Context: an optimization exercise on an open-source flow, tuned for small area, a short achievable clock period and few clock cycles. The choices shown serve that exercise and are no tape-out recipe. At most, simulation tests tie the RTL to the original design; equivalence was not proved. Not every run is shown, and edits may drop behaviour that the tests do not exercise. For runs 4 to 12, only the layout was checked, not whether the RTL still works. No driver is modelled on the clock port, so clocking that relies on it looks cheaper here than on a real chip. No activity file was given, so power comes from the tool's default toggle rates.

==> constraint.sdc <==
create_clock -name core_clock -period 11.0 [get_ports {clk}]
set_input_delay 2.2000 -clock core_clock [delete_from_list [all_inputs] [get_ports {clk}]]
set_output_delay 2.2000 -clock core_clock [all_outputs]
set_load 0.01 [all_outputs]
==> design.v <==
module pool1_top (
    input  wire        clk,
    input  wire        rst,
    input  wire [31:0] in_data,
    input  wire        in_valid,
    output wire        in_read,
    output wire [31:0] out_data,
    output wire        out_write,
    input  wire        out_ready
);
    localparam W = 29;
    reg  [8:0]        cnt;       
    reg               odd;       
    reg  [16*W-1:0]   seg_a;
    reg  [192*W-1:0]  seg_b;
    reg  [16*W-1:0]   seg_c;
    reg  [W-1:0]      res;
    reg               res_v;
    wire ph = cnt[4];            
    wire ok   = ~(odd & ph) | ~res_v | out_ready;
    wire fire = in_valid & ok;
    assign in_read   = fire;
    assign out_write = res_v & out_ready;
    assign out_data  = {3'b000, res};
    wire [W-1:0] x = in_data[31] ? {W{1'b0}} :
                     (|in_data[30:29]) ? {W{1'b1}} : in_data[W-1:0];
    wire [W-1:0] a15  = seg_a[16*W-1 -: W];
    wire [W-1:0] c223 = seg_c[16*W-1 -: W];
    wire [W-1:0] m_a  = (a15  >= x) ? a15  : x;
    wire [W-1:0] m_c  = (c223 >= x) ? c223 : x;
    wire en_a = fire & (~odd | ph);
    wire en_b = fire & ~(odd ^ ph);
    wire en_c = fire & (odd | ~ph);
    always @(posedge clk) begin
        if (rst) begin
            cnt   <= 9'd0;
            odd   <= 1'b0;
            res_v <= 1'b0;
        end else begin
            if (fire) begin
                if (cnt == 9'd447) begin
                    cnt <= 9'd0;
                    odd <= ~odd;
                end else begin
                    cnt <= cnt + 9'd1;
                end
            end
            res_v <= (fire & odd & ph) | (res_v & ~out_ready);
        end
    end
    always @(posedge clk) begin
        if (en_a)
            seg_a <= {seg_a[15*W-1:0], ph ? m_a : x};
        if (en_b)
            seg_b <= {seg_b[191*W-1:0], a15};
        if (en_c)
            seg_c <= {seg_c[15*W-1:0], (odd & ~ph) ? m_c : seg_b[192*W-1 -: W]};
        if (fire & odd & ph)
            res <= (m_c[W-1 -: 3] == 3'b111) ? {W{1'b0}} : m_c;
    end
endmodule
==> config.mk <==
export PLATFORM = sky130hd
export DESIGN_NAME = pool1_top
export DESIGN_NICKNAME = pool1_top
export VERILOG_FILES = /design/flow/design.v
export SDC_FILE = /design/flow/constraint.sdc
export NUM_CORES = 8
export LEC_CHECK = 0
export CAP_MARGIN = 20
export CORE_MARGIN = 2
export CORE_UTILIZATION = 40
export SLEW_MARGIN = 20
==> run.sh <==
#!/bin/bash
# synth_recipe.tcl (not shown) runs the flow's synth.tcl, then flattens the netlist and writes it again
# the make line also repeats each setting of config.mk as NAME=value (left out here)
make -C /OpenROAD-flow-scripts/flow DESIGN_CONFIG=/design/flow/config.mk WORK_HOME=/design/flow/orfs CLKGATE_MAP_FILE= SYNTH_SCRIPT=/design/flow/synth_recipe.tcl finish
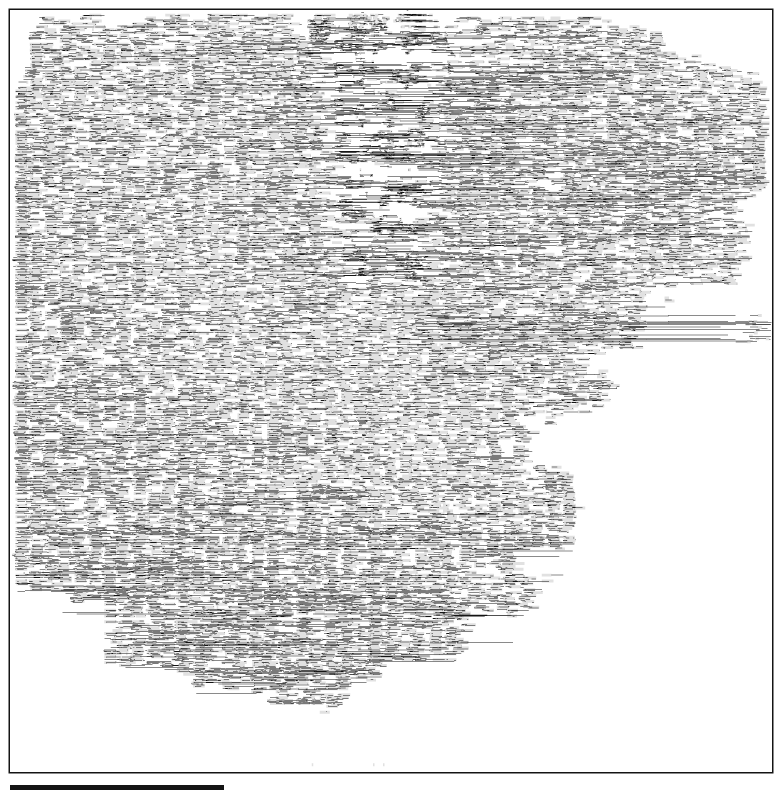
Figure 1: run 1, signal wires on met1.
The bar under the picture is 200 um long. Cells faint in the background.
The longest straight run is 293 um. 7,824 nets have wire on it.
Via Count: 67,580
wirelength, routed: 275,700 um
met1 Use GR: 16.62%

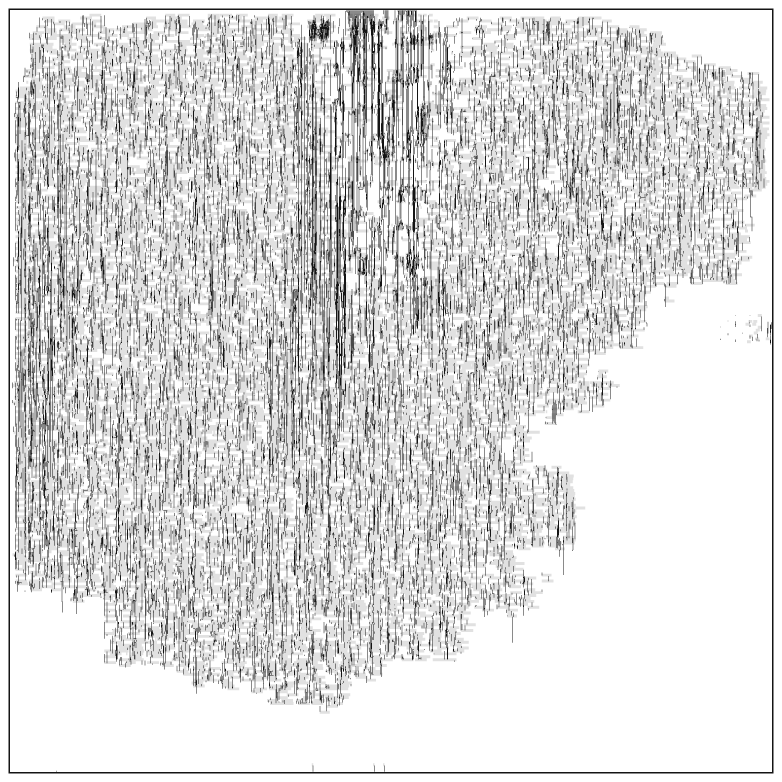
Figure 2: run 1, met2 routing.
Cells faint in the background.
The wires run mostly vertical. 7,460 nets have wire on it. The longest straight run is 311 um. The layer carries 114 mm of wire.
met2 usage: 14.15%

==> notes.md, run 1 <==
- Among all flip-flop cells after synthesis, the most frequent one is sky130_fd_sc_hd__edfxtp_1.
- The synthesized design contains 6,536 register bits.
- After synthesis, the largest family of logic cells by area is compound AO/OA/AOI/OAI gates.
- The DRC marker count from the first detailed-route iteration is 7,358.
- The final hold violation count is 0.
- The number of vias per cell is 4.531.
- The number of setup buffers added after CTS is 0.
- Counting distinct cell types in the post-synthesis netlist gives 47.
- The worst slew margin relative to its limit is 24.28%.
- The reg-to-reg setup timing slack is 7.16 ns.
- Of the total synthesized cell area, the portion taken by AND, OR, NAND and NOR gates is 0.4310%.
- At the later pin of the worst-skew pair, clock insertion delay measures 1.03 ns.
- The number of violations of the max-capacitance limit is 0.
- The count of hold buffers inserted by post-cts repair is 0.
- The total overflow left after global routing is 0.
- The run finished with no timing, DRC or antenna violations.
- The sequential cells in the finished layout cover a total of 196,200 um2.
- The share of the clock period used by the worst path is 56.68%.
- The post-cts sizing count is 0.
- The type of the tightest min-delay check is flip-flop to flip-flop.
- The number of global-route vias before repair is 66,370.
- The clock skew is 0.1043 ns.
- The tree built by TritonCTS fans out to 6,536 sinks.
- The horizontal die dimension is 710.6 um.
- In the layout the commonest cells are 6,525 x sky130_fd_sc_hd__edfxtp_1, 631 x sky130_fd_sc_hd__clkbuf_16, 162 x sky130_fd_sc_hd__clkbuf_1, 129 x sky130_fd_sc_hd__clkinv_1, 100 x sky130_fd_sc_hd__nor2_1.
- The number of fill cells is 39,960.
- Of all nets on the critical path, the largest fanout is 7.
- The initialized floorplan defines 259 standard-cell rows.
- The average detailed-routed wire length per instance is 18.49 um.
- Buffers placed on the I/O ports in this run total 66.
- The total I/O pin count is 70.
- The clock transition at the registers of the reported paths is 0.06 ns.
- The summed negative setup slack over all endpoints is 0 ns.
- Power spread over the standard cell area amounts to 212.7 nW/um2.
- After detailed routing, the number of remaining DRC violations is 0.
- The root buffer selected by CTS is sky130_fd_sc_hd__clkbuf_16.
- In the synthesized netlist, mux cells make up 0.1353% of the area.
- Timing would allow up to 160.4 MHz.
Testbench counts for the RTL of run 1, summed over its fixed seeds: cycles 301,064.
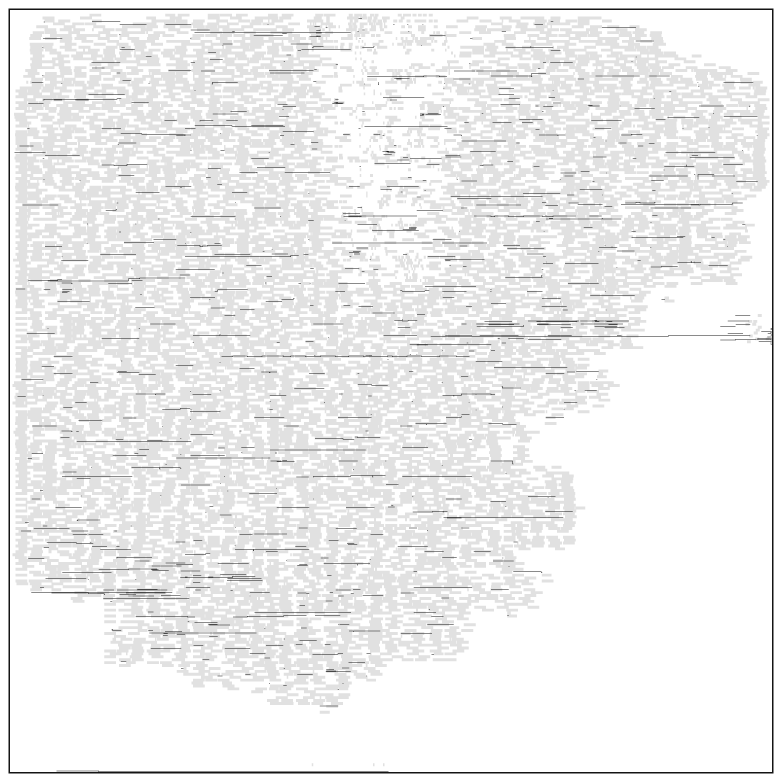
Figure 3: run 1, M3 wires.
Cells faint in the background.
The layer holds 4.6% of the routed length. The layer carries 12,700 um of wire.

==> run 1: area by class of cell <==
class / count / area share (%)
Tap cell: 6655 / 3.644
Antenna cell: 7 / 0.007665
Clock buffer: 793 / 7.175
Sequential cell: 6536 / 85.83
Inverter: 34 / 0.05584
Clock inverter: 298 / 1.137
Multi-Input combinational cell: 458 / 1.446
Timing Repair Buffer: 134 / 0.7008
==> run 1: state kept, by name (all words and copies together), names as in the netlist <==
name	count
res_v	1
seg_b	5568
cnt	9
odd	1
seg_a	464
res	29
seg_c	464
==> run 1: synth_stat cells, types with 3 or more instances <==
library cell                  n  area, um2
sky130_fd_sc_hd__a21o_1      13      97.59
sky130_fd_sc_hd__a21oi_1     49      245.2
sky130_fd_sc_hd__a221o_1     29      290.3
sky130_fd_sc_hd__a22o_1      29      254.0
sky130_fd_sc_hd__and3_1       4      25.02
sky130_fd_sc_hd__buf_2        7      35.03
sky130_fd_sc_hd__buf_4        8      60.06
sky130_fd_sc_hd__clkbuf_1    24      90.09
sky130_fd_sc_hd__dfxtp_1     11      220.2
sky130_fd_sc_hd__edfxtp_1  6525     195900
sky130_fd_sc_hd__ha_1        62      775.7
sky130_fd_sc_hd__inv_1       33      123.9
sky130_fd_sc_hd__mux2i_1     27      270.3
sky130_fd_sc_hd__nand2_1     13      48.80
sky130_fd_sc_hd__nand3_1     40      200.2
sky130_fd_sc_hd__nand4_1     12      75.07
sky130_fd_sc_hd__nor2_1     102      382.9
sky130_fd_sc_hd__nor2b_1      3      18.77
sky130_fd_sc_hd__nor3_1       3      15.01
sky130_fd_sc_hd__o21ai_0      3      15.01
sky130_fd_sc_hd__o21ai_1      3      15.01
sky130_fd_sc_hd__o31ai_1     27      202.7
sky130_fd_sc_hd__or2_2        3      18.77
sky130_fd_sc_hd__xnor2_1      6      52.55
==> run 1: final timing paths <==
check         startpoint          end  depth (start not counted)
max            out_ready      in_read                          5
min          seg_b[4632]  seg_b[4661]                          0
max reg2reg          odd  seg_b[1153]                          5
min reg2reg  seg_b[4632]  seg_b[4661]                          0
==> run 1: routing by layer <==
| layer | track usage (%) | vias up | wire, um |
|---|---|---|---|
| met5 | 0 | - | 0 |
| met1 | 16.62 | 35370 | 140400 |
| li1 | - | 30310 | - |
| met4 | 3.831 | 0 | 8439 |
| met3 | 2.036 | 573 | 12730 |
| met2 | 14.15 | 1321 | 114200 |
==> run 1: critical path, stage by stage <==
cell                              delay, ns
sky130_fd_sc_hd__clkdlybuf4s50_1       0.44
sky130_fd_sc_hd__nand3b_1              0.19
sky130_fd_sc_hd__nand2_1               0.30
sky130_fd_sc_hd__clkinv_1              0.34
sky130_fd_sc_hd__clkdlybuf4s50_1       0.57
==> run 1: power by group <==
group	switching (mW)	internal [mW]	total [mW]
Sequential	0.187	27.9	28.1
Clock	8.62	11.2	19.9
Combinational	0.552	0.104	0.656
==> run 1: per-stage QoR <==
step                cell area (um2)  instances  util [%]  power (mW)  setup slack [ns]
floorplan                    199700       7071         -       30.58            -30.52
global placement             209400      13810     42.10       29.25             4.078
detailed placement           209500      13820     42.11       29.27             4.121
CTS                          228500      14910     45.93       49.37             4.787
global route                 228500      14910     45.94       50.43             4.665
finish                       228500      14920     45.94       48.60             4.765
==> run 1: kinds of logic (layout without fill, tap and decap cells) <==
family                   count (synthesis)  after routing
AND/OR/NAND/NOR                        190            190
XOR/XNOR                                 8              8
other                                    1             10
buffers and inverters                   77           1259
AO/OA/AOI/OAI                          168            168
flip-flops                            6536           6536
adder cells (fa/ha/maj)                 62             62
multiplexers                            27             27
--- run 2 (diff from run 1) ---
--- a/config.mk
+++ b/config.mk
@@ -10,2 +10,3 @@
 export CORE_UTILIZATION = 40
+export SETUP_SLACK_MARGIN = 5
 export SLEW_MARGIN = 20
==> run 2 against run 1 <==
Effect of this change:
- final area is essentially flat
- synthesized cell count is the same
- fmax grew 5.6%
- critical path depth is the same
- clock-buffer cell count is the same
- sequential cell count is the same
- combinational power is essentially flat
==> notes.md, run 2 <==
- By area the synthesized netlist is led by sky130_fd_sc_hd__edfxtp_1 98%, sky130_fd_sc_hd__ha_1 0.39%, sky130_fd_sc_hd__nor2_1 0.19%.
- By area, the combinational part of the netlist is dominated by compound AO/OA/AOI/OAI gates.
- Of all cell types, the one taking the most synthesized area is sky130_fd_sc_hd__edfxtp_1.
- The share of the clock period used by the worst path is 53.67%.
- Internal power comes to 39.24 mW.
- The largest registers in the layout are seg_b (5568), seg_a (464), seg_c (464).
- The post-synthesis share of cell area spent on and, or, nand and nor gates is 0.4310%.
- The post-placement worst setup slack is 4.121 ns.
- Setup slack closes at 5.096 ns.
- The final hold violation count was 0.
- The number of fill cells is 39,970.
- The portion of total power attributed to the clock network is 40.9%.
- Using the TritonRoute via totals, the vias-per-cell ratio works out to 4.525.
- The number of global-route vias before repair is 66,370.
- The detailed router finished its first iteration with 7,392 violations.
- The cell family contributing the most delay on the critical path is buffers and inverters.
- The count of hold buffers inserted by post-cts repair is 0.
- Leaving out fill and tap cells, the most frequent cells in the layout are 6,525 x sky130_fd_sc_hd__edfxtp_1, 631 x sky130_fd_sc_hd__clkbuf_16, 162 x sky130_fd_sc_hd__clkbuf_1, 128 x sky130_fd_sc_hd__clkinv_1, 100 x sky130_fd_sc_hd__nor2_1.
- The slowest stage of the critical path is the sky130_fd_sc_hd__clkdlybuf4s50_1 cell.
- The synthesized design contains 6,536 register bits.
- Traced cell by cell, the critical path runs through clkdlybuf4s50_1, nand3b_1, nand2_4, clkinv_2, clkdlybuf4s50_1.
- The type of the tightest min-delay check is flip-flop to flip-flop.
- The root buffer selected by CTS is sky130_fd_sc_hd__clkbuf_16.
- The total I/O pin count is 70.
- The worst slew margin relative to its limit is 19.43%.
- The register with the most flip-flops in the layout has 5,568 of them.
- The longest individual stage delay on the worst path is 0.51 ns.
- The maximum clock frequency is 169.4 MHz.
- The average detailed-routed wire length per instance is 18.47 um.
- The portion of synthesized area spent on multiplexers is 0.1353%.
- The cell area power density is 212.7 nW/um2.
- Yosys mapped the design onto 47 distinct sky130hd cell types.
- Net switching is 19.27% of the power.
- The total congestion overflow after global routing is 0.
- Of all nets on the critical path, the largest fanout is 7.
- The flow ran to the end and the layout has no timing, DRC or antenna violations.
- The horizontal die dimension is 710.6 um.
- The most frequent cell after synthesis is sky130_fd_sc_hd__edfxtp_1.
## run 2: cell counts after synthesis
Identical to the previous run, type by type.
## run 2: per-stage QoR
| stage | utilization (%) | total power [mW] | area (um2) |
|---|---|---|---|
| 6_report | 45.95 | 48.60 | 228500 |
| 5_1_grt | 45.94 | 50.43 | 228500 |
| 4_1_cts | 45.93 | 49.37 | 228500 |
| 3_5_place_dp | 42.11 | 29.27 | 209500 |
| 3_3_place_gp | 42.10 | 29.25 | 209400 |
| 2_1_floorplan | - | 30.58 | 199700 |
## run 2: timing repair
action	4_1_cts	5_1_grt
pin swaps	0	0
buffers inserted	0	0
setup endpoints to repair	1	2
gates resized for setup	2	2
## run 2: power groups by stage
| stage | clock [mW] | sequential, mW | combinational [mW] |
|---|---|---|---|
| final | 19.9 | 28.1 | 0.656 |
| after floorplan | 0 | 30.1 | 0.448 |
| after global placement | 0 | 28.6 | 0.655 |
| after detailed placement | 0 | 28.6 | 0.679 |
| after global routing | 21.6 | 28.1 | 0.738 |
| after CTS | 20.6 | 28.1 | 0.674 |
## run 2: path summary, 6_finish.rpt
check / slack, ns / to / depth (start not counted) / from
max: 5.10 / in_read / 5 / out_ready
min: 0.34 / seg_b[4661] / 0 / seg_b[4632]
max reg2reg: 7.18 / seg_b[1616] / 5 / odd
min reg2reg: 0.34 / seg_b[4661] / 0 / seg_b[4632]
## run 2: area by class of cell
class	count	area [um2]	area share, %
Antenna cell	9	22.52	0.009854
Clock buffer	793	16400	7.175
Clock inverter	298	2597	1.137
Inverter	34	128.9	0.05639
Multi-Input combinational cell	458	3312	1.449
Sequential cell	6536	196200	85.83
Tap cell	6655	8327	3.643
Timing Repair Buffer	134	1605	0.7024
## run 2: kinds of logic after synthesis
family,Yosys count
xor+xnor,8
flops,6536
compound gates,168
buf+inv,77
other cells,1
fa+ha+maj,62
simple gates,190
mux,27
## run 2: layer usage
layer	GRT usage [%]	part of all wire, %	wire length (um)	vias up
met5	0	0	0	-
met3	2.036	4.7	13020	581
met2	14.15	41	114000	1332
met4	3.831	3.1	8454	0
met1	16.62	51	140000	35280
li1	-	-	-	30300
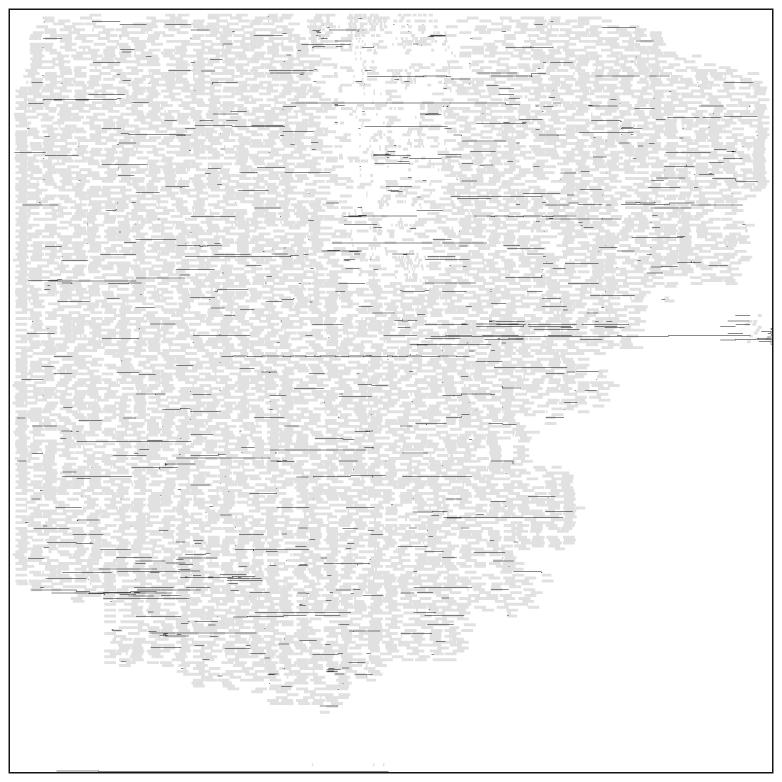
Figure 4: run 2, M3 wires.
Cells faint in the background.
The longest straight run is 270 um. The layer carries 13,000 um of wire. The layer holds 4.7% of the routed length.

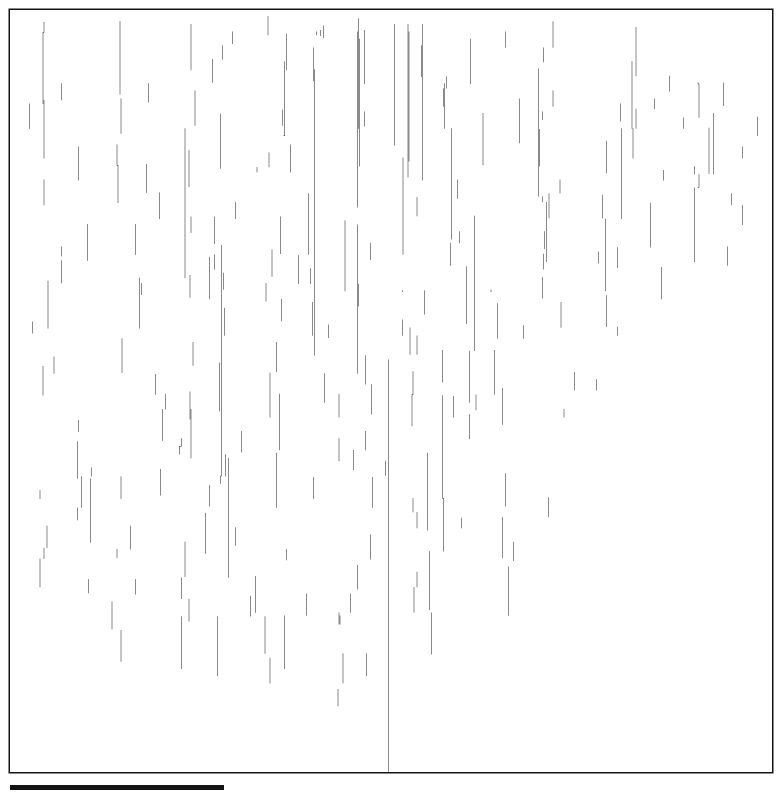
Figure 5: run 2, signal wires on met4.
The bar under the picture is 200 um long.
The longest straight run is 384 um. The wires run mostly vertical. The layer carries 8,450 um of wire. 81 nets have wire on it.
Via Count: 67,490
wirelength, routed: 275,500 um

--- run 3 (diff from run 2) ---
--- a/config.mk
+++ b/config.mk
@@ -10,3 +10,4 @@
 export CORE_UTILIZATION = 40
-export SETUP_SLACK_MARGIN = 5
+export CTS_BUF_LIST = sky130_fd_sc_hd__clkbuf_4 sky130_fd_sc_hd__clkbuf_8
+export CTS_CLUSTER_SIZE = 30
 export SLEW_MARGIN = 20
==> run 3 against run 2 <==
Effect of this change:
- still clean on timing, DRC and antenna
- global-route usage is 0.18 points higher
- synthesized cell count stayed put
- die area stayed put
- via count is 2.8% higher
- hold slack worse by 0.043 ns
- critical path depth stayed put
- routed wire length is 2.1% higher
- highest routed layer is now met5
==> notes.md, run 3 <==
- The run finished with no timing, DRC or antenna violations.
- Based on the critical path, the design can be clocked at up to 160.4 MHz.
- The total design power is 46.94 mW.
- The average detailed-routed wire length per instance is 18.11 um.
- After clock tree synthesis, the clock-pin slew on the worst setup and hold paths is 0.06 ns.
- The primary flip-flop cell chosen by synthesis mapping is sky130_fd_sc_hd__edfxtp_1.
- The share of the clock period used by the worst path is 56.68%.
- Among all stages on the critical path, the largest delay is contributed by sky130_fd_sc_hd__clkdlybuf4s50_1.
- In this run, synthesis produced a sequential element count of 6,536.
- The total congestion overflow after global routing is 0.
- Measured against its own limit, the worst slew margin works out to 18.67%.
- The proportion of netlist area held by the largest area contributor is 98.10%.
- The global routing usage on met1 is 16.80%.
- The cell type contributing the most total cell area after synthesis is sky130_fd_sc_hd__edfxtp_1.
- The met3 usage in global routing is 2.304%.
- After filler insertion, the fill cell instance count of the layout stands at 40,240.
- The worst-skew pair later-pin latency is 1.24 ns.
- The cell area power density is 206.2 nW/um2.
- The detail route stage leaves a number of antenna-violating nets equal to 0.
- The CTS sink count is 6,536.
- In the routed design, unresolved DRC markers number 0.
- The post-CTS setup buffer count is 0.
- The number of violations of the max-capacitance limit is 0.
- The worst-path maximum fanout is 7.
- In this run the horizontal extent of the chip is 710.6 um.
- The root buffer selected by CTS is sky130_fd_sc_hd__clkbuf_8.
- Hold repair after CTS inserted 0 buffers.
- The depth of the most critical reg-to-reg path is 5.
- The endpoint with the worst hold slack is seg_b[323].
- The layer with the highest usage after global routing is met1.
- Sorting the synthesized cells by how often they occur yields 6,525 x sky130_fd_sc_hd__edfxtp_1, 102 x sky130_fd_sc_hd__nor2_1, 62 x sky130_fd_sc_hd__ha_1.
- Setup total negative slack on the finished layout was measured at 0 ns.
- The worst hold path passes through 0 cells.
- The DRC marker count from the first detailed-route iteration is 7,048.
- The number of distinct library cell variants in the gate-level netlist after synthesis is 47.
- The number of flip-flops in the largest register is 5,568.
- The number of gates resized after CTS was 0.
- Setup repair after global routing left no endpoint under its margin.
- The first global-routing pass estimated 418,100 um of wire.
- Summed over all cells, the static leakage comes to 62.95 nW.
- Dividing the detail-routed via count by the number of cells gives 4.467.
- The largest registers in the layout are seg_b (5568), seg_a (464), seg_c (464).
- The floorplan row count is 259.
- Leaving out fill and tap cells, the most frequent cells in the layout are 6,525 x sky130_fd_sc_hd__edfxtp_1, 945 x sky130_fd_sc_hd__clkbuf_8, 304 x sky130_fd_sc_hd__clkbuf_4, 275 x sky130_fd_sc_hd__clkinv_1, 103 x sky130_fd_sc_hd__clkinv_2.
- By instance count, the leading cell after synthesis is sky130_fd_sc_hd__edfxtp_1.
- During placement, the flow inserted port buffers numbering 66.
- The clock skew is 0.1802 ns.
- The startpoint identified for the worst hold timing path is seg_b[294].
- In this run the worst hold path is classified as flip-flop to flip-flop.
- In the post-synthesis netlist, the biggest area contributors are sky130_fd_sc_hd__edfxtp_1 98%, sky130_fd_sc_hd__ha_1 0.39%, sky130_fd_sc_hd__nor2_1 0.19%.
- The most repeated library cell on the critical path is sky130_fd_sc_hd__clkdlybuf4s50_1.
- The signal on the critical path passes through clkdlybuf4s50_1, nand3b_1, nand2_1, clkinv_1, clkdlybuf4s50_1.
- Setup violations remaining at the end of the flow were counted as 0.
- The final hold violation count is 0.
- The endpoint of the worst register-to-register path is seg_b[1061].
- Ranked by flip-flop count, first place goes to seg_b.
- In this design, the stage delay of the slowest critical-path cell is 0.57 ns.
- The worst register-to-register path begins at odd.
- The total I/O pin count is 70.
- The number of global-route vias before repair is 69,450.
-- run 3: kinds of logic (layout without fill, tap and decap cells) --
kind of cell / count (synthesis) / in the layout / synth area share, %
compound gates: 168 / 168 / 0.6264
xor+xnor: 8 / 8 / 0.03508
fa+ha+maj: 62 / 62 / 0.3884
buf+inv: 77 / 1873 / 0.1716
flops: 6536 / 6536 / 98.21
mux: 27 / 27 / 0.1353
other cells: 1 / 6 / 0.001878
simple gates: 190 / 190 / 0.4310
-- run 3: metal layers --
layer / share of wire, % / wire [um]
met1: 51 / 143400
met2: 42 / 117700
met3: 4.6 / 12870
met4: 2.5 / 7169
met5: 0.030 / 85
-- run 3: layout make-up --
cell class / count / area [um2] / area share [%]
flip-flops and latches: 6536 / 196200 / 86.19
clock buffers: 1249 / 15290 / 6.717
well taps: 6655 / 8327 / 3.659
multi-input cells: 458 / 3304 / 1.452
clock inverters: 456 / 2778 / 1.220
repair buffers: 134 / 1602 / 0.7037
inverters: 34 / 127.6 / 0.05607
diodes: 3 / 7.507 / 0.003299
-- run 3: worst max-delay path by stage --
stage	endpoint	slack, ns	start
floorplan	seg_b[0]	-30.52	out_ready
global placement	seg_a[25]	4.08	in_data[29]
detailed placement	seg_a[25]	4.12	in_data[30]
CTS	in_read	4.78	out_ready
global route	in_read	4.67	out_ready
finish	in_read	4.76	out_ready
-- run 3: critical path, delay by kind of cell --
family / cells / cell delay [ns]
buffers and inverters: 3 / 1.34
and+or+nand+nor: 2 / 0.48
-- run 3: stage by stage --
stage / instances / setup slack (ns) / area, um2 / util (%) / hold slack (ns)
4_1_cts: 15520 / 4.776 / 227500 / 45.74 / 0.2744
5_1_grt: 15520 / 4.669 / 227600 / 45.75 / 0.2813
3_3_place_gp: 13810 / 4.078 / 209400 / 42.10 / 0.4000
3_5_place_dp: 13820 / 4.121 / 209500 / 42.11 / 0.4045
6_report: 15530 / 4.765 / 227600 / 45.75 / 0.2992
2_1_floorplan: 7071 / -30.52 / 199700 / - / 0.4003
-- run 3: power by group --
part | total [mW] | switching [mW] | internal [mW]
Combinational | 0.655 | 0.551 | 0.104
Clock | 18.2 | 8.68 | 9.52
Sequential | 28.1 | 0.188 | 27.9
Total | 46.9 | 9.42 | 37.5
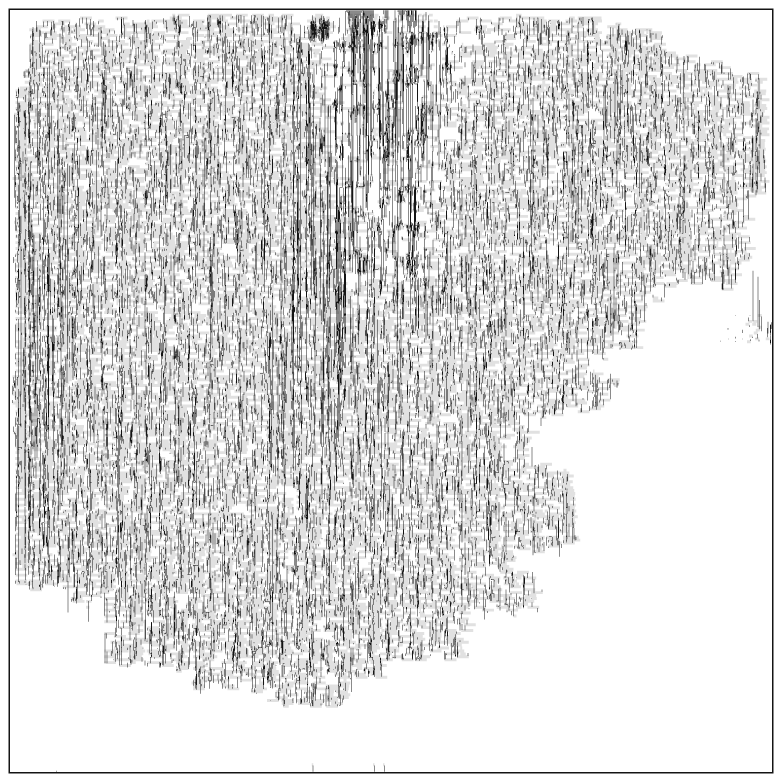
Figure 6: run 3, met2 routing.
Cells faint in the background.
The layer holds 42% of the routed length. The longest straight run is 294 um. The layer carries 118 mm of wire.
met2 usage: 14.41%
Via Count: 69,360
wirelength, routed: 281,200 um

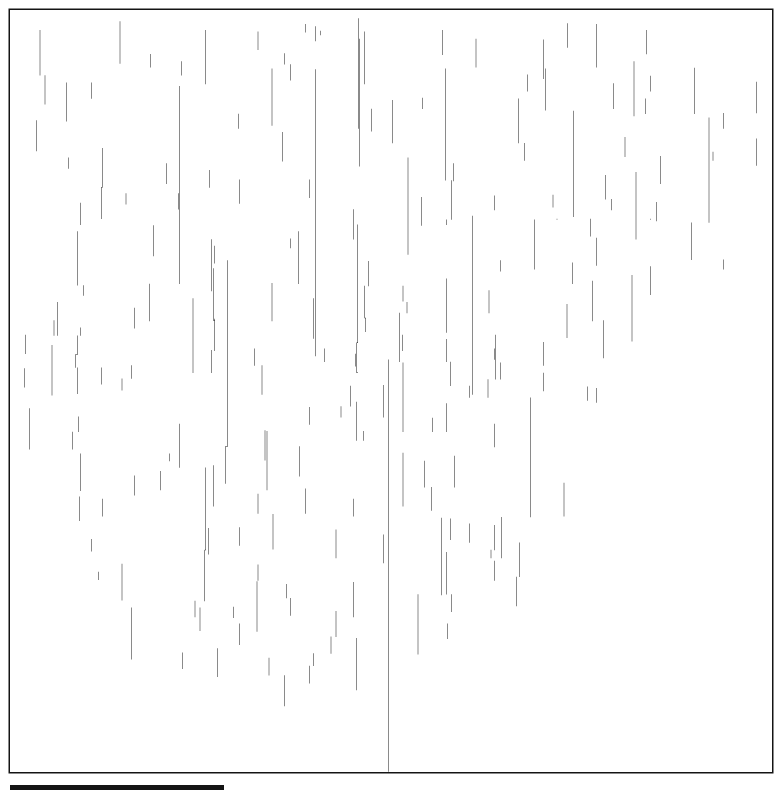
Figure 7: run 3, signal wires on met4.
The bar under the picture is 200 um long.
The layer carries 7,170 um of wire. The longest straight run is 384 um. 78 nets have wire on it. The layer holds 2.6% of the routed length. The wires run mostly vertical.

--- run 4 (diff from run 3) ---
--- a/design.v
+++ b/design.v
@@ -18,5 +18,5 @@
     reg               res_v;
+    reg               blk;       
     wire ph = cnt[4];            
-    wire ok   = ~(odd & ph) | ~res_v | out_ready;
-    wire fire = in_valid & ok;
+    wire fire = in_valid & (~blk | out_ready);
     assign in_read   = fire;
@@ -24,8 +24,12 @@
     assign out_data  = {3'b000, res};
-    wire [W-1:0] x = in_data[31] ? {W{1'b0}} :
-                     (|in_data[30:29]) ? {W{1'b1}} : in_data[W-1:0];
+    wire [W-1:0] xr   = in_data[W-1:0];
+    wire         xneg = in_data[31];
+    wire         xsat = ~in_data[31] & (in_data[30] | in_data[29]);
+    wire [W-1:0] x    = xneg ? {W{1'b0}} : xsat ? {W{1'b1}} : xr;
     wire [W-1:0] a15  = seg_a[16*W-1 -: W];
     wire [W-1:0] c223 = seg_c[16*W-1 -: W];
-    wire [W-1:0] m_a  = (a15  >= x) ? a15  : x;
-    wire [W-1:0] m_c  = (c223 >= x) ? c223 : x;
+    wire         ge_a = a15  >= xr;
+    wire         ge_c = c223 >= xr;
+    wire [W-1:0] m_a  = xsat ? {W{1'b1}} : (xneg | ge_a) ? a15  : xr;
+    wire [W-1:0] m_c  = xsat ? {W{1'b1}} : (xneg | ge_c) ? c223 : xr;
     wire en_a = fire & (~odd | ph);
@@ -33,2 +37,6 @@
     wire en_c = fire & (odd | ~ph);
+    wire       wrap    = cnt == 9'd447;
+    wire [8:0] cnt_n   = ~fire ? cnt : wrap ? 9'd0 : cnt + 9'd1;
+    wire       odd_n   = odd ^ (fire & wrap);
+    wire       res_v_n = (fire & odd & ph) | (res_v & ~out_ready);
     always @(posedge clk) begin
@@ -38,12 +46,8 @@
             res_v <= 1'b0;
+            blk   <= 1'b0;
         end else begin
-            if (fire) begin
-                if (cnt == 9'd447) begin
-                    cnt <= 9'd0;
-                    odd <= ~odd;
-                end else begin
-                    cnt <= cnt + 9'd1;
-                end
-            end
-            res_v <= (fire & odd & ph) | (res_v & ~out_ready);
+            cnt   <= cnt_n;
+            odd   <= odd_n;
+            res_v <= res_v_n;
+            blk   <= odd_n & cnt_n[4] & res_v_n;
         end
==> flow/run.sh (new file) <==
#!/bin/bash
# Own layout flow: the standard flow, with port buffers of a plain buffer cell,
# larger clock-tree sink clusters and a larger setup repair margin.
export BUFFER_PORTS_ARGS="-buffer_cell sky130_fd_sc_hd__buf_4"
export CTS_ARGS="-sink_clustering_enable -repair_clock_nets -sink_clustering_size 24 -sink_clustering_max_diameter 80 -buf_list sky130_fd_sc_hd__clkbuf_16"
bash standard.sh SETUP_SLACK_MARGIN=7 finish > standard.log 2>&1
==> standard.sh (new file) <==
#!/bin/bash
# synth_recipe.tcl (not shown) runs the flow's synth.tcl, then flattens the netlist and writes it again
# the make line also repeats each setting of config.mk as NAME=value (left out here)
make -C /OpenROAD-flow-scripts/flow DESIGN_CONFIG=/design/flow/config.mk WORK_HOME=/design/flow/orfs CLKGATE_MAP_FILE= SYNTH_SCRIPT=/design/flow/synth_recipe.tcl "${@:-finish}"
--- a/config.mk
+++ b/config.mk
@@ -10,4 +10,3 @@
 export CORE_UTILIZATION = 40
-export CTS_BUF_LIST = sky130_fd_sc_hd__clkbuf_4 sky130_fd_sc_hd__clkbuf_8
-export CTS_CLUSTER_SIZE = 30
+export SETUP_SLACK_MARGIN = 5
 export SLEW_MARGIN = 20
removed: run.sh
==> run 4 against run 3 <==
Effect of this change:
- still clean
- cell count is 8.3% lower
- fmax is 30% higher
- clock skew is 0.080 ns lower
- largest power group unchanged
==> notes.md, run 4 <==
- Summing all multi-input logic gate instances after layout gives 3167 um2.
- Relative to the synthesized area, the layout overhead comes to 9.435%.
- After the first detailed-routing iteration, the DRC count stood at 7,785.
- The root buffer selected by CTS is sky130_fd_sc_hd__clkbuf_16.
- In this run, post-CTS hold repair placed 0 buffers.
- The maximum clock frequency is 209.0 MHz.
- In the final layout, the registers with the most flip-flops are seg_b (5568), seg_a (464), seg_c (464).
- For this run, the leading register cell type out of synthesis is sky130_fd_sc_hd__edfxtp_1.
- Setup total negative slack on the finished layout was measured at 0 ns.
- The average detailed-routed wire length per instance is 19.23 um.
- After floorplanning, the core was divided into 259 placement rows.
- The number of vias per cell is 4.624.
- The worst slew margin relative to its limit is 27.81%.
- The worst-path maximum fanout is 3.
- The routed layout has 65,850 vias.
- The switching power of the nets is 7.688 mW.
- Setup violations remaining at the end of the flow were counted as 0.
- After detailed placement, the design holds a cell count of 13,850.
- The number of flip-flops and latches in the synthesized netlist is 6,537.
- Power comes to 40.86 mW.
- For this block, the routed nets add up to 273,900 um of wire.
- Clock tree synthesis found a total of 6,537 sinks.
- After clock tree synthesis, the clock-pin slew on the worst setup and hold paths is 0.09 ns.
- The storage element area is 196,200 um2.
- The total I/O pin count is 70.
- The clock network accounts for 30.0% of the total power.
- The post-detailed-placement cell area is 209,100 um2.
- The final weighted congestion in routability-driven placement is 0.7803.
- The wire length of the first global-routing pass is 402,000 um.
- In the post-synthesis netlist, the biggest area contributors are sky130_fd_sc_hd__edfxtp_1 98%, sky130_fd_sc_hd__ha_1 0.38%, sky130_fd_sc_hd__nand2_1 0.24%.
- In the post-synthesis netlist, the cell with the most instances is sky130_fd_sc_hd__edfxtp_1.
- The top cell types in the final layout, fill and taps aside, are 6,525 x sky130_fd_sc_hd__edfxtp_1, 328 x sky130_fd_sc_hd__clkbuf_16, 129 x sky130_fd_sc_hd__nand2_1, 80 x sky130_fd_sc_hd__buf_4, 62 x sky130_fd_sc_hd__nand3_1.
- The DRC violations left is 0.
- The die covers 504,500 um2.
- The commonest cells after synthesis are 6,525 x sky130_fd_sc_hd__edfxtp_1, 129 x sky130_fd_sc_hd__nand2_1, 63 x sky130_fd_sc_hd__nand3_1.
- The design internal power is 33.17 mW.
- The count of cells in the finished layout, fillers not included, comes to 14,240.
- The core occupancy in the finished layout is 43.93%.
- The top cell type by area accounts for 98.19% of the synthesized area.
- Per report_power, the sequential group accounts for 68.4% of the total.
- The count of input and output buffers is 66.
- The clock skew is 0.09997 ns.
- The register with the most flip-flops in the layout has 5,568 of them.
- The tightest min-delay check is of the flip-flop to flip-flop type.
- The run finished with no timing, DRC or antenna violations.
- The number of global-route vias before repair is 62,740.
- The combinational cell fraction of total power is 1.6%.
- The post-placement worst setup slack is 4.939 ns.
- The worst-skew pair later-pin latency is 0.95 ns.
- The final hold violation count was 0.
- The number of violations of the max-capacitance limit is 0.
- Across all setup checks in the final design, the least slack found is 6.216 ns.
- The minimum hold slack is 0.3364 ns.
- Summing all non-filler instances in the final layout gives an area of 218,400 um2.
- For this run the aggregate overflow at the end of global routing stands at 0.
- Setup repair after global routing could not meet its margin everywhere.
- For this design the static power due to leakage is 57.24 nW.
- seg_b holds more flip-flops than any other register.
- For this design the ratio of total power to cell area is 187.1 nW/um2.
- The net switching fraction of the power is 18.82%.
-- run 4: routing by layer --
layer	vias to the layer above	routed length [um]	share of wire, %	global-route usage (%)
li1	29320	-	-	-
met4	0	6756	2.5	2.780
met2	1029	114200	42	14.17
met5	-	0	0	0
met1	35090	141400	52	16.88
met3	404	11590	4.2	1.628
-- run 4: path summary, 6_finish.rpt --
check	end	from	slack (ns)	depth (start not counted)
min	seg_b[4409]	seg_b[4380]	0.34	0
min reg2reg	seg_b[4409]	seg_b[4380]	0.34	0
max	in_read	out_ready	6.22	4
max reg2reg	seg_a[88]	cnt[4]	7.73	6
-- run 4: critical path: stages --
cell                       delay [ns]
sky130_fd_sc_hd__buf_8           0.08
sky130_fd_sc_hd__inv_4           0.03
sky130_fd_sc_hd__a21boi_4        0.15
sky130_fd_sc_hd__buf_6           0.12
-- run 4: area by class of cell --
type                       instances  area share (%)
antenna                            7        0.008022
timing repair buffer             159          0.9574
tap                             6655           3.813
clock buffer                     320           3.667
multi-input combinational        489           1.450
clock inverter                    34          0.1977
sequential                      6537           89.84
inverter                          40         0.06990
-- run 4: cell families (layout without fill, tap and decap cells) --
family	after synthesis	after routing	synth area share [%]
xor+xnor	8	8	0.03511
flops	6537	6537	98.31
other cells	1	10	0.001879
simple gates	267	271	0.5787
fa+ha+maj	61	61	0.3825
mux	1	1	0.005016
compound gates	145	145	0.5010
buf+inv	82	553	0.1831
-- run 4: what timing repair did --
action                     in CTS  in global routing
setup endpoints to repair    4458               2612
resized for setup              53                 19
pin swaps                       5                  3
cloned                          5                  9
setup buffers                  12                  3
-- run 4: power groups by stage --
stage	logic, mW	registers, mW	clock network (mW)
final	0.648	28.0	12.2
after global routing	0.727	28.0	13.6
after CTS	0.649	28.0	12.9
after detailed placement	0.633	28.5	0
after global placement	0.604	28.5	0
after floorplan	0.417	30.1	0
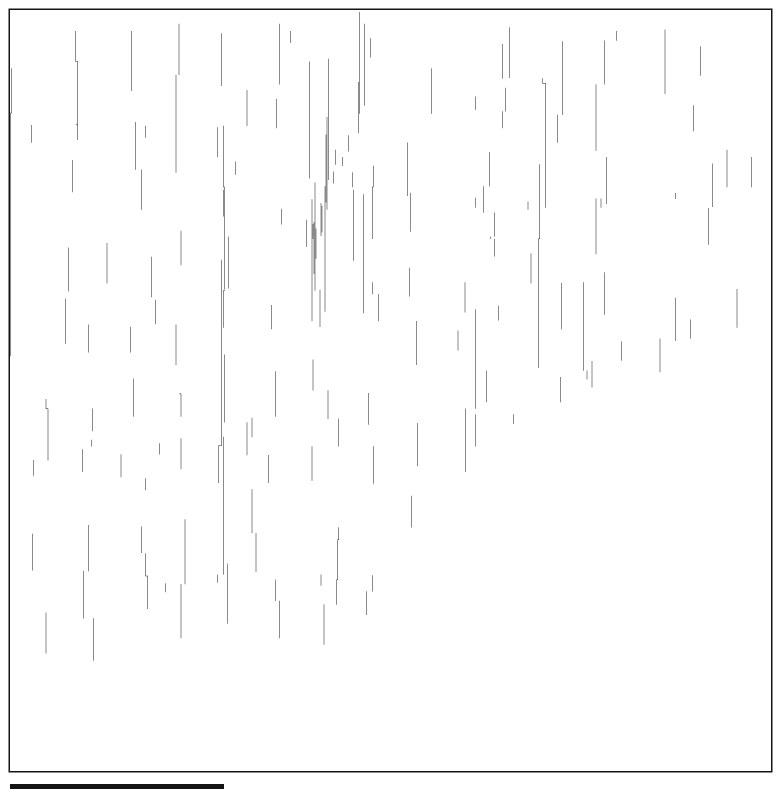
Figure 8: run 4, signal wires on met4.
The bar under the picture is 200 um long.
The wires run mostly vertical. 60 nets have wire on it. The layer holds 2.5% of the routed length. The layer carries 6,760 um of wire.

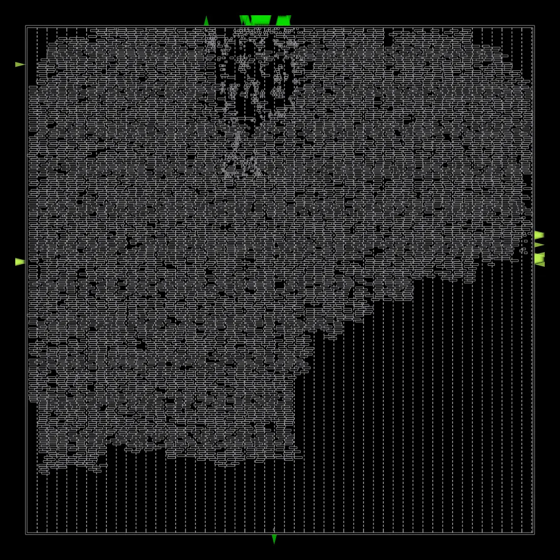
Figure 9: run 4, cell outlines without signal wires.
number of fill cells in the layout: 40,760
tap cells: 6,655

--- run 5 (diff from run 4) ---
==> flow/run.sh (replaced) <==
#!/bin/bash
# Own layout flow: the standard flow, with port buffers of a plain buffer cell,
# larger clock-tree sink clusters and a larger setup repair margin.
export BUFFER_PORTS_ARGS="-buffer_cell sky130_fd_sc_hd__buf_4"
export CTS_ARGS="-sink_clustering_enable -repair_clock_nets -sink_clustering_size 30 -sink_clustering_max_diameter 100 -buf_list sky130_fd_sc_hd__clkbuf_16"
bash standard.sh SETUP_SLACK_MARGIN=7 finish > standard.log 2>&1
==> run 5 against run 4 <==
Effect of this change:
- sequential share of layout area rose by 0.83 points
- register-to-register slack barely moved
- via count fell by 0.65%
- clock-buffer cell count fell by 76
- cell count fell by 0.56%
- largest power group unchanged
- highest routed layer is now met5
==> notes.md, run 5 <==
- The run finished with no timing, DRC or antenna violations.
- The clock reaches the later pin of the worst-skew pair after 0.98 ns.
- The largest registers in the layout are seg_b (5568), seg_a (464), seg_c (464).
- The commonest cells after synthesis are 6,525 x sky130_fd_sc_hd__edfxtp_1, 129 x sky130_fd_sc_hd__nand2_1, 63 x sky130_fd_sc_hd__nand3_1.
- The number of flip-flops in the largest register is 5,568.
- Clock tree synthesis found a total of 6,537 sinks.
- The post-route non-filler standard cell count is 14,160.
- The DRC marker count from the first detailed-route iteration is 7,355.
- After filler insertion, the fill cell instance count of the layout stands at 40,950.
- Once layout is done, the placed cells without fillers occupy 216,400 um2.
- The layout overhead on the synthesized area is 8.438%.
- The most frequent cell after synthesis is sky130_fd_sc_hd__edfxtp_1.
- Counting distinct cell types in the post-synthesis netlist gives 45.
- The DRC violations left is 0.
- The number of violations of the max-capacitance limit is 0.
- The primary flip-flop cell chosen by synthesis mapping is sky130_fd_sc_hd__edfxtp_1.
- The share of the clock period used by the worst path is 43.39%.
- The final hold violation count is 0.
- Dividing the detail-routed wire length by the instance count gives 19.24 um.
- The worst slew margin relative to its limit is 29.86%.
- For this run the aggregate overflow at the end of global routing stands at 0.
- The minimum hold slack is 0.3259 ns.
- At the end of routability-driven placement, the weighted congestion stood at 0.7803.
- The cell area power density is 181.7 nW/um2.
- Between clock sinks in the finished design, the worst skew comes to 0.1172 ns.
- In the final timing run, aggregate negative setup slack is 0 ns.
- The number of vias per cell is 4.620.
- The cell type contributing the most total cell area after synthesis is sky130_fd_sc_hd__edfxtp_1.
- The number of flip-flops and latches in the synthesized netlist is 6,537.
- Setup repair after global routing could not meet its margin everywhere.
- The total via count after detailed routing is 65,420.
- The count of nets left with antenna violations once routing finished came out at 0.
- The horizontal die dimension is 710.3 um.
- The maximum clock frequency is 209.5 MHz.
- More flip-flops sit in one register than any other, and that register is seg_b.
- For this design the static power due to leakage is 56.31 nW.
- The number of global-route vias before repair is 61,960.
- Along the worst path, the maximum fanout reaches 2.
run 5: cell types whose count changed in the layout (fill, tap and decap cells not counted), moves of 2 or more:
cell / previous run / this run
sky130_fd_sc_hd__clkinv_16: 5 / 3
sky130_fd_sc_hd__buf_12: 16 / 14
sky130_fd_sc_hd__buf_6: 31 / 35
sky130_fd_sc_hd__clkinv_2: 2 / 0
sky130_fd_sc_hd__bufbuf_16: 2 / 7
sky130_fd_sc_hd__inv_1: 46 / 55
sky130_fd_sc_hd__clkbuf_16: 328 / 246
sky130_fd_sc_hd__buf_4: 80 / 72
sky130_fd_sc_hd__clkinvlp_4: 2 / 0
sky130_fd_sc_hd__inv_6: 7 / 5
run 5: metal layers:
layer | vias up | share of wire (%) | track usage [%] | wire length (um)
met1 | 34930 | 51 | 16.76 | 139900
met2 | 1048 | 42 | 14.22 | 113900
met3 | 336 | 4.5 | 1.750 | 12320
li1 | 29110 | - | - | -
met5 | - | 0.0048 | 0 | 13
met4 | 2 | 2.3 | 2.566 | 6334
run 5: path summary, 6_finish.rpt:
| check | endpoint | slack [ns] | depth (start not counted) | from |
|---|---|---|---|---|
| setup / recovery | in_read | 6.23 | 4 | out_ready |
| hold reg to reg | seg_b[5106] | 0.33 | 0 | seg_b[5077] |
| hold / removal | seg_b[5106] | 0.33 | 0 | seg_b[5077] |
| setup reg to reg | seg_b[2146] | 7.72 | 5 | cnt[4] |
run 5: final cells by class:
type	instances	area [um2]	area share [%]
Timing Repair Buffer	153	2063	0.9535
Multi-Input combinational cell	490	3179	1.469
Clock buffer	244	6106	2.822
Antenna cell	8	20.02	0.009252
Clock inverter	34	356.6	0.1648
Inverter	40	152.6	0.07054
Sequential cell	6537	196200	90.66
Tap cell	6655	8327	3.848
run 5: logic make-up (layout without fill, tap and decap cells):
kind of cell    count (synthesis)  after routing  share of synthesized area, %
compound gates                145            145                        0.5010
xor+xnor                        8              8                       0.03511
fa+ha+maj                      61             61                        0.3825
buf+inv                        82            471                        0.1831
flops                        6537           6537                         98.31
mux                             1              1                      0.005016
other cells                     1             11                      0.001879
simple gates                  267            272                        0.5787
run 5: critical path, stage by stage:
cell and delay (ns):
sky130_fd_sc_hd__buf_8 0.08, sky130_fd_sc_hd__inv_4 0.03, sky130_fd_sc_hd__a21boi_4 0.14, sky130_fd_sc_hd__buf_6 0.12
run 5: repair_timing:
action | 4_1_cts | 5_1_grt
endpoints found under the setup margin | 4458 | 774
buffers inserted | 7 | 3
gates resized for setup | 65 | 12
gates cloned | 12 | 2
hold endpoints to repair | 0 | 0
pin swaps | 5 | 3
run 5: metrics by stage:
step,setup slack [ns],power [mW],utilization [%]
2_1_floorplan,-30.36,30.51,-
3_3_place_gp,5.023,29.15,42.06
3_5_place_dp,4.939,29.16,42.06
4_1_cts,6.218,39.93,43.49
5_1_grt,6.218,40.78,43.53
6_report,6.227,39.32,43.53
run 5: power by group:
| part | total (mW) | switching (mW) | internal (mW) | leakage (nW) |
|---|---|---|---|---|
| logic | 0.650 | 0.542 | 0.108 | 2.81 |
| clock network | 10.7 | 6.64 | 4.06 | 3.22 |
| registers | 28.0 | 0.178 | 27.8 | 50.3 |
| total | 39.3 | 7.36 | 32.0 | 56.3 |
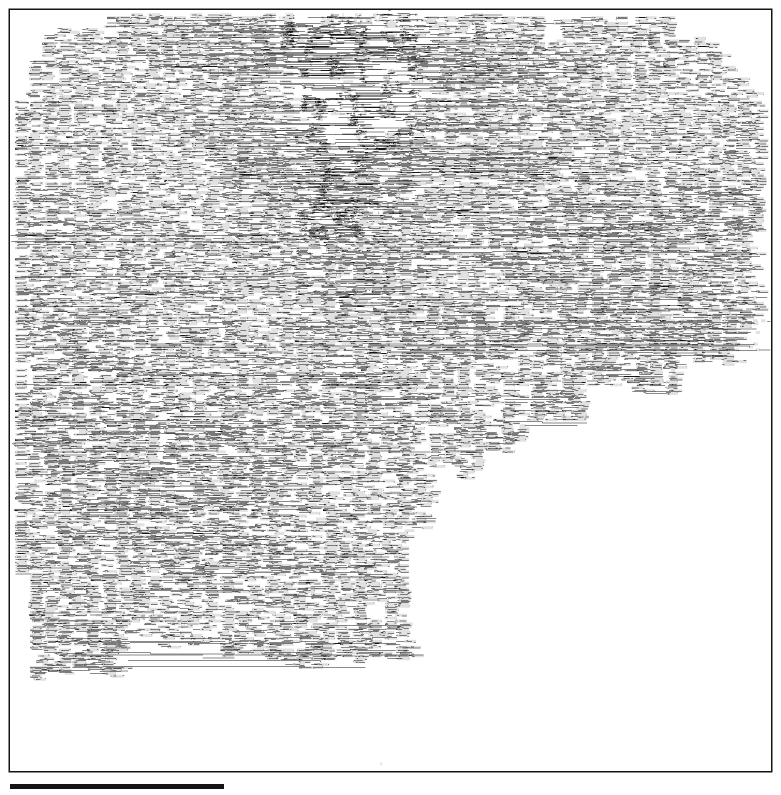
Figure 10: run 5, signal wires on met1.
The bar under the picture is 200 um long. Cells faint in the background.
The layer carries 140 mm of wire. 7,496 nets have wire on it.
wirelength, routed: 272,400 um
met1 Use GR: 16.76%

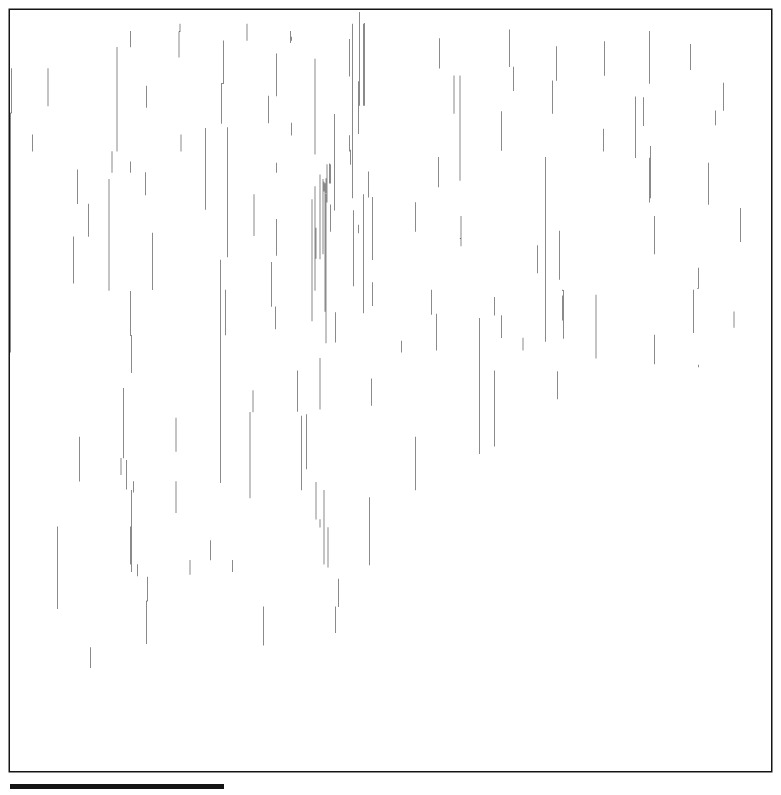
Figure 11: run 5, signal wires on met4.
The bar under the picture is 200 um long.
The layer carries 6,330 um of wire. The layer holds 2.3% of the routed length. 48 nets have wire on it.

--- run 6 (diff from run 5) ---
==> design.v (replaced) <==
module pool1_top (
    input  wire        clk,
    input  wire        rst,
    input  wire [31:0] in_data,
    input  wire        in_valid,
    output wire        in_read,
    output wire [31:0] out_data,
    output wire        out_write,
    input  wire        out_ready
);
    localparam W  = 29;
    localparam NR = 14;          
    localparam RW = 16 * W;      
    reg  [NR*RW-1:0]  lb;        
    reg  [8:0]        cnt;       
    reg               odd;       
    reg  [W-1:0]      res;       
    reg               res_v;
    reg  [W-1:0]      sk;        
    reg               sk_v;
    reg  [3:0]        pause;     
    reg               go;        
    wire ph   = cnt[4];          
    wire free = ~odd & (cnt == 9'd0);
    wire run = in_valid & go;
    assign in_read   = run;
    assign out_write = res_v & out_ready;
    assign out_data  = {3'b000, res};
    wire [W-1:0] xr   = in_data[W-1:0];
    wire         xneg = in_data[31];
    wire         xsat = ~in_data[31] & (in_data[30] | in_data[29]);
    wire [W-1:0] x    = xneg ? {W{1'b0}} : xsat ? {W{1'b1}} : xr;
    wire [W-1:0] first = lb[RW-1 -: W];          
    wire [W-1:0] last  = lb[NR*RW-1 -: W];       
    wire         ge_f  = first >= xr;
    wire         ge_l  = last  >= xr;
    wire [W-1:0] m_f   = xsat ? {W{1'b1}} : (xneg | ge_f) ? first : xr;
    wire [W-1:0] m_l   = xsat ? {W{1'b1}} : (xneg | ge_l) ? last  : xr;
    wire shift = run & ~(odd ^ ph);              
    reg  [W-1:0] ring_in [0:NR-1];
    integer k;
    always @(*) begin
        ring_in[0] = (run & ~odd) ? (ph ? m_f : x) : first;
        for (k = 1; k < NR; k = k + 1)
            ring_in[k] = shift ? lb[k*RW-1 -: W] : lb[(k+1)*RW-1 -: W];
        if (run & odd & ~ph)
            ring_in[NR-1] = m_l;
    end
    always @(posedge clk)
        for (k = 0; k < NR; k = k + 1)
            lb[k*RW +: RW] <= {lb[k*RW +: RW-W], ring_in[k]};
    wire         new_r    = run & odd & ph;
    wire [W-1:0] r        = (m_l[W-1 -: 3] == 3'b111) ? {W{1'b0}} : m_l;
    wire         res_free = ~res_v | out_ready;
    always @(posedge clk) begin
        if (res_free)
            res <= sk_v ? sk : r;
        if (new_r & ~(res_free & ~sk_v))
            sk <= r;
    end
    wire       wrap    = cnt == 9'd447;
    wire [8:0] cnt_n   = ~run ? cnt : wrap ? 9'd0 : cnt + 9'd1;
    wire       odd_n   = odd ^ (run & wrap);
    wire       res_v_n = res_free ? (sk_v | new_r) : 1'b1;
    wire       sk_v_n  = res_free ? (sk_v & new_r) : (sk_v | new_r);
    wire [3:0] pause_n = stop ? 4'd15 : (pause != 4'd0) ? pause - 4'd1 : 4'd0;
    wire       stop    = (pause == 4'd0) & ~run & ~free;
    always @(posedge clk) begin
        if (rst) begin
            cnt   <= 9'd0;
            odd   <= 1'b0;
            res_v <= 1'b0;
            sk_v  <= 1'b0;
            pause <= 4'd0;
            go    <= 1'b1;
        end else begin
            cnt   <= cnt_n;
            odd   <= odd_n;
            res_v <= res_v_n;
            sk_v  <= sk_v_n;
            pause <= pause_n;
            go    <= (pause_n == 4'd0) & ~(odd_n & cnt_n[4] & sk_v_n);
        end
    end
endmodule
==> flow/run.sh (replaced) <==
#!/bin/bash
# Own layout flow: the standard flow, with port buffers of a plain buffer cell,
# larger clock-tree sink clusters and a larger setup repair margin.
export BUFFER_PORTS_ARGS="-buffer_cell sky130_fd_sc_hd__buf_4"
export CTS_ARGS="-sink_clustering_enable -repair_clock_nets -sink_clustering_size 24 -sink_clustering_max_diameter 80 -buf_list sky130_fd_sc_hd__clkbuf_16"
bash standard.sh SETUP_SLACK_MARGIN=7 finish > standard.log 2>&1
==> run 6 against run 5 <==
Effect of this change:
- sequential cell count rose by 34
- sequential power is 7.1% lower
- non-clock buffer count fell by 41
- still clean on timing, DRC and antenna
- clock-buffer cell count up 78
- global-route usage shrank 0.21 points
- highest routed layer unchanged
- largest power group unchanged
==> notes.md, run 6 <==
- The register with the most flip-flops in the layout has 6,496 of them.
- The total congestion overflow after global routing is 0.
- The adder-cell share of the synthesized area is 0.5345%.
- The flow ran to the end and the layout has no timing, DRC or antenna violations.
- The multiplexer share of the synthesized area is 3.234%.
- The endpoint with the worst hold slack is lb[2655].
- The leakage power is 62.32 nW.
- The number of vias per cell is 3.890.
- The worst-skew pair later-pin latency is 0.92 ns.
- Along the worst hold path, the cell count comes to 0.
- The number of violations of the max-capacitance limit is 0.
- The floorplan die area is 355,900 um2.
- The share of the clock period used by the worst path is 43.23%.
- The met2 global-route usage is 14.27%.
- During placement, the flow inserted port buffers numbering 66.
- Summing all multi-input logic gate instances after layout gives 8751 um2.
- The reg-to-reg setup timing slack is 7.70 ns.
- The met3 usage in global routing is 2.319%.
- The proportion of netlist area held by the largest area contributor is 92.83%.
- Power spread over the standard cell area amounts to 248.3 nW/um2.
- The layout overhead on the synthesized area is 11.55%.
- The worst register-to-register path has a depth of 6.
- The CTS sink count is 6,571.
- Setup repair after global routing could not meet its margin everywhere.
- The worst register-to-register path begins at cnt[4].
- The final hold violation count is 0.
- The worst register-to-register path ends at lb[2803].
- met1 is the most crowded layer.
- The DRC marker count from the first detailed-route iteration is 2,586.
- The number of warnings issued by yosys is 2.
- In the final layout, the registers with the most flip-flops are lb (6496), res (29), sk (29).
- The congestion estimate from routability-driven global placement came to 0.7810.
- The average detailed-routed wire length per instance is 14.41 um.
- The count of hold buffers inserted by post-cts repair is 0.
- The worst path required time is 8.80 ns.
- The synthesized netlist devotes 0.05612% of its cell area to XOR and XNOR gates.
- The post-placement worst setup slack is 5.191 ns.
- The minimum hold slack is 0.2587 ns.
- The root buffer selected by CTS is sky130_fd_sc_hd__clkbuf_16.
- Setup violations remaining at the end of the flow were counted as 0.
- Measured along the x axis, the die boundary spans 596.6 um.
- Yosys instantiated no cell more often than sky130_fd_sc_hd__dfxtp_1.
- The post-detailed-placement cell area is 147,200 um2.
- The storage element area is 132,100 um2.
- Of all nets on the critical path, the largest fanout is 2.
- The type of the tightest min-delay check is flip-flop to flip-flop.
- The compound-cell area share of the yosys netlist is 1.100%.
- After synthesis, the largest family of logic cells by area is multiplexers.
- Data arrives at the worst endpoint at 2.56 ns.
- Measured against its own limit, the worst slew margin works out to 32.51%.
- Clock skew on the completed layout was measured at 0.1001 ns.
- The synthesized netlist devotes 0.5933% of its cell area to simple gates.
- Counting distinct cell types in the post-synthesis netlist gives 55.
- The count of nets left with antenna violations once routing finished came out at 0.
- Row generation in the floorplan step produced 217 rows.
- For this run, design rule violations remaining after detail routing come to 0.
- The finished layout cell area is 156,700 um2.
- The worst min-delay path startpoint is lb[2626].
- The summed negative setup slack over all endpoints is 0 ns.
- The register with the most flip-flops is lb.
run 6: cell count changes in the layout (fill, tap and decap cells not counted), sizes merged, moves of 28 or more:
cell / before / now
mux2: 0 / 349
o221a: 0 / 28
mux2i: 1 / 61
a221o: 29 / 1
nand3: 63 / 10
edfxtp: 6525 / 58
buf: 144 / 108
nor3: 3 / 35
dfxtp: 12 / 6513
nand2: 130 / 78
o21ai: 6 / 43
a22oi: 0 / 28
clkbuf: 246 / 325
run 6: worst max path at each step:
| stage | from | endpoint | slack [ns] |
|---|---|---|---|
| finish | in_valid | in_read | 6.24 |
| global route | in_valid | in_read | 6.23 |
| CTS | in_valid | in_read | 6.23 |
| detailed placement | in_data[20] | res[5] | 5.19 |
| global placement | in_data[20] | res[2] | 5.22 |
| floorplan | in_valid | in_read | 6.46 |
run 6: critical path, cell delays in order:
cell	delay [ns]
sky130_fd_sc_hd__buf_8	0.10
sky130_fd_sc_hd__nand2_8	0.08
sky130_fd_sc_hd__clkinv_8	0.05
sky130_fd_sc_hd__buf_8	0.11
run 6: cell families (layout without fill, tap and decap cells):
family	after synthesis	in the layout
flops	6571	6571
mux	409	410
compound gates	218	218
simple gates	181	181
buf+inv	129	512
fa+ha+maj	60	60
xor+xnor	9	9
other cells	1	8
run 6: timing repair:
item	CTS	global route
pin swaps	5	9
buffers inserted	11	8
cloned	3	3
setup endpoints to repair	418	58
resized for setup	41	36
run 6: report_power, final:
part,switching (mW),total (mW),internal (mW)
clock network,6.80,12.1,5.34
logic,0.387,0.729,0.342
registers,0.623,26.0,25.4
total,7.81,38.9,31.1
run 6: stage by stage:
stage	instances	power, mW
after floorplan	7580	26.69
after global placement	12170	27.26
after detailed placement	12170	27.29
after CTS	12550	39.43
after global routing	12560	40.46
final	12570	38.91
run 6: area by class of cell:
| class | count | area share (%) |
|---|---|---|
| sequential | 6571 | 84.33 |
| clock inverter | 42 | 0.3809 |
| clock buffer | 322 | 5.143 |
| antenna | 5 | 0.007986 |
| tap | 4599 | 3.673 |
| timing repair buffer | 112 | 0.7483 |
| inverter | 36 | 0.1294 |
| multi-input combinational | 881 | 5.585 |
run 6: per-layer routing:
metal  up-vias  wire length, um
met5         -               51
met4         8             4876
met3       326             8697
met2       643            71940
met1     23380            95530
li1      24540                -
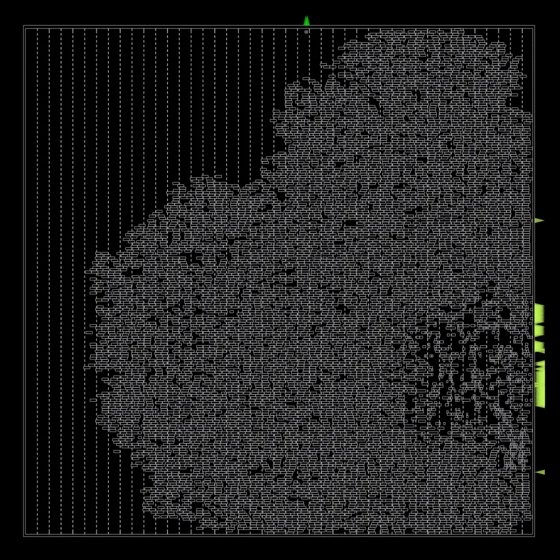
Figure 12: run 6, cell outlines without signal wires.
non-filler instance count after layout: 12,570
sequential cell count: 6,571

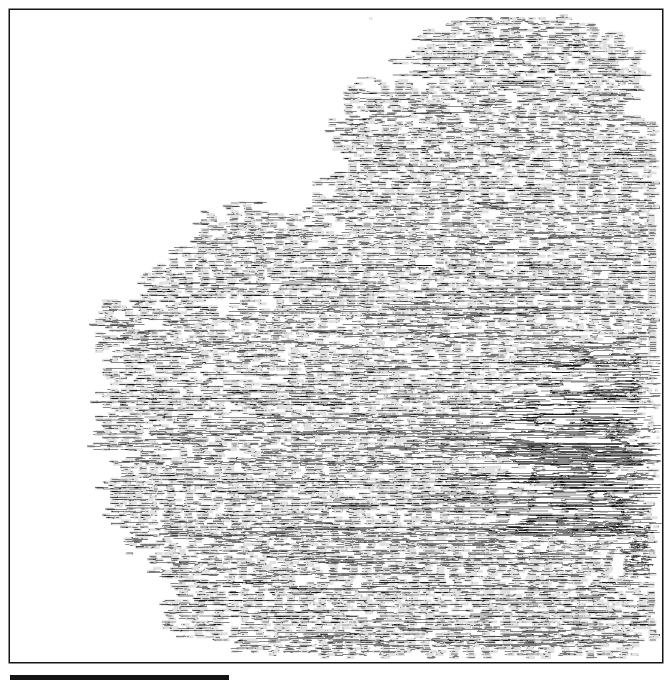
Figure 13: run 6, signal wires on met1.
The bar under the picture is 200 um long. Cells faint in the background.
7,933 nets have wire on it. The longest straight run is 232 um. The layer holds 53% of the routed length. The layer carries 95.5 mm of wire. The wires run mostly horizontal.
wirelength, routed: 181,100 um
Via Count: 48,890
met1 Use GR: 15.10%

--- run 7 (diff from run 6) ---
--- a/design.v
+++ b/design.v
@@ -25,4 +25,4 @@
     wire run = in_valid & go;
-    assign in_read   = run;
-    assign out_write = res_v & out_ready;
+    pool1_and u_in_read   (.a(in_valid), .b(go),        .y(in_read));
+    pool1_and u_out_write (.a(res_v),    .b(out_ready), .y(out_write));
     assign out_data  = {3'b000, res};
@@ -85 +85,8 @@
 endmodule
+module pool1_and (
+    input  wire a,
+    input  wire b,
+    output wire y
+);
+    assign y = a & b;
+endmodule
--- a/config.mk
+++ b/config.mk
@@ -12 +12,2 @@
 export SLEW_MARGIN = 20
+export SYNTH_HIERARCHICAL = 1
==> run 7 against run 6 <==
Effect of this change:
- global-route usage up 0.11 points
- register-to-register slack better by 0.09 ns
- core utilization up 0.12 points
- largest cell class unchanged
- largest power group unchanged
- highest routed layer unchanged
==> notes.md, run 7 <==
- Clock-pin slew was measured on the worst setup and hold paths at 0.09 ns.
- The summed negative setup slack over all endpoints is 0 ns.
- Of the total synthesized cell area, the portion taken by XOR and XNOR cells is 0.05577%.
- The portion of synthesized area spent on multiplexers is 3.250%.
- The cell area power density is 239.6 nW/um2.
- In the post-route analysis, the smallest setup slack over all paths is 6.250 ns.
- The worst-path maximum fanout is 2.
- The synthesized design spends more area on one cell type than any other, namely sky130_fd_sc_hd__dfxtp_1.
- The count of hold buffers inserted by post-cts repair is 0.
- In this run the remaining antenna-violating nets after routing total 0.
- In the layout the commonest cells are 6,512 x sky130_fd_sc_hd__dfxtp_1, 375 x sky130_fd_sc_hd__mux2_2, 327 x sky130_fd_sc_hd__clkbuf_16, 107 x sky130_fd_sc_hd__nor2_1, 104 x sky130_fd_sc_hd__nand2_1.
- The largest registers in the layout are lb (6496), res (29), sk (29).
- Data on the critical path arrives at its endpoint at 2.55 ns.
- In the synthesized netlist the dominant register cell turns out to be sky130_fd_sc_hd__dfxtp_1.
- The DRC marker count from the first detailed-route iteration is 2,185.
- The floorplan row count is 218.
- The number of global-route vias before repair is 51,400.
- The leakage power is 62.51 nW.
- The post-synthesis share of cell area spent on and, or, nand and nor gates is 1.197%.
- The count of input and output buffers is 66.
- Measured against its own limit, the worst slew margin works out to 22.70%.
- At the placement stage, the worst setup path has a slack of 4.484 ns.
- Derived from the worst setup path, the maximum achievable clock frequency is 210.5 MHz.
- From left edge to right edge, the die measures 598.4 um.
- The worst path required time is 8.80 ns.
- After filler insertion, the fill cell instance count of the layout stands at 29,790.
- At the later pin of the worst-skew pair, clock insertion delay measures 0.94 ns.
- The final weighted congestion in routability-driven placement is 0.8205.
- The register with the most flip-flops in the layout has 6,496 of them.
- The die covers 358,100 um2.
- In this design, the stage delay of the slowest critical-path cell is 0.14 ns.
- The CTS sink count is 6,571.
- The number of violations of the max-capacitance limit is 0.
- The total of endpoints with negative setup slack in the final report is 0.
- The first global-routing pass estimated 290,000 um of wire.
- The type of the tightest min-delay check is flip-flop to flip-flop.
- Among all cell types in the netlist, the one instantiated most often is sky130_fd_sc_hd__dfxtp_1.
- Summed over its instances, the top area cell type makes up 92.25% of the synthesized netlist area.
- The placed instances occupy a cell area of 148,100 um2.
- The layout overhead on the synthesized area is 12.00%.
- The finished layout cell area is 158,300 um2.
- The main combinational cell family by area after synthesis is multiplexers.
- After synthesis, the most frequently instantiated cells are 6,513 x sky130_fd_sc_hd__dfxtp_1, 399 x sky130_fd_sc_hd__mux2_2, 114 x sky130_fd_sc_hd__nor2_1.
- By area the synthesized netlist is led by sky130_fd_sc_hd__dfxtp_1 92%, sky130_fd_sc_hd__mux2_2 3.2%, sky130_fd_sc_hd__edfxtp_1 1.2%.
- Between clock sinks in the finished design, the worst skew comes to 0.05252 ns.
- The number of warnings issued by yosys is 8.
- The run finished with no timing, DRC or antenna violations.
- The signal on the critical path passes through buf_12, and2_4, buf_6.
- The adder-cell share of the synthesized area is 0.5382%.
- Summed over all layers, the global routing overflow is 0.
- The root buffer selected by CTS is sky130_fd_sc_hd__clkbuf_16.
- Using the TritonRoute via totals, the vias-per-cell ratio works out to 3.855.
- The register with the most flip-flops is lb.
- In the final routed layout, each cell accounts on average for 14.31 um.
- After detailed routing, the number of remaining DRC violations is 0.
- Synthesis instantiated 45 different standard cells from the library.
[run 7: cell types whose count changed after synthesis, moves of 20 or more]
cell                        previous run  this run
sky130_fd_sc_hd__clkbuf_1             43        97
sky130_fd_sc_hd__a2111oi_0             0        30
sky130_fd_sc_hd__o21ai_0              40        99
sky130_fd_sc_hd__mux2_2              349       399
sky130_fd_sc_hd__o41ai_2               0        24
sky130_fd_sc_hd__nor4b_1               0        26
sky130_fd_sc_hd__nor2_1               24       114
sky130_fd_sc_hd__mux2i_1              59        10
sky130_fd_sc_hd__o41ai_1              26         2
sky130_fd_sc_hd__a22oi_1              28         3
sky130_fd_sc_hd__nor3_1               35        62
sky130_fd_sc_hd__o221a_1              20         0
sky130_fd_sc_hd__nand2_1              78       108
sky130_fd_sc_hd__buf_2                36         7
[run 7: Yosys stat by module, one instance, submodules excluded]
module / area (um2) / flops+latches / copies in the design
pool1_top: 141300 / 6571 / 1
pool1_and: 6.256 / 0 / 2
[run 7: cell families (layout without fill, tap and decap cells)]
group                      count (synthesis)  in the layout
xor gates and xnor gates                   9              9
AOI/OAI and AO/OA                        210            210
and+or+nand+nor                          362            362
buffers and inverters                    146            538
adders and majority gates                 61             61
other                                      1             16
muxes                                    409            409
DFF                                     6571           6571
[run 7: metrics by stage]
stage | hold slack [ns] | power (mW) | instances
finish | 0.2922 | 37.93 | 12910
global placement | 0.3095 | 26.03 | 12480
CTS | 0.2854 | 38.41 | 12880
detailed placement | 0.3121 | 26.06 | 12480
floorplan | 0.3096 | 25.70 | 7771
global route | 0.2977 | 39.42 | 12900
[run 7: power breakdown]
part	internal [mW]	switching, mW	total (mW)
combinational	0.288	0.393	0.681
sequential	24.6	0.281	24.9
clock	5.42	6.97	12.4
[run 7: final timing paths]
kind	slack [ns]	from	to	cells past startpoint
worst max-delay path	6.25	in_valid	in_read	3
worst min-delay path	0.29	lb[2878]	lb[2907]	0
worst max register to register	7.79	lb[6494]	res[19]	11
worst min register to register	0.29	lb[2878]	lb[2907]	0
[run 7: critical path: cells and delay by family]
| kind | cells | cell delay [ns] |
|---|---|---|
| simple gates | 1 | 0.14 |
| buf+inv | 2 | 0.21 |
[run 7: what timing repair did]
action,in CTS,in global routing
endpoints found under the hold margin,0,0
setup endpoints to repair,125,77
gates cloned,3,6
gates resized for setup,72,76
setup buffers,13,10
pin swaps,12,21
[run 7: routing by layer]
metal | share of wire [%] | wire [um] | vias to the layer above | GRT usage [%]
li1 | - | - | 25160 | -
met1 | 49 | 90370 | 23670 | 13.97
met2 | 42 | 77800 | 564 | 15.35
met3 | 4.0 | 7353 | 357 | 2.168
met4 | 5.0 | 9154 | 2 | 4.595
met5 | 0.0070 | 13 | - | 0
[run 7: area by class of cell]
| cell class | count | share of cell area (%) |
|---|---|---|
| Clock buffer | 322 | 5.090 |
| Sequential cell | 6571 | 83.47 |
| Tap cell | 4730 | 3.739 |
| Clock inverter | 55 | 0.5446 |
| Timing Repair Buffer | 125 | 0.8592 |
| Inverter | 36 | 0.1043 |
| Antenna cell | 13 | 0.02055 |
| Multi-Input combinational cell | 1054 | 6.172 |
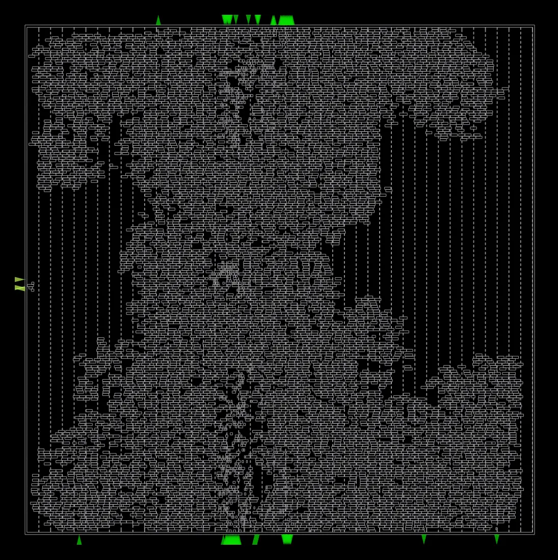
Figure 14: run 7, cell outlines without signal wires.
register fraction of the total cell area: 83.47%
non-filler instance count after layout: 12,910
core occupancy in the finished layout: 44.95%

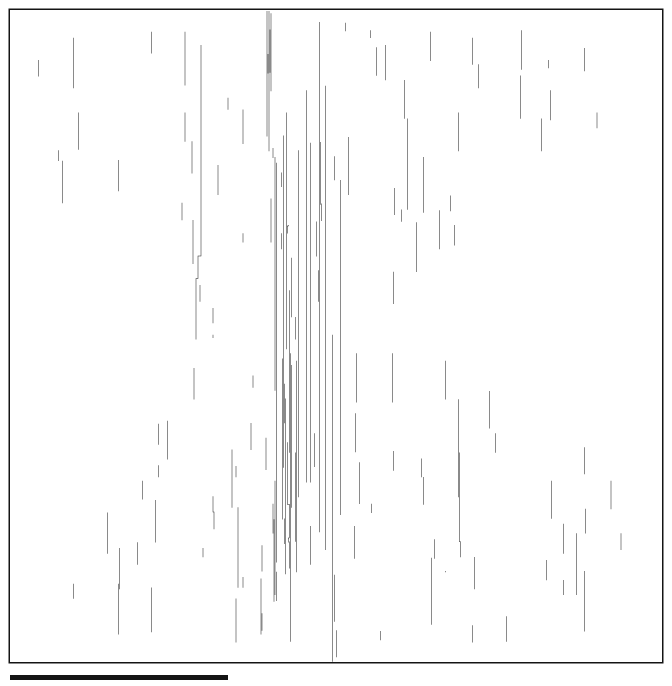
Figure 15: run 7, signal wires on met4.
The bar under the picture is 200 um long.
The longest straight run is 468 um. 68 nets have wire on it. The layer holds 5.0% of the routed length. The wires run mostly vertical.

--- run 8 (diff from run 7) ---
==> design.v (replaced) <==
module pool1_top (
    input  wire        clk,
    input  wire        rst,
    input  wire [31:0] in_data,
    input  wire        in_valid,
    output wire        in_read,
    output wire [31:0] out_data,
    output wire        out_write,
    input  wire        out_ready
);
    localparam W  = 29;
    localparam NR = 14;          
    localparam RW = 16 * W;      
    reg  [NR*RW-1:0]  lb;        
    reg  [8:0]        cnt;       
    reg               odd;       
    reg  [W-1:0]      res;       
    reg               res_v;
    reg  [3:0]        pause;     
    reg               att;       
    reg               nblk;      
    wire ph   = cnt[4];          
    wire free = ~odd & (cnt == 9'd0);
    wire run = in_valid & att & (nblk | out_ready);
    pool1_rd  u_in_read   (.v(in_valid), .r(out_ready), .n(nblk), .g(att),
                           .y(in_read));
    pool1_and u_out_write (.a(res_v),    .b(out_ready), .y(out_write));
    assign out_data  = {3'b000, res};
    wire [W-1:0] xr   = in_data[W-1:0];
    wire         xneg = in_data[31];
    wire         xsat = ~in_data[31] & (in_data[30] | in_data[29]);
    wire [W-1:0] first = lb[RW-1 -: W];          
    wire [W-1:0] last  = lb[NR*RW-1 -: W];       
    wire [W-1:0] op    = odd ? last : ph ? first : {W{1'b0}};
    wire         ge    = op >= xr;
    wire [W-1:0] m     = xsat ? {W{1'b1}} : (xneg | ge) ? op : xr;
    wire shift = run & ~(odd ^ ph);              
    wire [NR*W-1:0] ring_in;
    wire shift_n = ~shift;
    genvar g, i;
    generate
        for (g = 1; g < NR - 1; g = g + 1) begin : g_mid
            for (i = 0; i < W; i = i + 1) begin : g_bit
                pool1_sel u_sel (
                    .a(lb[(g-1)*RW + (RW-W) + i]), .b(lb[g*RW + (RW-W) + i]),
                    .sa(shift), .sb(shift_n), .y(ring_in[g*W + i])
                );
            end
        end
    endgenerate
    assign ring_in[W-1:0] = (run & ~odd) ? m : first;
    assign ring_in[NR*W-1 -: W] = shift ? lb[(NR-1)*RW-1 -: W] :
                                  (run & odd & ~ph) ? m : last;
    integer k;
    always @(posedge clk)
        for (k = 0; k < NR; k = k + 1)
            lb[k*RW +: RW] <= {lb[k*RW +: RW-W], ring_in[k*W +: W]};
    wire         new_r   = run & odd & ph;
    always @(posedge clk)
        if (new_r)
            res <= (m[W-1 -: 3] == 3'b111) ? {W{1'b0}} : m;
    wire       wrap    = cnt == 9'd447;
    wire [8:0] cnt_n   = ~run ? cnt : wrap ? 9'd0 : cnt + 9'd1;
    wire       odd_n   = odd ^ (run & wrap);
    wire       res_v_n = new_r | (res_v & ~out_ready);
    wire       stop    = att & ~run & ~free;
    wire [3:0] pause_n = stop ? 4'd15 : (pause != 4'd0) ? pause - 4'd1 : 4'd0;
    always @(posedge clk) begin
        if (rst) begin
            cnt   <= 9'd0;
            odd   <= 1'b0;
            res_v <= 1'b0;
            pause <= 4'd0;
            att   <= 1'b1;
            nblk  <= 1'b1;
        end else begin
            cnt   <= cnt_n;
            odd   <= odd_n;
            res_v <= res_v_n;
            pause <= pause_n;
            att   <= pause_n == 4'd0;
            nblk  <= ~(odd_n & cnt_n[4] & res_v_n);
        end
    end
endmodule
module pool1_rd (
    input  wire v,
    input  wire r,
    input  wire n,
    input  wire g,
    output wire y
);
    assign y = v & g & (r | n);
endmodule
module pool1_and (
    input  wire a,
    input  wire b,
    output wire y
);
    assign y = a & b;
endmodule
module pool1_sel (
    input  wire a,
    input  wire b,
    input  wire sa,
    input  wire sb,
    output wire y
);
    assign y = (a & sa) | (b & sb);
endmodule
==> flow/run.sh (replaced) <==
#!/bin/bash
# Own layout flow: the standard flow, with port buffers of a plain buffer cell,
# larger clock-tree sink clusters and a larger setup repair margin.
export BUFFER_PORTS_ARGS="-buffer_cell sky130_fd_sc_hd__buf_1"
export CTS_ARGS="-sink_clustering_enable -repair_clock_nets -sink_clustering_size 32 -sink_clustering_max_diameter 80 -buf_list sky130_fd_sc_hd__clkbuf_16 -dont_use_dummy_load"
bash standard.sh SETUP_SLACK_MARGIN=6.4 finish > standard.log 2>&1
==> run 8 against run 7 <==
Effect of this change:
- hold slack got worse by 0.029 ns
- cell count decreased by 5.2%
- first-iteration DRC count increased by 12%
- still clean on timing, DRC and antenna
- critical endpoint unchanged
- clock power decreased by 19%
- core utilization decreased by 1.3 points
- sequential share of layout area increased by 4.5 points
- via count decreased by 4.5%
- global-route usage decreased by 0.64 points
==> notes.md, run 8 <==
- The number of global-route vias before repair is 47,950.
- The total of endpoints with negative setup slack in the final report is 0.
- The number of distinct library cell variants in the gate-level netlist after synthesis is 45.
- The area occupied by multi-input gates is 5859 um2.
- Yosys attributes the largest share of cell area to sky130_fd_sc_hd__dfxtp_1 95%, sky130_fd_sc_hd__a22o_1 2.4%, sky130_fd_sc_hd__edfxtp_1 0.63%.
- The final route contains 47,520 vias.
- The layout overhead on the synthesized area is 8.746%.
- In the finished design, the share of the clock period the worst path needs comes to 43.98%.
- After the first detailed-routing iteration, the DRC count stood at 2,445.
- The number of warnings issued by yosys is 7.
- The floorplan die area is 347,900 um2.
- The post-placement worst setup slack is 4.636 ns.
- The DRC violations left is 0.
- The number of vias per cell is 3.885.
- Multiplexer cells account for 0.2114% of the synthesized area.
- By instance count, the leading cell after synthesis is sky130_fd_sc_hd__dfxtp_1.
- Registers take 131,300 um2.
- The synthesized netlist devotes 3.060% of its cell area to compound gates.
- The type of the tightest min-delay check is flip-flop to flip-flop.
- The maximum clock frequency is 206.7 MHz.
- In the synthesized netlist, the cells that appear most often are 6,513 x sky130_fd_sc_hd__dfxtp_1, 375 x sky130_fd_sc_hd__a22o_1, 77 x sky130_fd_sc_hd__a21oi_1.
- By area, the combinational part of the netlist is dominated by compound AO/OA/AOI/OAI gates.
- Measured along the x axis, the die boundary spans 589.8 um.
- The flow ran to the end and the layout has no timing, DRC or antenna violations.
- The summed negative setup slack over all endpoints is 0 ns.
- The worst-skew pair later-pin latency is 0.90 ns.
- In this run the static leakage power is 58.73 nW.
- STA puts the critical path data required time at 8.80 ns.
- The reg-to-reg critical path startpoint is cnt[4].
- Of all nets on the critical path, the largest fanout is 4.
- In this run the count of I/O pins placed on the die edge is 70.
- The tool flagged a number of max-cap violations equal to 0.
- The register with the most flip-flops is lb.
- Summing the areas of all and, or, nand and nor instances in the mapped netlist gives 0.5596% of the synthesized area.
- STA puts the critical path data arrival time at 2.64 ns.
- After Yosys synthesis, full adders, half adders and majority gates account for 0.2825% of the synthesized area.
- The count of hold buffers inserted by post-cts repair is 0.
- The reg-to-reg setup timing slack is 6.44 ns.
- The synthesized netlist devotes 0.04466% of its cell area to XOR and XNOR gates.
- Along the worst hold path, the cell count comes to 0.
- The count of nets left with antenna violations once routing finished came out at 0.
- The endpoint of the worst register-to-register path is lb[6037].
[run 8: cells by family after synthesis]
family	Yosys count
adder cells (fa/ha/maj)	31
XOR/XNOR	7
AO/OA/AOI/OAI	540
AND/OR/NAND/NOR	153
buffers and inverters	75
multiplexers	29
other	1
flip-flops	6542
[run 8: worst max path at each step]
stage / start / endpoint / slack (ns) / cells after the start
floorplan: out_ready / lb[1392] / 3.35 / 5
global placement: in_data[16] / res[26] / 4.12 / 11
detailed placement: in_data[16] / res[26] / 4.64 / 11
CTS: out_ready / in_read / 6.17 / 3
global route: out_ready / in_read / 6.16 / 3
finish: out_ready / in_read / 6.16 / 3
[run 8: where the power goes]
part	internal, mW	switching [mW]	total (mW)
sequential	25.5	0.532	26.0
clock	3.77	6.24	10.0
combinational	0.153	0.400	0.553
[run 8: timing repair]
item,in CTS,in global routing
setup buffers,2,5
cloned,2,2
pin swaps,1,3
setup endpoints to repair,262,68
gates resized for setup,11,11
[run 8: per-module statistics from Yosys (local to each module, per instance)]
| module | cell area, um2 | copies in the design | flops+latches | cells |
|---|---|---|---|---|
| pool1_and | 6.256 | 1 | 0 | 1 |
| pool1_sel | 8.758 | 348 | 0 | 1 |
| pool1_top | 134200 | 1 | 6542 | 7028 |
| pool1_rd | 10.01 | 1 | 0 | 1 |
[run 8: layout make-up]
cell class                 instances  share of cell area, %
timing repair inverter             2               0.006705
timing repair buffer              98                 0.3755
sequential                      6542                  87.92
antenna                            6                0.01006
tap                             4557                  3.819
multi-input combinational        765                  3.925
clock buffer                     230                  3.855
inverter                          33                0.08549
[run 8: metrics by stage]
step / total power, mW / hold slack (ns) / instances / instance area, um2
floorplan: 26.61 / 0.3096 / 7380 / 137300
global placement: 27.05 / 0.3096 / 11980 / 143300
detailed placement: 27.10 / 0.3121 / 11990 / 143300
CTS: 37.02 / 0.2557 / 12220 / 149200
global route: 38.02 / 0.2605 / 12230 / 149300
finish: 36.58 / 0.2630 / 12230 / 149300
[run 8: worst max-delay path: cells and delay by family]
family,cells,cell delay [ns]
AO/OA/AOI/OAI,1,0.22
buffers and inverters,2,0.22
[run 8: routing by layer]
metal  vias up  share of wire (%)  track usage [%]
met1     22820                 51            13.60
met4         0                4.4            3.646
met3       345                3.2            1.631
met2       468                 42            14.41
met5         -                  0                0
li1      23890                  -                -
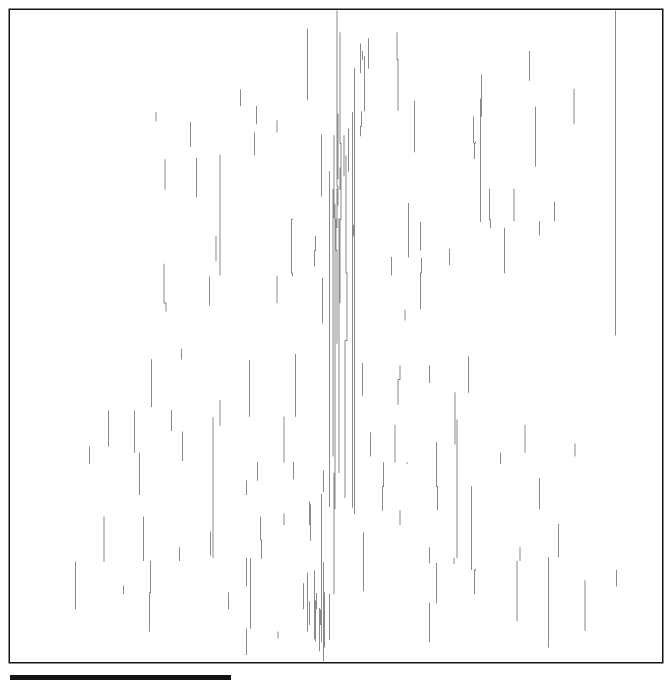
Figure 16: run 8, signal wires on met4.
The bar under the picture is 200 um long.
The wires run mostly vertical. The layer holds 4.4% of the routed length. The layer carries 7,470 um of wire.

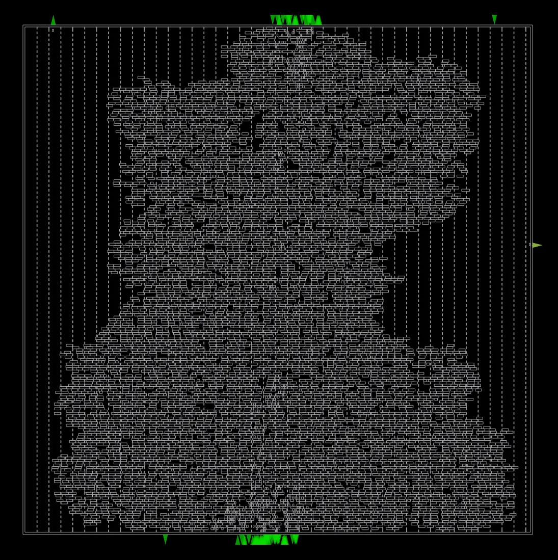
Figure 17: run 8, cell outlines without signal wires.
tap cells: 4,557
sequential cell count: 6,542
Cell Rows: 215
core outline area: 342,200 um2
core occupancy in the finished layout: 43.63%

--- run 9 (diff from run 8) ---
--- a/design.v
+++ b/design.v
@@ -20,8 +20,10 @@
     reg               att;       
-    reg               nblk;      
+    reg               go;        
     wire ph   = cnt[4];          
     wire free = ~odd & (cnt == 9'd0);
-    wire run = in_valid & att & (nblk | out_ready);
-    pool1_rd  u_in_read   (.v(in_valid), .r(out_ready), .n(nblk), .g(att),
-                           .y(in_read));
+    wire run = in_valid & (go | (att & out_ready));
+    wire rd_a, rd_b;
+    pool1_nand2 u_rd_a (.a(in_valid), .b(go),               .y(rd_a));
+    pool1_nand3 u_rd_b (.a(in_valid), .b(att), .c(out_ready), .y(rd_b));
+    pool1_nand2 u_rd   (.a(rd_a),     .b(rd_b),             .y(in_read));
     pool1_and u_out_write (.a(res_v),    .b(out_ready), .y(out_write));
@@ -74,3 +76,3 @@
             att   <= 1'b1;
-            nblk  <= 1'b1;
+            go    <= 1'b1;
         end else begin
@@ -81,3 +83,3 @@
             att   <= pause_n == 4'd0;
-            nblk  <= ~(odd_n & cnt_n[4] & res_v_n);
+            go    <= (pause_n == 4'd0) & ~(odd_n & cnt_n[4] & res_v_n);
         end
@@ -85,10 +87,16 @@
 endmodule
-module pool1_rd (
-    input  wire v,
-    input  wire r,
-    input  wire n,
-    input  wire g,
+module pool1_nand2 (
+    input  wire a,
+    input  wire b,
     output wire y
 );
-    assign y = v & g & (r | n);
+    assign y = ~(a & b);
+endmodule
+module pool1_nand3 (
+    input  wire a,
+    input  wire b,
+    input  wire c,
+    output wire y
+);
+    assign y = ~(a & b & c);
 endmodule
--- a/flow/run.sh
+++ b/flow/run.sh
@@ -1,4 +1,11 @@
 #!/bin/bash
-# Own layout flow: the standard flow, with port buffers of a plain buffer cell,
-# larger clock-tree sink clusters and a larger setup repair margin.
+# Own layout flow: the standard flow (standard.sh, its synthesis
+# unchanged), with these settings:
+# - port buffers of the smallest plain buffer; timing repair resizes the
+#   ones on critical paths,
+# - larger clock-tree sink clusters, of clkbuf_16 only, and no dummy loads,
+# - a setup repair margin of 6.4 ns, which reaches only the paths from the
+#   handshake inputs to the handshake outputs.
+# Every tool's output is in the ORFS logs under orfs/logs; make's own output
+# is in standard.log.
 export BUFFER_PORTS_ARGS="-buffer_cell sky130_fd_sc_hd__buf_1"
==> run 9 against run 8 <==
Effect of this change:
- first-iteration DRC count down 3.3%
- combinational power down 18%
- synthesized cell count about the same
- non-clock buffer count fell by 6
- clock-buffer cell count up 2
- register-to-register slack better by 0.18 ns
- sequential cell count did not move
- fmax up 2.0%
- total power down 1.2%
- critical path depth is the same
- setup slack better by 0.095 ns
- largest power group unchanged
==> notes.md, run 9 <==
- The layout overhead on the synthesized area is 8.709%.
- Synthesis instantiated 43 different standard cells from the library.
- After floorplanning, the core was divided into 215 placement rows.
- The endpoint of the worst register-to-register path is lb[14].
- The placed instances occupy a cell area of 143,300 um2.
- The depth of the most critical reg-to-reg path is 11.
- The register with the most flip-flops in the layout has 6,496 of them.
- The endpoint with the worst hold slack is lb[2047].
- The count of buffers added on input and output ports is 66.
- Setup repair after global routing could not meet its margin everywhere.
- The root buffer selected by CTS is sky130_fd_sc_hd__clkbuf_16.
- Data on the critical path is required at its endpoint by 8.80 ns.
- Using the TritonRoute via totals, the vias-per-cell ratio works out to 3.877.
- The remaining antenna violation count is 0.
- By count the netlist is led by 6,513 x sky130_fd_sc_hd__dfxtp_1, 375 x sky130_fd_sc_hd__a22o_1, 77 x sky130_fd_sc_hd__a21oi_1.
- The depth of the worst hold-timing path is 0.
- Sequential cells burn 70.9% of the power.
- The region available for standard cell placement spans 342,200 um2.
- The reg-to-reg setup timing slack is 6.62 ns.
- Between clock sinks in the finished design, the worst skew comes to 0.1570 ns.
- The net switching fraction of the power is 19.48%.
- The worst-skew pair later-pin latency is 1.01 ns.
- The DRC marker count from the first detailed-route iteration is 2,365.
- The number of warnings issued by yosys is 7.
- The clock network burns 27.8% of the power.
- Setup violations remaining at the end of the flow were counted as 0.
- For this design the top-level I/O count stands at 70.
- The finished cells cover 149,200 um2.
- Cells fill 43.62% of the core in the end.
- The total congestion overflow after global routing is 0.
- The floorplan step defined a die boundary enclosing 347,900 um2.
- The worst slew margin relative to its limit is 38.61%.
- The proportion of netlist area held by the largest area contributor is 94.97%.
- Clock-pin slew was measured on the worst setup and hold paths at 0.11 ns.
- The wire length of the first global-routing pass is 266,700 um.
- Once placement completed, the tool counted placed cells totaling 11,990.
- In the final routed layout, each cell accounts on average for 13.62 um.
- The primary flip-flop cell chosen by synthesis mapping is sky130_fd_sc_hd__dfxtp_1.
- For the worst setup path, the data arrival time is 2.54 ns.
- The worst-path maximum fanout is 4.
- Ranked by total cell area, the synthesized netlist is headed by sky130_fd_sc_hd__dfxtp_1 95%, sky130_fd_sc_hd__a22o_1 2.4%, sky130_fd_sc_hd__edfxtp_1 0.63%.
- For this design, the CTS-stage hold fixing added 0 buffers.
- The cell type contributing the most total cell area after synthesis is sky130_fd_sc_hd__dfxtp_1.
- The flow ran to the end and the layout has no timing, DRC or antenna violations.
- The number of global-route vias before repair came to 48,090.
- The cell area power density is 242.1 nW/um2.
- Based on the critical path, the design can be clocked at up to 210.8 MHz.
- The switching power of the nets is 7.038 mW.
- The combinational cell fraction of total power is 1.3%.
- The reg-to-reg critical path startpoint is cnt[4].
- At the end of routability-driven placement, the weighted congestion stood at 0.7795.
- The CTS sink count is 6,542.
- The worst hold path begins at lb[2018].
- The analysis attributes to cell leakage a power of 58.73 nW.
- The final hold violation count is 0.
- The count of cells in the finished layout, fillers not included, comes to 12,230.
- In the routed design, unresolved DRC markers number 0.
- The HPWL after detailed placement is 89,670 um.
- Across the run, the number of max-cap violations was 0.
==> run 9: cell count changes after synthesis, sizes merged, moves of 2 or more <==
cell	before	now
buf	11	13
nand3	37	34
nor2	43	47
xor2	5	2
o211a	2	0
nand4	3	5
xnor2	2	6
==> run 9: worst max path at each step <==
stage	from	endpoint	slack, ns	cells past startpoint
after floorplan	out_ready	lb[1392]	3.20	7
after global placement	in_data[20]	res[16]	4.93	12
after detailed placement	in_data[20]	res[11]	4.87	12
after CTS	out_ready	out_write	6.25	3
after global routing	out_ready	in_read	6.24	4
final	out_ready	out_write	6.26	3
==> run 9: cell families after synthesis <==
group / synth area share, %
AOI/OAI and AO/OA: 3.044
xor gates and xnor gates: 0.05104
adders and majority gates: 0.2825
buffers and inverters: 0.2351
DFF: 95.60
muxes: 0.2114
other: 0.002731
and+or+nand+nor: 0.5696
==> run 9: per-layer routing <==
metal,GRT usage [%],routed length [um]
met3,1.633,5343
met5,0,0
met4,3.163,6596
met2,14.51,69060
met1,13.50,85560
==> run 9: power groups by stage <==
stage / Sequential, mW / Combinational (mW) / Clock (mW)
floorplan: 25.9 / 0.276 / 0
global placement: 26.1 / 0.441 / 0
detailed placement: 26.2 / 0.453 / 0
CTS: 25.7 / 0.460 / 10.5
global route: 25.8 / 0.495 / 11.3
finish: 25.6 / 0.455 / 10.1
==> run 9: layout make-up <==
type	count	area [um2]
tap	4557	5702
fill	29420	192900
clock buffer	232	5806
sequential	6542	131300
multi-input combinational	766	5821
inverter	34	131.4
antenna	4	10.01
timing repair buffer	92	521.8
==> run 9: timing repair <==
item,CTS,global route
pin swaps,4,1
endpoints found under the setup margin,111,82
cloned,0,1
gates resized for setup,15,6
buffers inserted,2,0
==> run 9: Yosys stat by module (local to each module, per instance) <==
module,copies in the design,cell area [um2]
pool1_sel,348,8.758
pool1_nand2,2,3.754
pool1_and,1,6.256
pool1_nand3,1,5.005
pool1_top,1,134200
==> run 9: critical path, cell delays in order <==
cell                     delay, ns
sky130_fd_sc_hd__buf_8        0.10
sky130_fd_sc_hd__and2_4       0.13
sky130_fd_sc_hd__buf_6        0.11
==> run 9: per-stage QoR <==
stage                     power [mW]  setup slack, ns
after detailed placement       26.61            4.869
final                          36.13            6.257
after floorplan                26.20            3.200
after CTS                      36.56            6.251
after global placement         26.57            4.929
after global routing           37.52            6.243
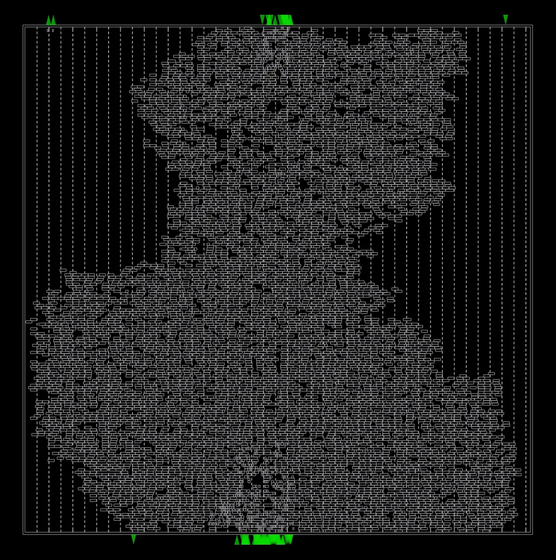
Figure 18: run 9, cell outlines without signal wires.
register fraction of the total cell area: 87.95%
number of fill cells in the layout: 29,420

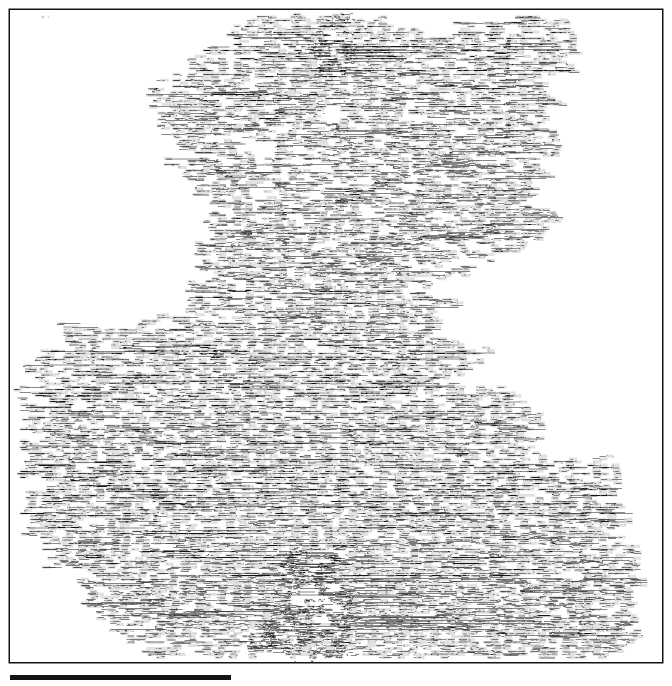
Figure 19: run 9, signal wires on met1.
The bar under the picture is 200 um long. Cells faint in the background.
The longest straight run is 125 um. The wires run mostly horizontal.
wirelength, routed: 166,600 um
met1 Use GR: 13.50%
Via Count: 47,400

--- run 10 (diff from run 9) ---
--- a/design.v
+++ b/design.v
@@ -28,3 +28,5 @@
     pool1_nand2 u_rd   (.a(rd_a),     .b(rd_b),             .y(in_read));
-    pool1_and u_out_write (.a(res_v),    .b(out_ready), .y(out_write));
+    wire wr_n;
+    pool1_nand2 u_wr_n (.a(res_v), .b(out_ready), .y(wr_n));
+    pool1_inv   u_wr   (.a(wr_n), .y(out_write));
     assign out_data  = {3'b000, res};
@@ -102,8 +104,7 @@
 endmodule
-module pool1_and (
+module pool1_inv (
     input  wire a,
-    input  wire b,
     output wire y
 );
-    assign y = a & b;
+    assign y = ~a;
 endmodule
--- a/flow/run.sh
+++ b/flow/run.sh
@@ -7,3 +7,4 @@
 # - a setup repair margin of 6.4 ns, which reaches only the paths from the
-#   handshake inputs to the handshake outputs.
+#   handshake inputs to the handshake outputs,
+# - after clock-tree synthesis, the two handshake output buffers set to buf_6.
 # Every tool's output is in the ORFS logs under orfs/logs; make's own output
@@ -12,2 +13,3 @@
 export CTS_ARGS="-sink_clustering_enable -repair_clock_nets -sink_clustering_size 32 -sink_clustering_max_diameter 80 -buf_list sky130_fd_sc_hd__clkbuf_16 -dont_use_dummy_load"
+export POST_CTS_TCL="$PWD/flow/post_cts.tcl"
 bash standard.sh SETUP_SLACK_MARGIN=6.4 finish > standard.log 2>&1
==> flow/post_cts.tcl (new file) <==
# Size the buffers of the handshake outputs for speed: they sit on the
# paths from in_valid/out_ready to in_read/out_write, which set the period.
foreach port {in_read out_write} {
  foreach pin [get_pins -of_objects [get_nets -of_objects [get_ports $port]]] {
    if {[get_property $pin direction] eq "output"} {
      set cell [get_cells -of_objects $pin]
      puts "post_cts: $port driven by [get_full_name $cell] ([get_property $cell ref_name]) -> sky130_fd_sc_hd__buf_6"
      replace_cell $cell sky130_fd_sc_hd__buf_6
    }
  }
}
detailed_placement
==> run 10 against run 9 <==
Effect of this change:
- synthesized cell count barely moved
- area after synthesis barely moved
- the run now fails in clock tree synthesis
==> notes.md, run 10 <==
- OpenSTA, run right after detailed placement, puts the worst setup slack at 4.954 ns.
- Summing every instance area after synthesis gives 137,300 um2.
- sky130_fd_sc_hd__dfxtp_1 is the most common cell in the netlist.
- The initial core utilization is 40.12%.
- Routability-driven placement finished with a final weighted congestion of 0.7930.
- During placement, the flow inserted port buffers numbering 66.
- The total I/O pin count is 70.
- The tool reported: "[ERROR STA-0100] unsupported object type Port".
- Synthesis produced 7,383 cells.
- Counting instances in the post-synthesis netlist gives the leading cell types as 6,513 x sky130_fd_sc_hd__dfxtp_1, 375 x sky130_fd_sc_hd__a22o_1, 77 x sky130_fd_sc_hd__a21oi_1.
- The CTS sink count is 6,542.
- Yosys printed 7 warnings.
- The floorplan has 215 rows.
- The share of synthesized registers carrying an async set or reset is 0%.
- The number of different library cells used by synthesis comes to 43.
- The flow did not finish.
- The primary flip-flop cell chosen by synthesis mapping is sky130_fd_sc_hd__dfxtp_1.
- The largest total area in the synthesized netlist belongs to sky130_fd_sc_hd__dfxtp_1.
- The horizontal die dimension is 589.9 um.
- The post-detailed-placement cell area is 143,300 um2.
- After legalization and detailed placement, the total HPWL measured 91,150 um.
- The proportion of netlist area held by the largest area contributor is 94.97%.
- The die boundary height is 589.9 um.
- Yosys attributes the largest share of cell area to sky130_fd_sc_hd__dfxtp_1 95%, sky130_fd_sc_hd__a22o_1 2.4%, sky130_fd_sc_hd__edfxtp_1 0.63%.
- The number of flip-flops and latches in the synthesized netlist is 6,542.
- The flow halted during clock tree synthesis.
run 10: logic make-up after synthesis:
family	Yosys count	share of synthesized area (%)
other	1	0.002731
AND/OR/NAND/NOR	156	0.5678
AO/OA/AOI/OAI	538	3.044
XOR/XNOR	8	0.05104
multiplexers	29	0.2114
adder cells (fa/ha/maj)	31	0.2825
flip-flops	6542	95.60
buffers and inverters	78	0.2379
run 10: how the worst max path moves through the flow:
| stage | to | slack (ns) | cells after the start |
|---|---|---|---|
| after global placement | res[8] | 4.56 | 10 |
| after floorplan | lb[1392] | 3.20 | 7 |
| after detailed placement | lb[6043] | 4.95 | 11 |
run 10: through the flow:
| step | instances | util, % | power, mW |
|---|---|---|---|
| floorplan | 7385 | - | 26.20 |
| global placement | 11990 | 41.88 | 26.57 |
| detailed placement | 11990 | 41.89 | 26.62 |
run 10: power by group through the flow:
| stage | combinational, mW | clock, mW | sequential (mW) |
|---|---|---|---|
| 2_1_floorplan | 0.276 | 0 | 25.9 |
| 3_3_place_gp | 0.452 | 0 | 26.1 |
| 3_5_place_dp | 0.460 | 0 | 26.2 |
run 10: per-module statistics from Yosys, one instance, submodules excluded:
module	flops+latches	times used
pool1_inv	0	1
pool1_sel	0	348
pool1_nand3	0	1
pool1_top	6542	1
pool1_nand2	0	3
--- run 11 (diff from run 10) ---
--- a/design.v
+++ b/design.v
@@ -20,9 +20,14 @@
     reg               att;       
-    reg               go;        
+    reg  [W-1:0]      hq;        
+    reg               hv;
+    reg               rd_any;    
+    reg               rd_rdy;    
     wire ph   = cnt[4];          
     wire free = ~odd & (cnt == 9'd0);
-    wire run = in_valid & (go | (att & out_ready));
+    wire dblk = odd & ph & res_v;
+    wire run  = att & (hv | in_valid) & (~dblk | out_ready);
+    wire take = in_valid & (rd_any | (rd_rdy & out_ready));
     wire rd_a, rd_b;
-    pool1_nand2 u_rd_a (.a(in_valid), .b(go),               .y(rd_a));
-    pool1_nand3 u_rd_b (.a(in_valid), .b(att), .c(out_ready), .y(rd_b));
+    pool1_nand2 u_rd_a (.a(in_valid), .b(rd_any),               .y(rd_a));
+    pool1_nand3 u_rd_b (.a(in_valid), .b(rd_rdy), .c(out_ready), .y(rd_b));
     pool1_nand2 u_rd   (.a(rd_a),     .b(rd_b),             .y(in_read));
@@ -32,5 +37,5 @@
     assign out_data  = {3'b000, res};
-    wire [W-1:0] xr   = in_data[W-1:0];
-    wire         xneg = in_data[31];
-    wire         xsat = ~in_data[31] & (in_data[30] | in_data[29]);
+    wire [W-1:0] xr   = hv ? hq : in_data[W-1:0];
+    wire         xneg = ~hv & in_data[31];
+    wire         xsat = ~hv & ~in_data[31] & (in_data[30] | in_data[29]);
     wire [W-1:0] first = lb[RW-1 -: W];          
@@ -62,5 +67,10 @@
     wire         new_r   = run & odd & ph;
-    always @(posedge clk)
+    wire         hold    = take & ~att;      
+    always @(posedge clk) begin
         if (new_r)
             res <= (m[W-1 -: 3] == 3'b111) ? {W{1'b0}} : m;
+        if (hold)
+            hq <= in_data[31] ? {W{1'b0}} :
+                  (in_data[30] | in_data[29]) ? {W{1'b1}} : in_data[W-1:0];
+    end
     wire       wrap    = cnt == 9'd447;
@@ -69,2 +79,3 @@
     wire       res_v_n = new_r | (res_v & ~out_ready);
+    wire       hv_n    = hold | (hv & ~run);
     wire       stop    = att & ~run & ~free;
@@ -78,3 +89,5 @@
             att   <= 1'b1;
-            go    <= 1'b1;
+            hv    <= 1'b0;
+            rd_any <= 1'b1;
+            rd_rdy <= 1'b1;
         end else begin
@@ -85,3 +98,5 @@
             att   <= pause_n == 4'd0;
-            go    <= (pause_n == 4'd0) & ~(odd_n & cnt_n[4] & res_v_n);
+            hv    <= hv_n;
+            rd_any <= ~hv_n & ((pause_n != 4'd0) | ~(odd_n & cnt_n[4] & res_v_n));
+            rd_rdy <= ~hv_n;
         end
--- a/flow/post_cts.tcl
+++ b/flow/post_cts.tcl
@@ -3,3 +3,3 @@
 foreach port {in_read out_write} {
-  foreach pin [get_pins -of_objects [get_nets -of_objects [get_ports $port]]] {
+  foreach pin [get_pins -of_objects [get_nets $port]] {
     if {[get_property $pin direction] eq "output"} {
==> run 11 against run 10 <==
Effect of this change:
- area after synthesis is 1.4% higher
- synthesized cell count is 2.4% higher
- the run now finishes clean
==> notes.md, run 11 <==
- The final hold violation count is 0.
- The longest individual stage delay on the worst path is 0.12 ns.
- The number of global-route vias before repair is 49,650.
- The min-delay analysis places its worst path in the category flip-flop to flip-flop.
- The number of instances in the synthesized netlist is 7,563.
- The remaining antenna violation count is 0.
- The core occupancy in the finished layout is 43.63%.
- The number of flip-flops and latches in the synthesized netlist is 6,573.
- The flow ran to the end and the layout has no timing, DRC or antenna violations.
- The primary flip-flop cell chosen by synthesis mapping is sky130_fd_sc_hd__dfxtp_1.
- The analysis attributes to cell leakage a power of 59.07 nW.
- The floorplan row count is 216.
- The initial core utilization is 40.21%.
- In the routed design, unresolved DRC markers number 0.
- Along the worst hold path, the cell count comes to 0.
- The signal on the critical path passes through buf_8, nand3_4, nand2_2, buf_6.
- The number of buffers and inverters on the critical path is 2.
- The critical path's slowest cell is sky130_fd_sc_hd__buf_6.
- The reg-to-reg setup timing slack is 6.71 ns.
- The DRC marker count from the first detailed-route iteration is 2,907.
- Clock tree synthesis found a total of 6,573 sinks.
- Setup repair after global routing could not meet its margin everywhere.
- The worst-path maximum fanout is 3.
- By count the netlist is led by 6,515 x sky130_fd_sc_hd__dfxtp_1, 376 x sky130_fd_sc_hd__a22o_1, 106 x sky130_fd_sc_hd__nor2_1.
- 70 I/O pins were placed.
- The top cell type by area accounts for 93.69% of the synthesized area.
- The share of synthesized registers carrying an async set or reset is 0%.
- The share of the clock period used by the worst path is 43.09%.
- In the layout the commonest cells are 6,513 x sky130_fd_sc_hd__dfxtp_1, 376 x sky130_fd_sc_hd__a22o_1, 231 x sky130_fd_sc_hd__clkbuf_16, 105 x sky130_fd_sc_hd__nor2_1, 88 x sky130_fd_sc_hd__a21oi_1.
- The largest registers in the layout are lb (6496), hq (29), res (29).
- sky130_fd_sc_hd__dfxtp_1 is the most common cell in the netlist.
## run 11: changes by cell type after synthesis, moves of 29 or more
cell and delta:
sky130_fd_sc_hd__nand3_1 +33, sky130_fd_sc_hd__o21ai_0 -30, sky130_fd_sc_hd__o22ai_1 -29, sky130_fd_sc_hd__a22oi_1 +29, sky130_fd_sc_hd__edfxtp_1 +29, sky130_fd_sc_hd__o21ai_1 +29, sky130_fd_sc_hd__nor2_1 +59
## run 11: modules after synthesis (local to each module, per instance)
| module | flops+latches | cell area, um2 |
|---|---|---|
| pool1_top | 6573 | 136100 |
| pool1_inv | 0 | 3.754 |
| pool1_sel | 0 | 8.758 |
| pool1_nand2 | 0 | 3.754 |
| pool1_nand3 | 0 | 5.005 |
## run 11: how the worst max path moves through the flow
stage	from	endpoint	cells past startpoint
5_1_grt	in_valid	in_read	4
3_5_place_dp	out_ready	lb[2812]	8
2_1_floorplan	out_ready	lb[1392]	6
6_report	in_valid	in_read	4
3_3_place_gp	out_ready	lb[3713]	8
## run 11: cell type report
| cell class | instances | area [um2] | share of cell area [%] |
|---|---|---|---|
| Sequential cell | 6573 | 132200 | 87.49 |
| Multi-Input combinational cell | 914 | 6753 | 4.470 |
| Clock buffer | 231 | 5781 | 3.827 |
| Tap cell | 4578 | 5728 | 3.792 |
| Timing Repair Buffer | 96 | 561.8 | 0.3719 |
| Inverter | 15 | 60.06 | 0.03976 |
| Antenna cell | 4 | 10.01 | 0.006626 |
## run 11: kinds of logic (layout without fill, tap and decap cells)
family	count (synthesis)	count (layout)	synth area share [%]
xor+xnor	8	8	0.05033
fa+ha+maj	32	32	0.2876
simple gates	250	250	0.8862
mux	30	30	0.2193
other cells	1	7	0.002694
flops	6573	6573	94.94
compound gates	591	591	3.334
buf+inv	78	342	0.2813
## run 11: worst reg2reg max path: cells and delay by family, from the launching register on
| kind | cells | cell delay, ns |
|---|---|---|
| AO/OA/AOI/OAI | 7 | 1.99 |
| buffers and inverters | 3 | 1.21 |
| adder cells (fa/ha/maj) | 1 | 0.37 |
| flip-flops | 1 | 0.32 |
| AND/OR/NAND/NOR | 2 | 0.24 |
## run 11: routing by layer
metal  up-vias  track usage [%]  routed length (um)
li1      24570                -                   -
met4         0            3.739                6693
met3       353            1.608                5604
met1     23450            13.86               88740
met2       556            15.00               74380
met5         -                0                   0
## run 11: stage by stage
step / instances / power, mW / worst slack, ns / hold slack (ns) / area (um2)
finish: 12410 / 36.49 / 6.260 / 0.2571 / 151100
global route: 12410 / 37.90 / 6.247 / 0.2465 / 151100
detailed placement: 12180 / 26.99 / 5.158 / 0.3121 / 145200
global placement: 12180 / 26.93 / 5.228 / 0.3096 / 145200
floorplan: 7565 / 26.52 / 3.442 / 0.3096 / 139300
## run 11: where the power goes
part	switching, mW	leakage (nW)	internal [mW]
clock network	6.27	2.85	3.79
registers	0.464	53.3	25.4
logic	0.423	2.88	0.155
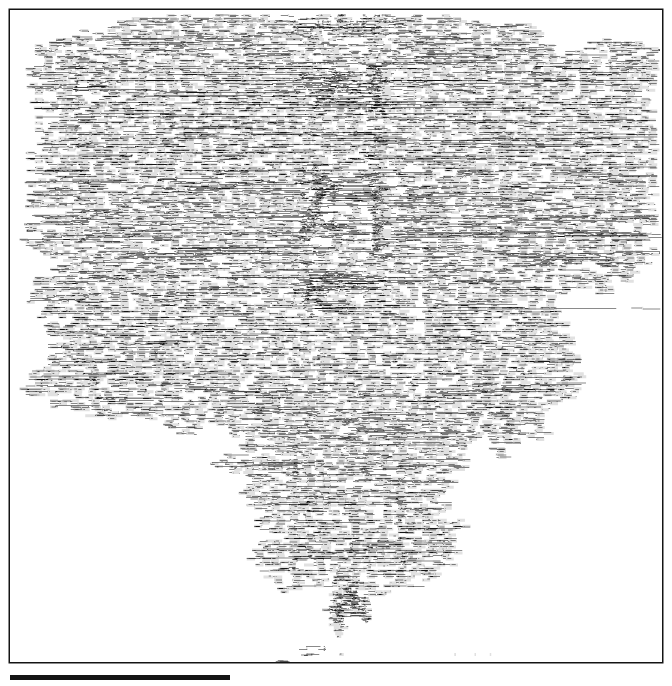
Figure 20: run 11, signal wires on met1.
The bar under the picture is 200 um long. Cells faint in the background.
The layer carries 88.7 mm of wire. The wires run mostly horizontal. The longest straight run is 138 um. The layer holds 51% of the routed length.

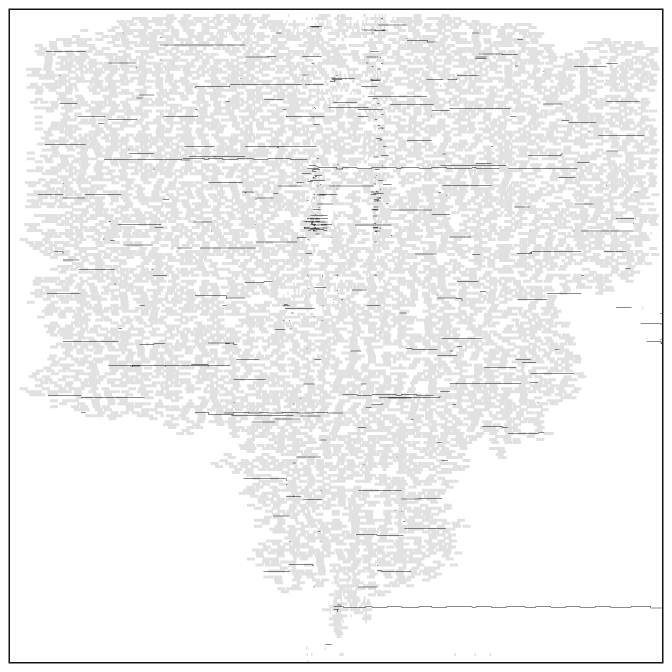
Figure 21: run 11, M3 wires.
Cells faint in the background.
The longest straight run is 89.0 um. The wires run mostly horizontal. 105 nets have wire on it.
fraction of met3 tracks used by global routing: 1.608%
wirelength, routed: 175,400 um
Via Count: 48,930

--- run 12 (diff from run 11) ---
--- a/design.v
+++ b/design.v
@@ -20,4 +20,4 @@
     reg               att;       
-    reg  [W-1:0]      hq;        
-    reg               hv;
+    reg  [W-1:0]      iw;        
+    reg               iv;
     reg               rd_any;    
@@ -27,3 +27,3 @@
     wire dblk = odd & ph & res_v;
-    wire run  = att & (hv | in_valid) & (~dblk | out_ready);
+    wire run  = att & iv & (~dblk | out_ready);
     wire take = in_valid & (rd_any | (rd_rdy & out_ready));
@@ -37,5 +37,2 @@
     assign out_data  = {3'b000, res};
-    wire [W-1:0] xr   = hv ? hq : in_data[W-1:0];
-    wire         xneg = ~hv & in_data[31];
-    wire         xsat = ~hv & ~in_data[31] & (in_data[30] | in_data[29]);
     wire [W-1:0] first = lb[RW-1 -: W];          
@@ -43,4 +40,3 @@
     wire [W-1:0] op    = odd ? last : ph ? first : {W{1'b0}};
-    wire         ge    = op >= xr;
-    wire [W-1:0] m     = xsat ? {W{1'b1}} : (xneg | ge) ? op : xr;
+    wire [W-1:0] m     = (op >= iw) ? op : iw;
     wire shift = run & ~(odd ^ ph);              
@@ -67,3 +63,2 @@
     wire         new_r   = run & odd & ph;
-    wire         hold    = take & ~att;      
     always @(posedge clk) begin
@@ -71,4 +66,4 @@
             res <= (m[W-1 -: 3] == 3'b111) ? {W{1'b0}} : m;
-        if (hold)
-            hq <= in_data[31] ? {W{1'b0}} :
+        if (take)
+            iw <= in_data[31] ? {W{1'b0}} :
                   (in_data[30] | in_data[29]) ? {W{1'b1}} : in_data[W-1:0];
@@ -79,3 +74,3 @@
     wire       res_v_n = new_r | (res_v & ~out_ready);
-    wire       hv_n    = hold | (hv & ~run);
+    wire       iv_n    = take | (iv & ~run);
     wire       stop    = att & ~run & ~free;
@@ -89,3 +84,3 @@
             att   <= 1'b1;
-            hv    <= 1'b0;
+            iv    <= 1'b0;
             rd_any <= 1'b1;
@@ -98,5 +93,5 @@
             att   <= pause_n == 4'd0;
-            hv    <= hv_n;
-            rd_any <= ~hv_n & ((pause_n != 4'd0) | ~(odd_n & cnt_n[4] & res_v_n));
-            rd_rdy <= ~hv_n;
+            iv    <= iv_n;
+            rd_any <= ~iv_n | ((pause_n == 4'd0) & ~(odd_n & cnt_n[4] & res_v_n));
+            rd_rdy <= pause_n == 4'd0;
         end
==> run 12 against run 11 <==
Effect of this change:
- clock-buffer cell count is 1 higher
- still clean
- synthesized cell count is 0.15% lower
- setup slack worse by 0.0089 ns
- core utilization is 0.051 points lower
==> notes.md, run 12 <==
- The flow ran to the end and the layout has no timing, DRC or antenna violations.
- Once detail routing completed, the nets flagged for antenna violations numbered 0.
- The proportion of netlist area held by the largest area contributor is 93.85%.
- After technology mapping, the gate count stands at 7,552.
- For this run, the share of the core covered by cells in the final layout is 43.58%.
- In the final layout, the registers with the most flip-flops are lb (6496), iw (29), res (29).
- Summed over all failing endpoints, the final setup total negative slack is 0 ns.
- The most frequent cell after synthesis is sky130_fd_sc_hd__dfxtp_1.
- The critical path's slowest cell is sky130_fd_sc_hd__buf_6.
- The wire length of the first global-routing pass is 276,700 um.
- The longest individual stage delay on the worst path is 0.10 ns.
- The most repeated library cell on the critical path is sky130_fd_sc_hd__buf_6.
- Global routing finished with a remaining overflow of 0.
- The total I/O pin count is 70.
- Across all register-to-register paths, the minimum setup slack is 6.68 ns.
- The floorplan die area is 352,100 um2.
- The number of global-route vias before repair is 49,160.
- The initial core utilization is 40.17%.
- The worst path required time is 8.80 ns.
- In the synthesized netlist the dominant register cell turns out to be sky130_fd_sc_hd__dfxtp_1.
- Power spread over the standard cell area amounts to 233.7 nW/um2.
- The number of fill cells is 29,780.
- The worst-path maximum fanout is 3.
- The register with the most flip-flops is lb.
- In the post-synthesis netlist, the biggest area contributors are sky130_fd_sc_hd__dfxtp_1 94%, sky130_fd_sc_hd__a22o_1 2.4%, sky130_fd_sc_hd__edfxtp_1 1.3%.
- The total core area is 345,900 um2.
- Across the run, the number of max-cap violations was 0.
- The leakage power is 59.12 nW.
- Setup repair after global routing could not meet its margin everywhere.
- In this run, distinct cell masters in the synthesized netlist total 45.
- For the final database, setup skew stands at 0.09307 ns.
- For this run, asynchronously set or reset flops after synthesis account for 0%.
- The floorplan row count is 216.
- The total via count after detailed routing is 48,840.
- The detailed placer's ending HPWL is 95,910 um.
- Summed over all instances, the cell type with the most area after synthesis is sky130_fd_sc_hd__dfxtp_1.
- The multi-input combinational cells in the finished layout cover a total of 6467 um2.
- The clock transition at the registers of the reported paths is 0.10 ns.
- The number of flip-flops and latches in the synthesized netlist is 6,572.
- The final critical path takes up 43.18% of the cycle.
- The die boundary height is 593.4 um.
- Yosys printed 7 warnings.
- The post-route non-filler standard cell count is 12,390.
run 12: final timing paths:
path | from | endpoint | cells past startpoint
max | in_valid | in_read | 4
min | lb[2907] | lb[2936] | 0
max reg2reg | odd | lb[9] | 10
min reg2reg | lb[2907] | lb[2936] | 0
run 12: final cells by class:
type / instances / area share (%)
tap: 4578 / 3.799
antenna: 1 / 0.001660
multi-input combinational: 888 / 4.290
timing repair buffer: 88 / 0.3187
clock buffer: 232 / 3.851
inverter: 35 / 0.08963
sequential: 6572 / 87.65
run 12: routing by layer:
| layer | wire (um) | vias to the layer above | GRT usage, % | share of wire, % |
|---|---|---|---|---|
| li1 | - | 24480 | - | - |
| met1 | 88880 | 23410 | 14.10 | 51 |
| met2 | 73570 | 572 | 14.75 | 42 |
| met3 | 5631 | 381 | 1.650 | 3.2 |
| met4 | 7020 | 0 | 3.845 | 4.0 |
| met5 | 0 | - | 0 | 0 |
run 12: report_power, final:
| part | internal [mW] | total [mW] | switching [mW] |
|---|---|---|---|
| logic | 0.0913 | 0.427 | 0.335 |
| clock network | 3.80 | 10.1 | 6.30 |
| registers | 24.5 | 24.7 | 0.228 |
run 12: kinds of logic (layout without fill, tap and decap cells):
kind of cell               after synthesis  count (layout)  share of synthesized area, %
DFF                                   6572            6572                         95.10
AOI/OAI and AO/OA                      588             588                         3.352
and+or+nand+nor                        227             228                        0.6988
buffers and inverters                   95             355                        0.2936
adders and majority gates               32              32                        0.2882
muxes                                   29              29                        0.2089
xor gates and xnor gates                 8               8                       0.05042
other                                    1               4                      0.002699
run 12: stage by stage:
| step | hold slack (ns) | worst slack [ns] |
|---|---|---|
| after floorplan | 0.3096 | 3.497 |
| after global placement | 0.3096 | 5.448 |
| after detailed placement | 0.3121 | 5.383 |
| after global routing | 0.2439 | 6.239 |
| final | 0.2327 | 6.251 |
run 12: worst max-delay path: cells and delay by family:
family	cells	cell delay (ns)
buffers and inverters	2	0.18
AND/OR/NAND/NOR	2	0.17
run 12: Yosys stat by module, one instance, submodules excluded:
module	cell area (um2)	flops+latches	cells	times used
pool1_sel	8.758	0	1	348
pool1_nand2	3.754	0	1	3
pool1_nand3	5.005	0	1	1
pool1_top	135900	6572	7199	1
pool1_inv	3.754	0	1	1
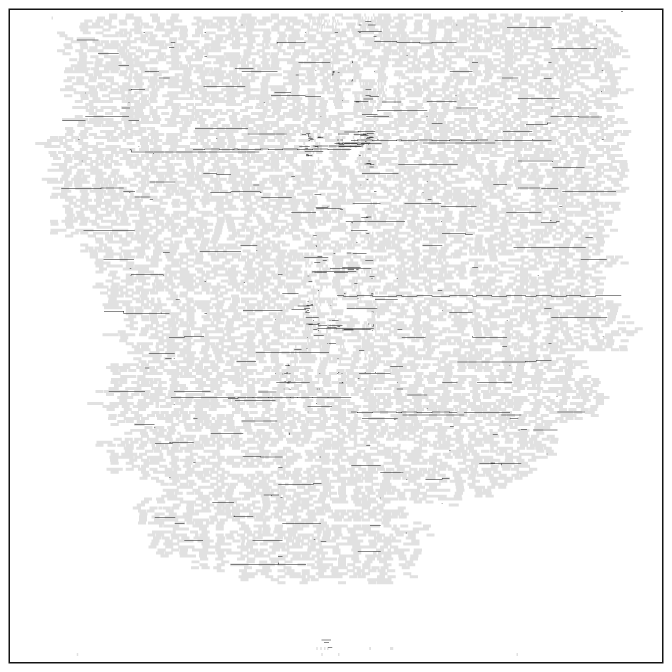
Figure 22: run 12, M3 wires.
Cells faint in the background.
109 nets have wire on it. The wires run mostly horizontal. The longest straight run is 116 um. The layer holds 3.2% of the routed length. The layer carries 5,630 um of wire.
fraction of met3 tracks used by global routing: 1.650%
wirelength, routed: 175,100 um

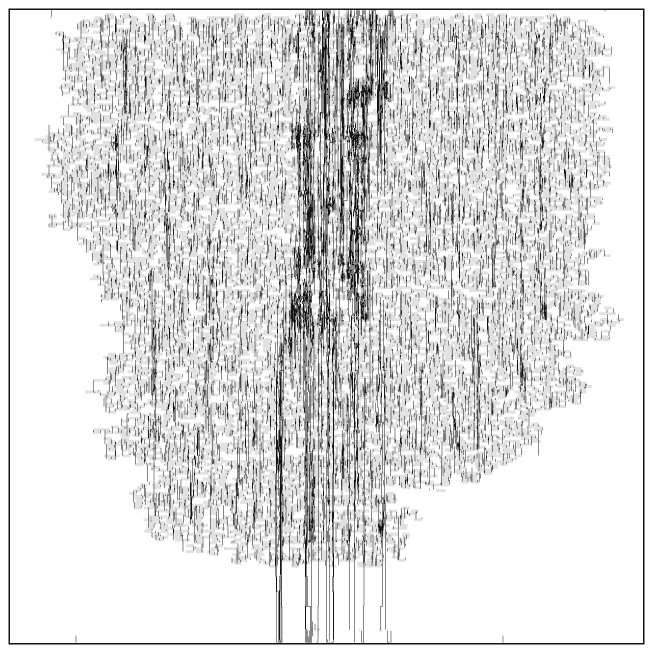
Figure 23: run 12, met2 routing.
Cells faint in the background.
The layer carries 73.6 mm of wire. The layer holds 42% of the routed length. The wires run mostly vertical. 7,058 nets have wire on it.


==> gallery <==
Met2 routing.
Cells faint in the background.
Plate I
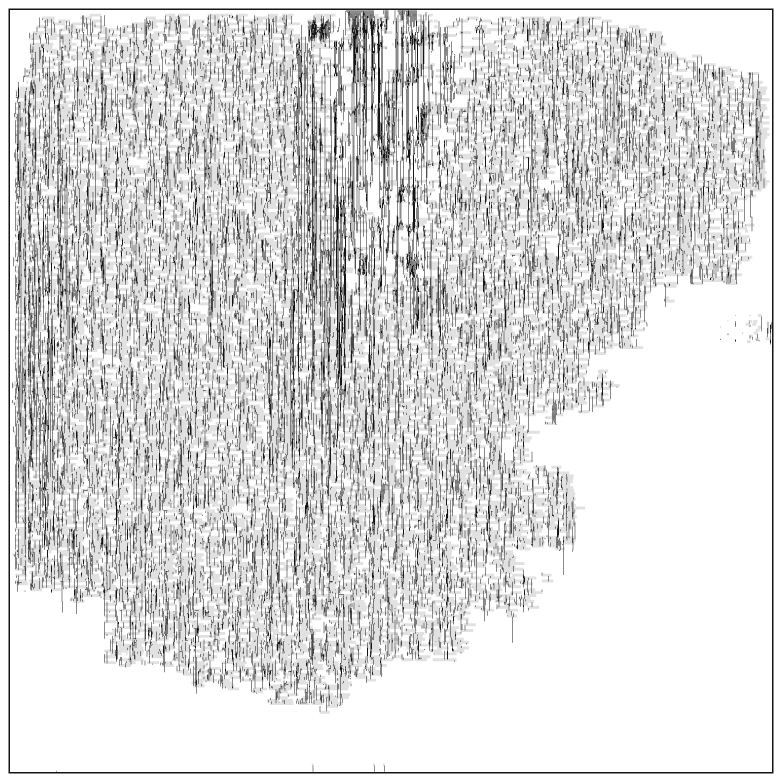
Plate II
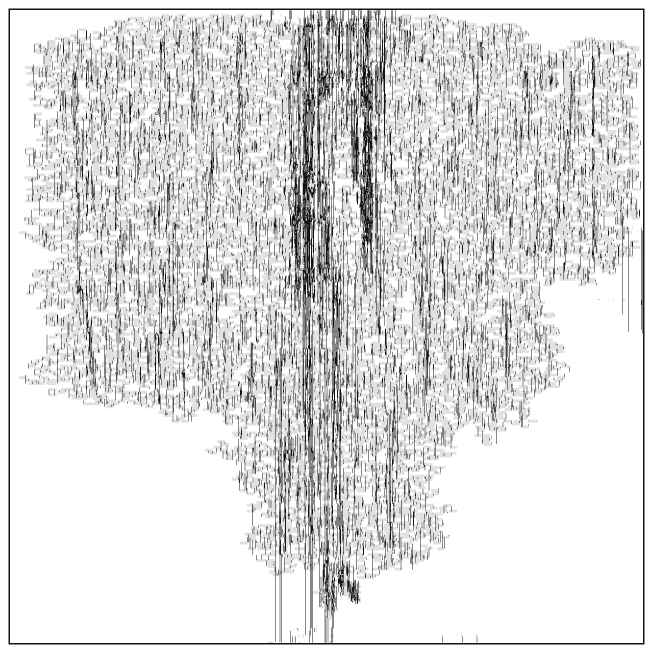
Plate III
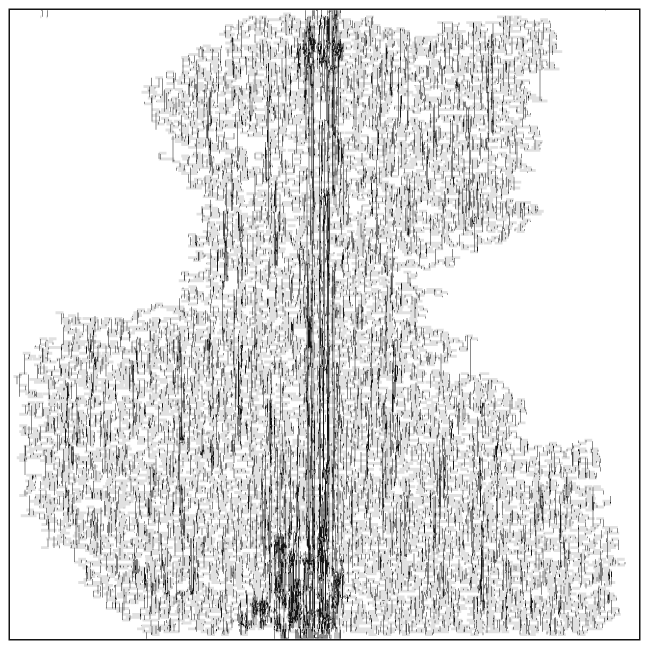
Plate IV
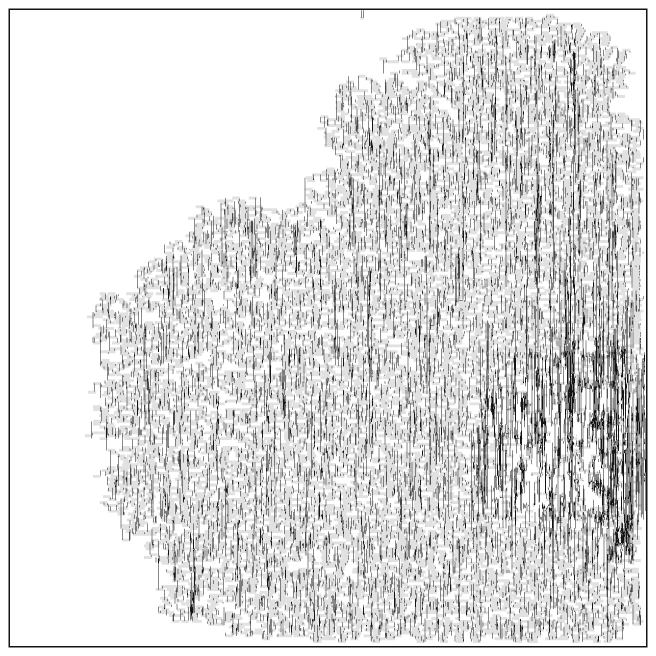
Plate IV: run 6
Plate II: run 11
Plate I: run 2
Plate III: run 9

Key to Plate III:
The layer holds 41% of the routed length. The longest straight run is 164 um. 6,858 nets have wire on it.


## Gallery

Met2 routing.
Cells faint in the background.
picture 1
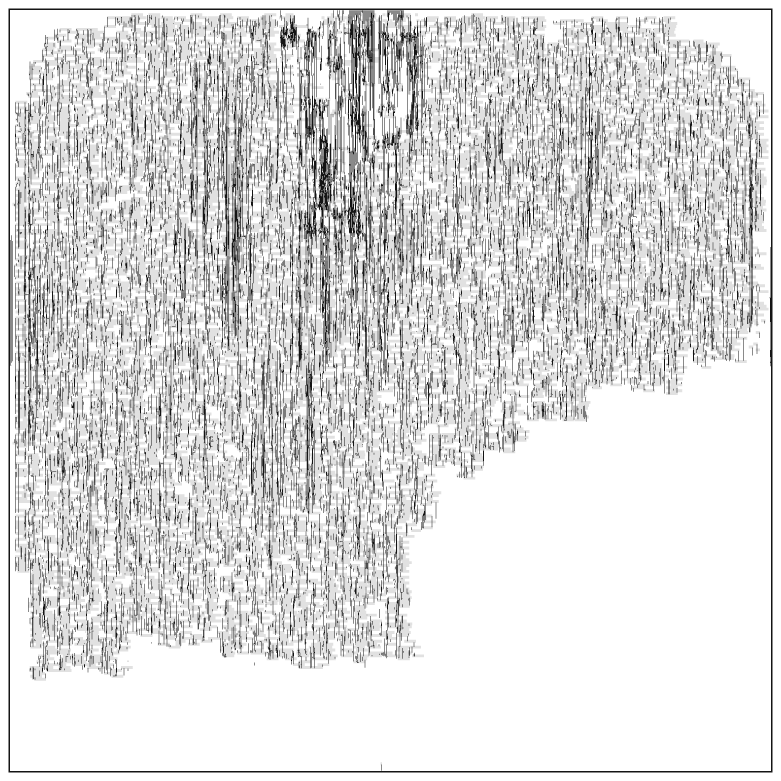
picture 2
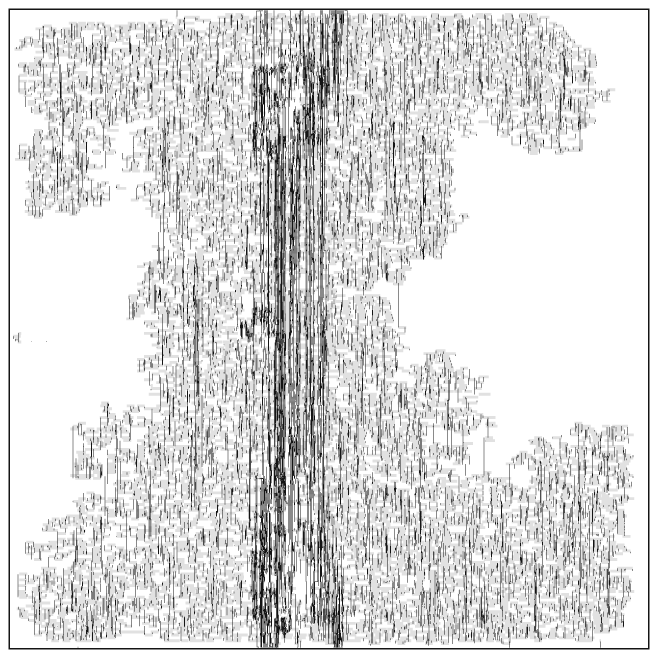
picture 1 -> run 4
picture 2 -> run 7

Key to picture 2:
The longest straight run is 212 um. The layer carries 77.8 mm of wire. 7,216 nets have wire on it.

Re-timed with assumed drivers on the ports (clkbuf_16 on the clock, buf_2 on other inputs), run 12 has 6.190 ns of setup slack against 6.251 ns with ideal ports, and 5.468 ns once port delays also move by the mid clock arrival of 0.952 ns.
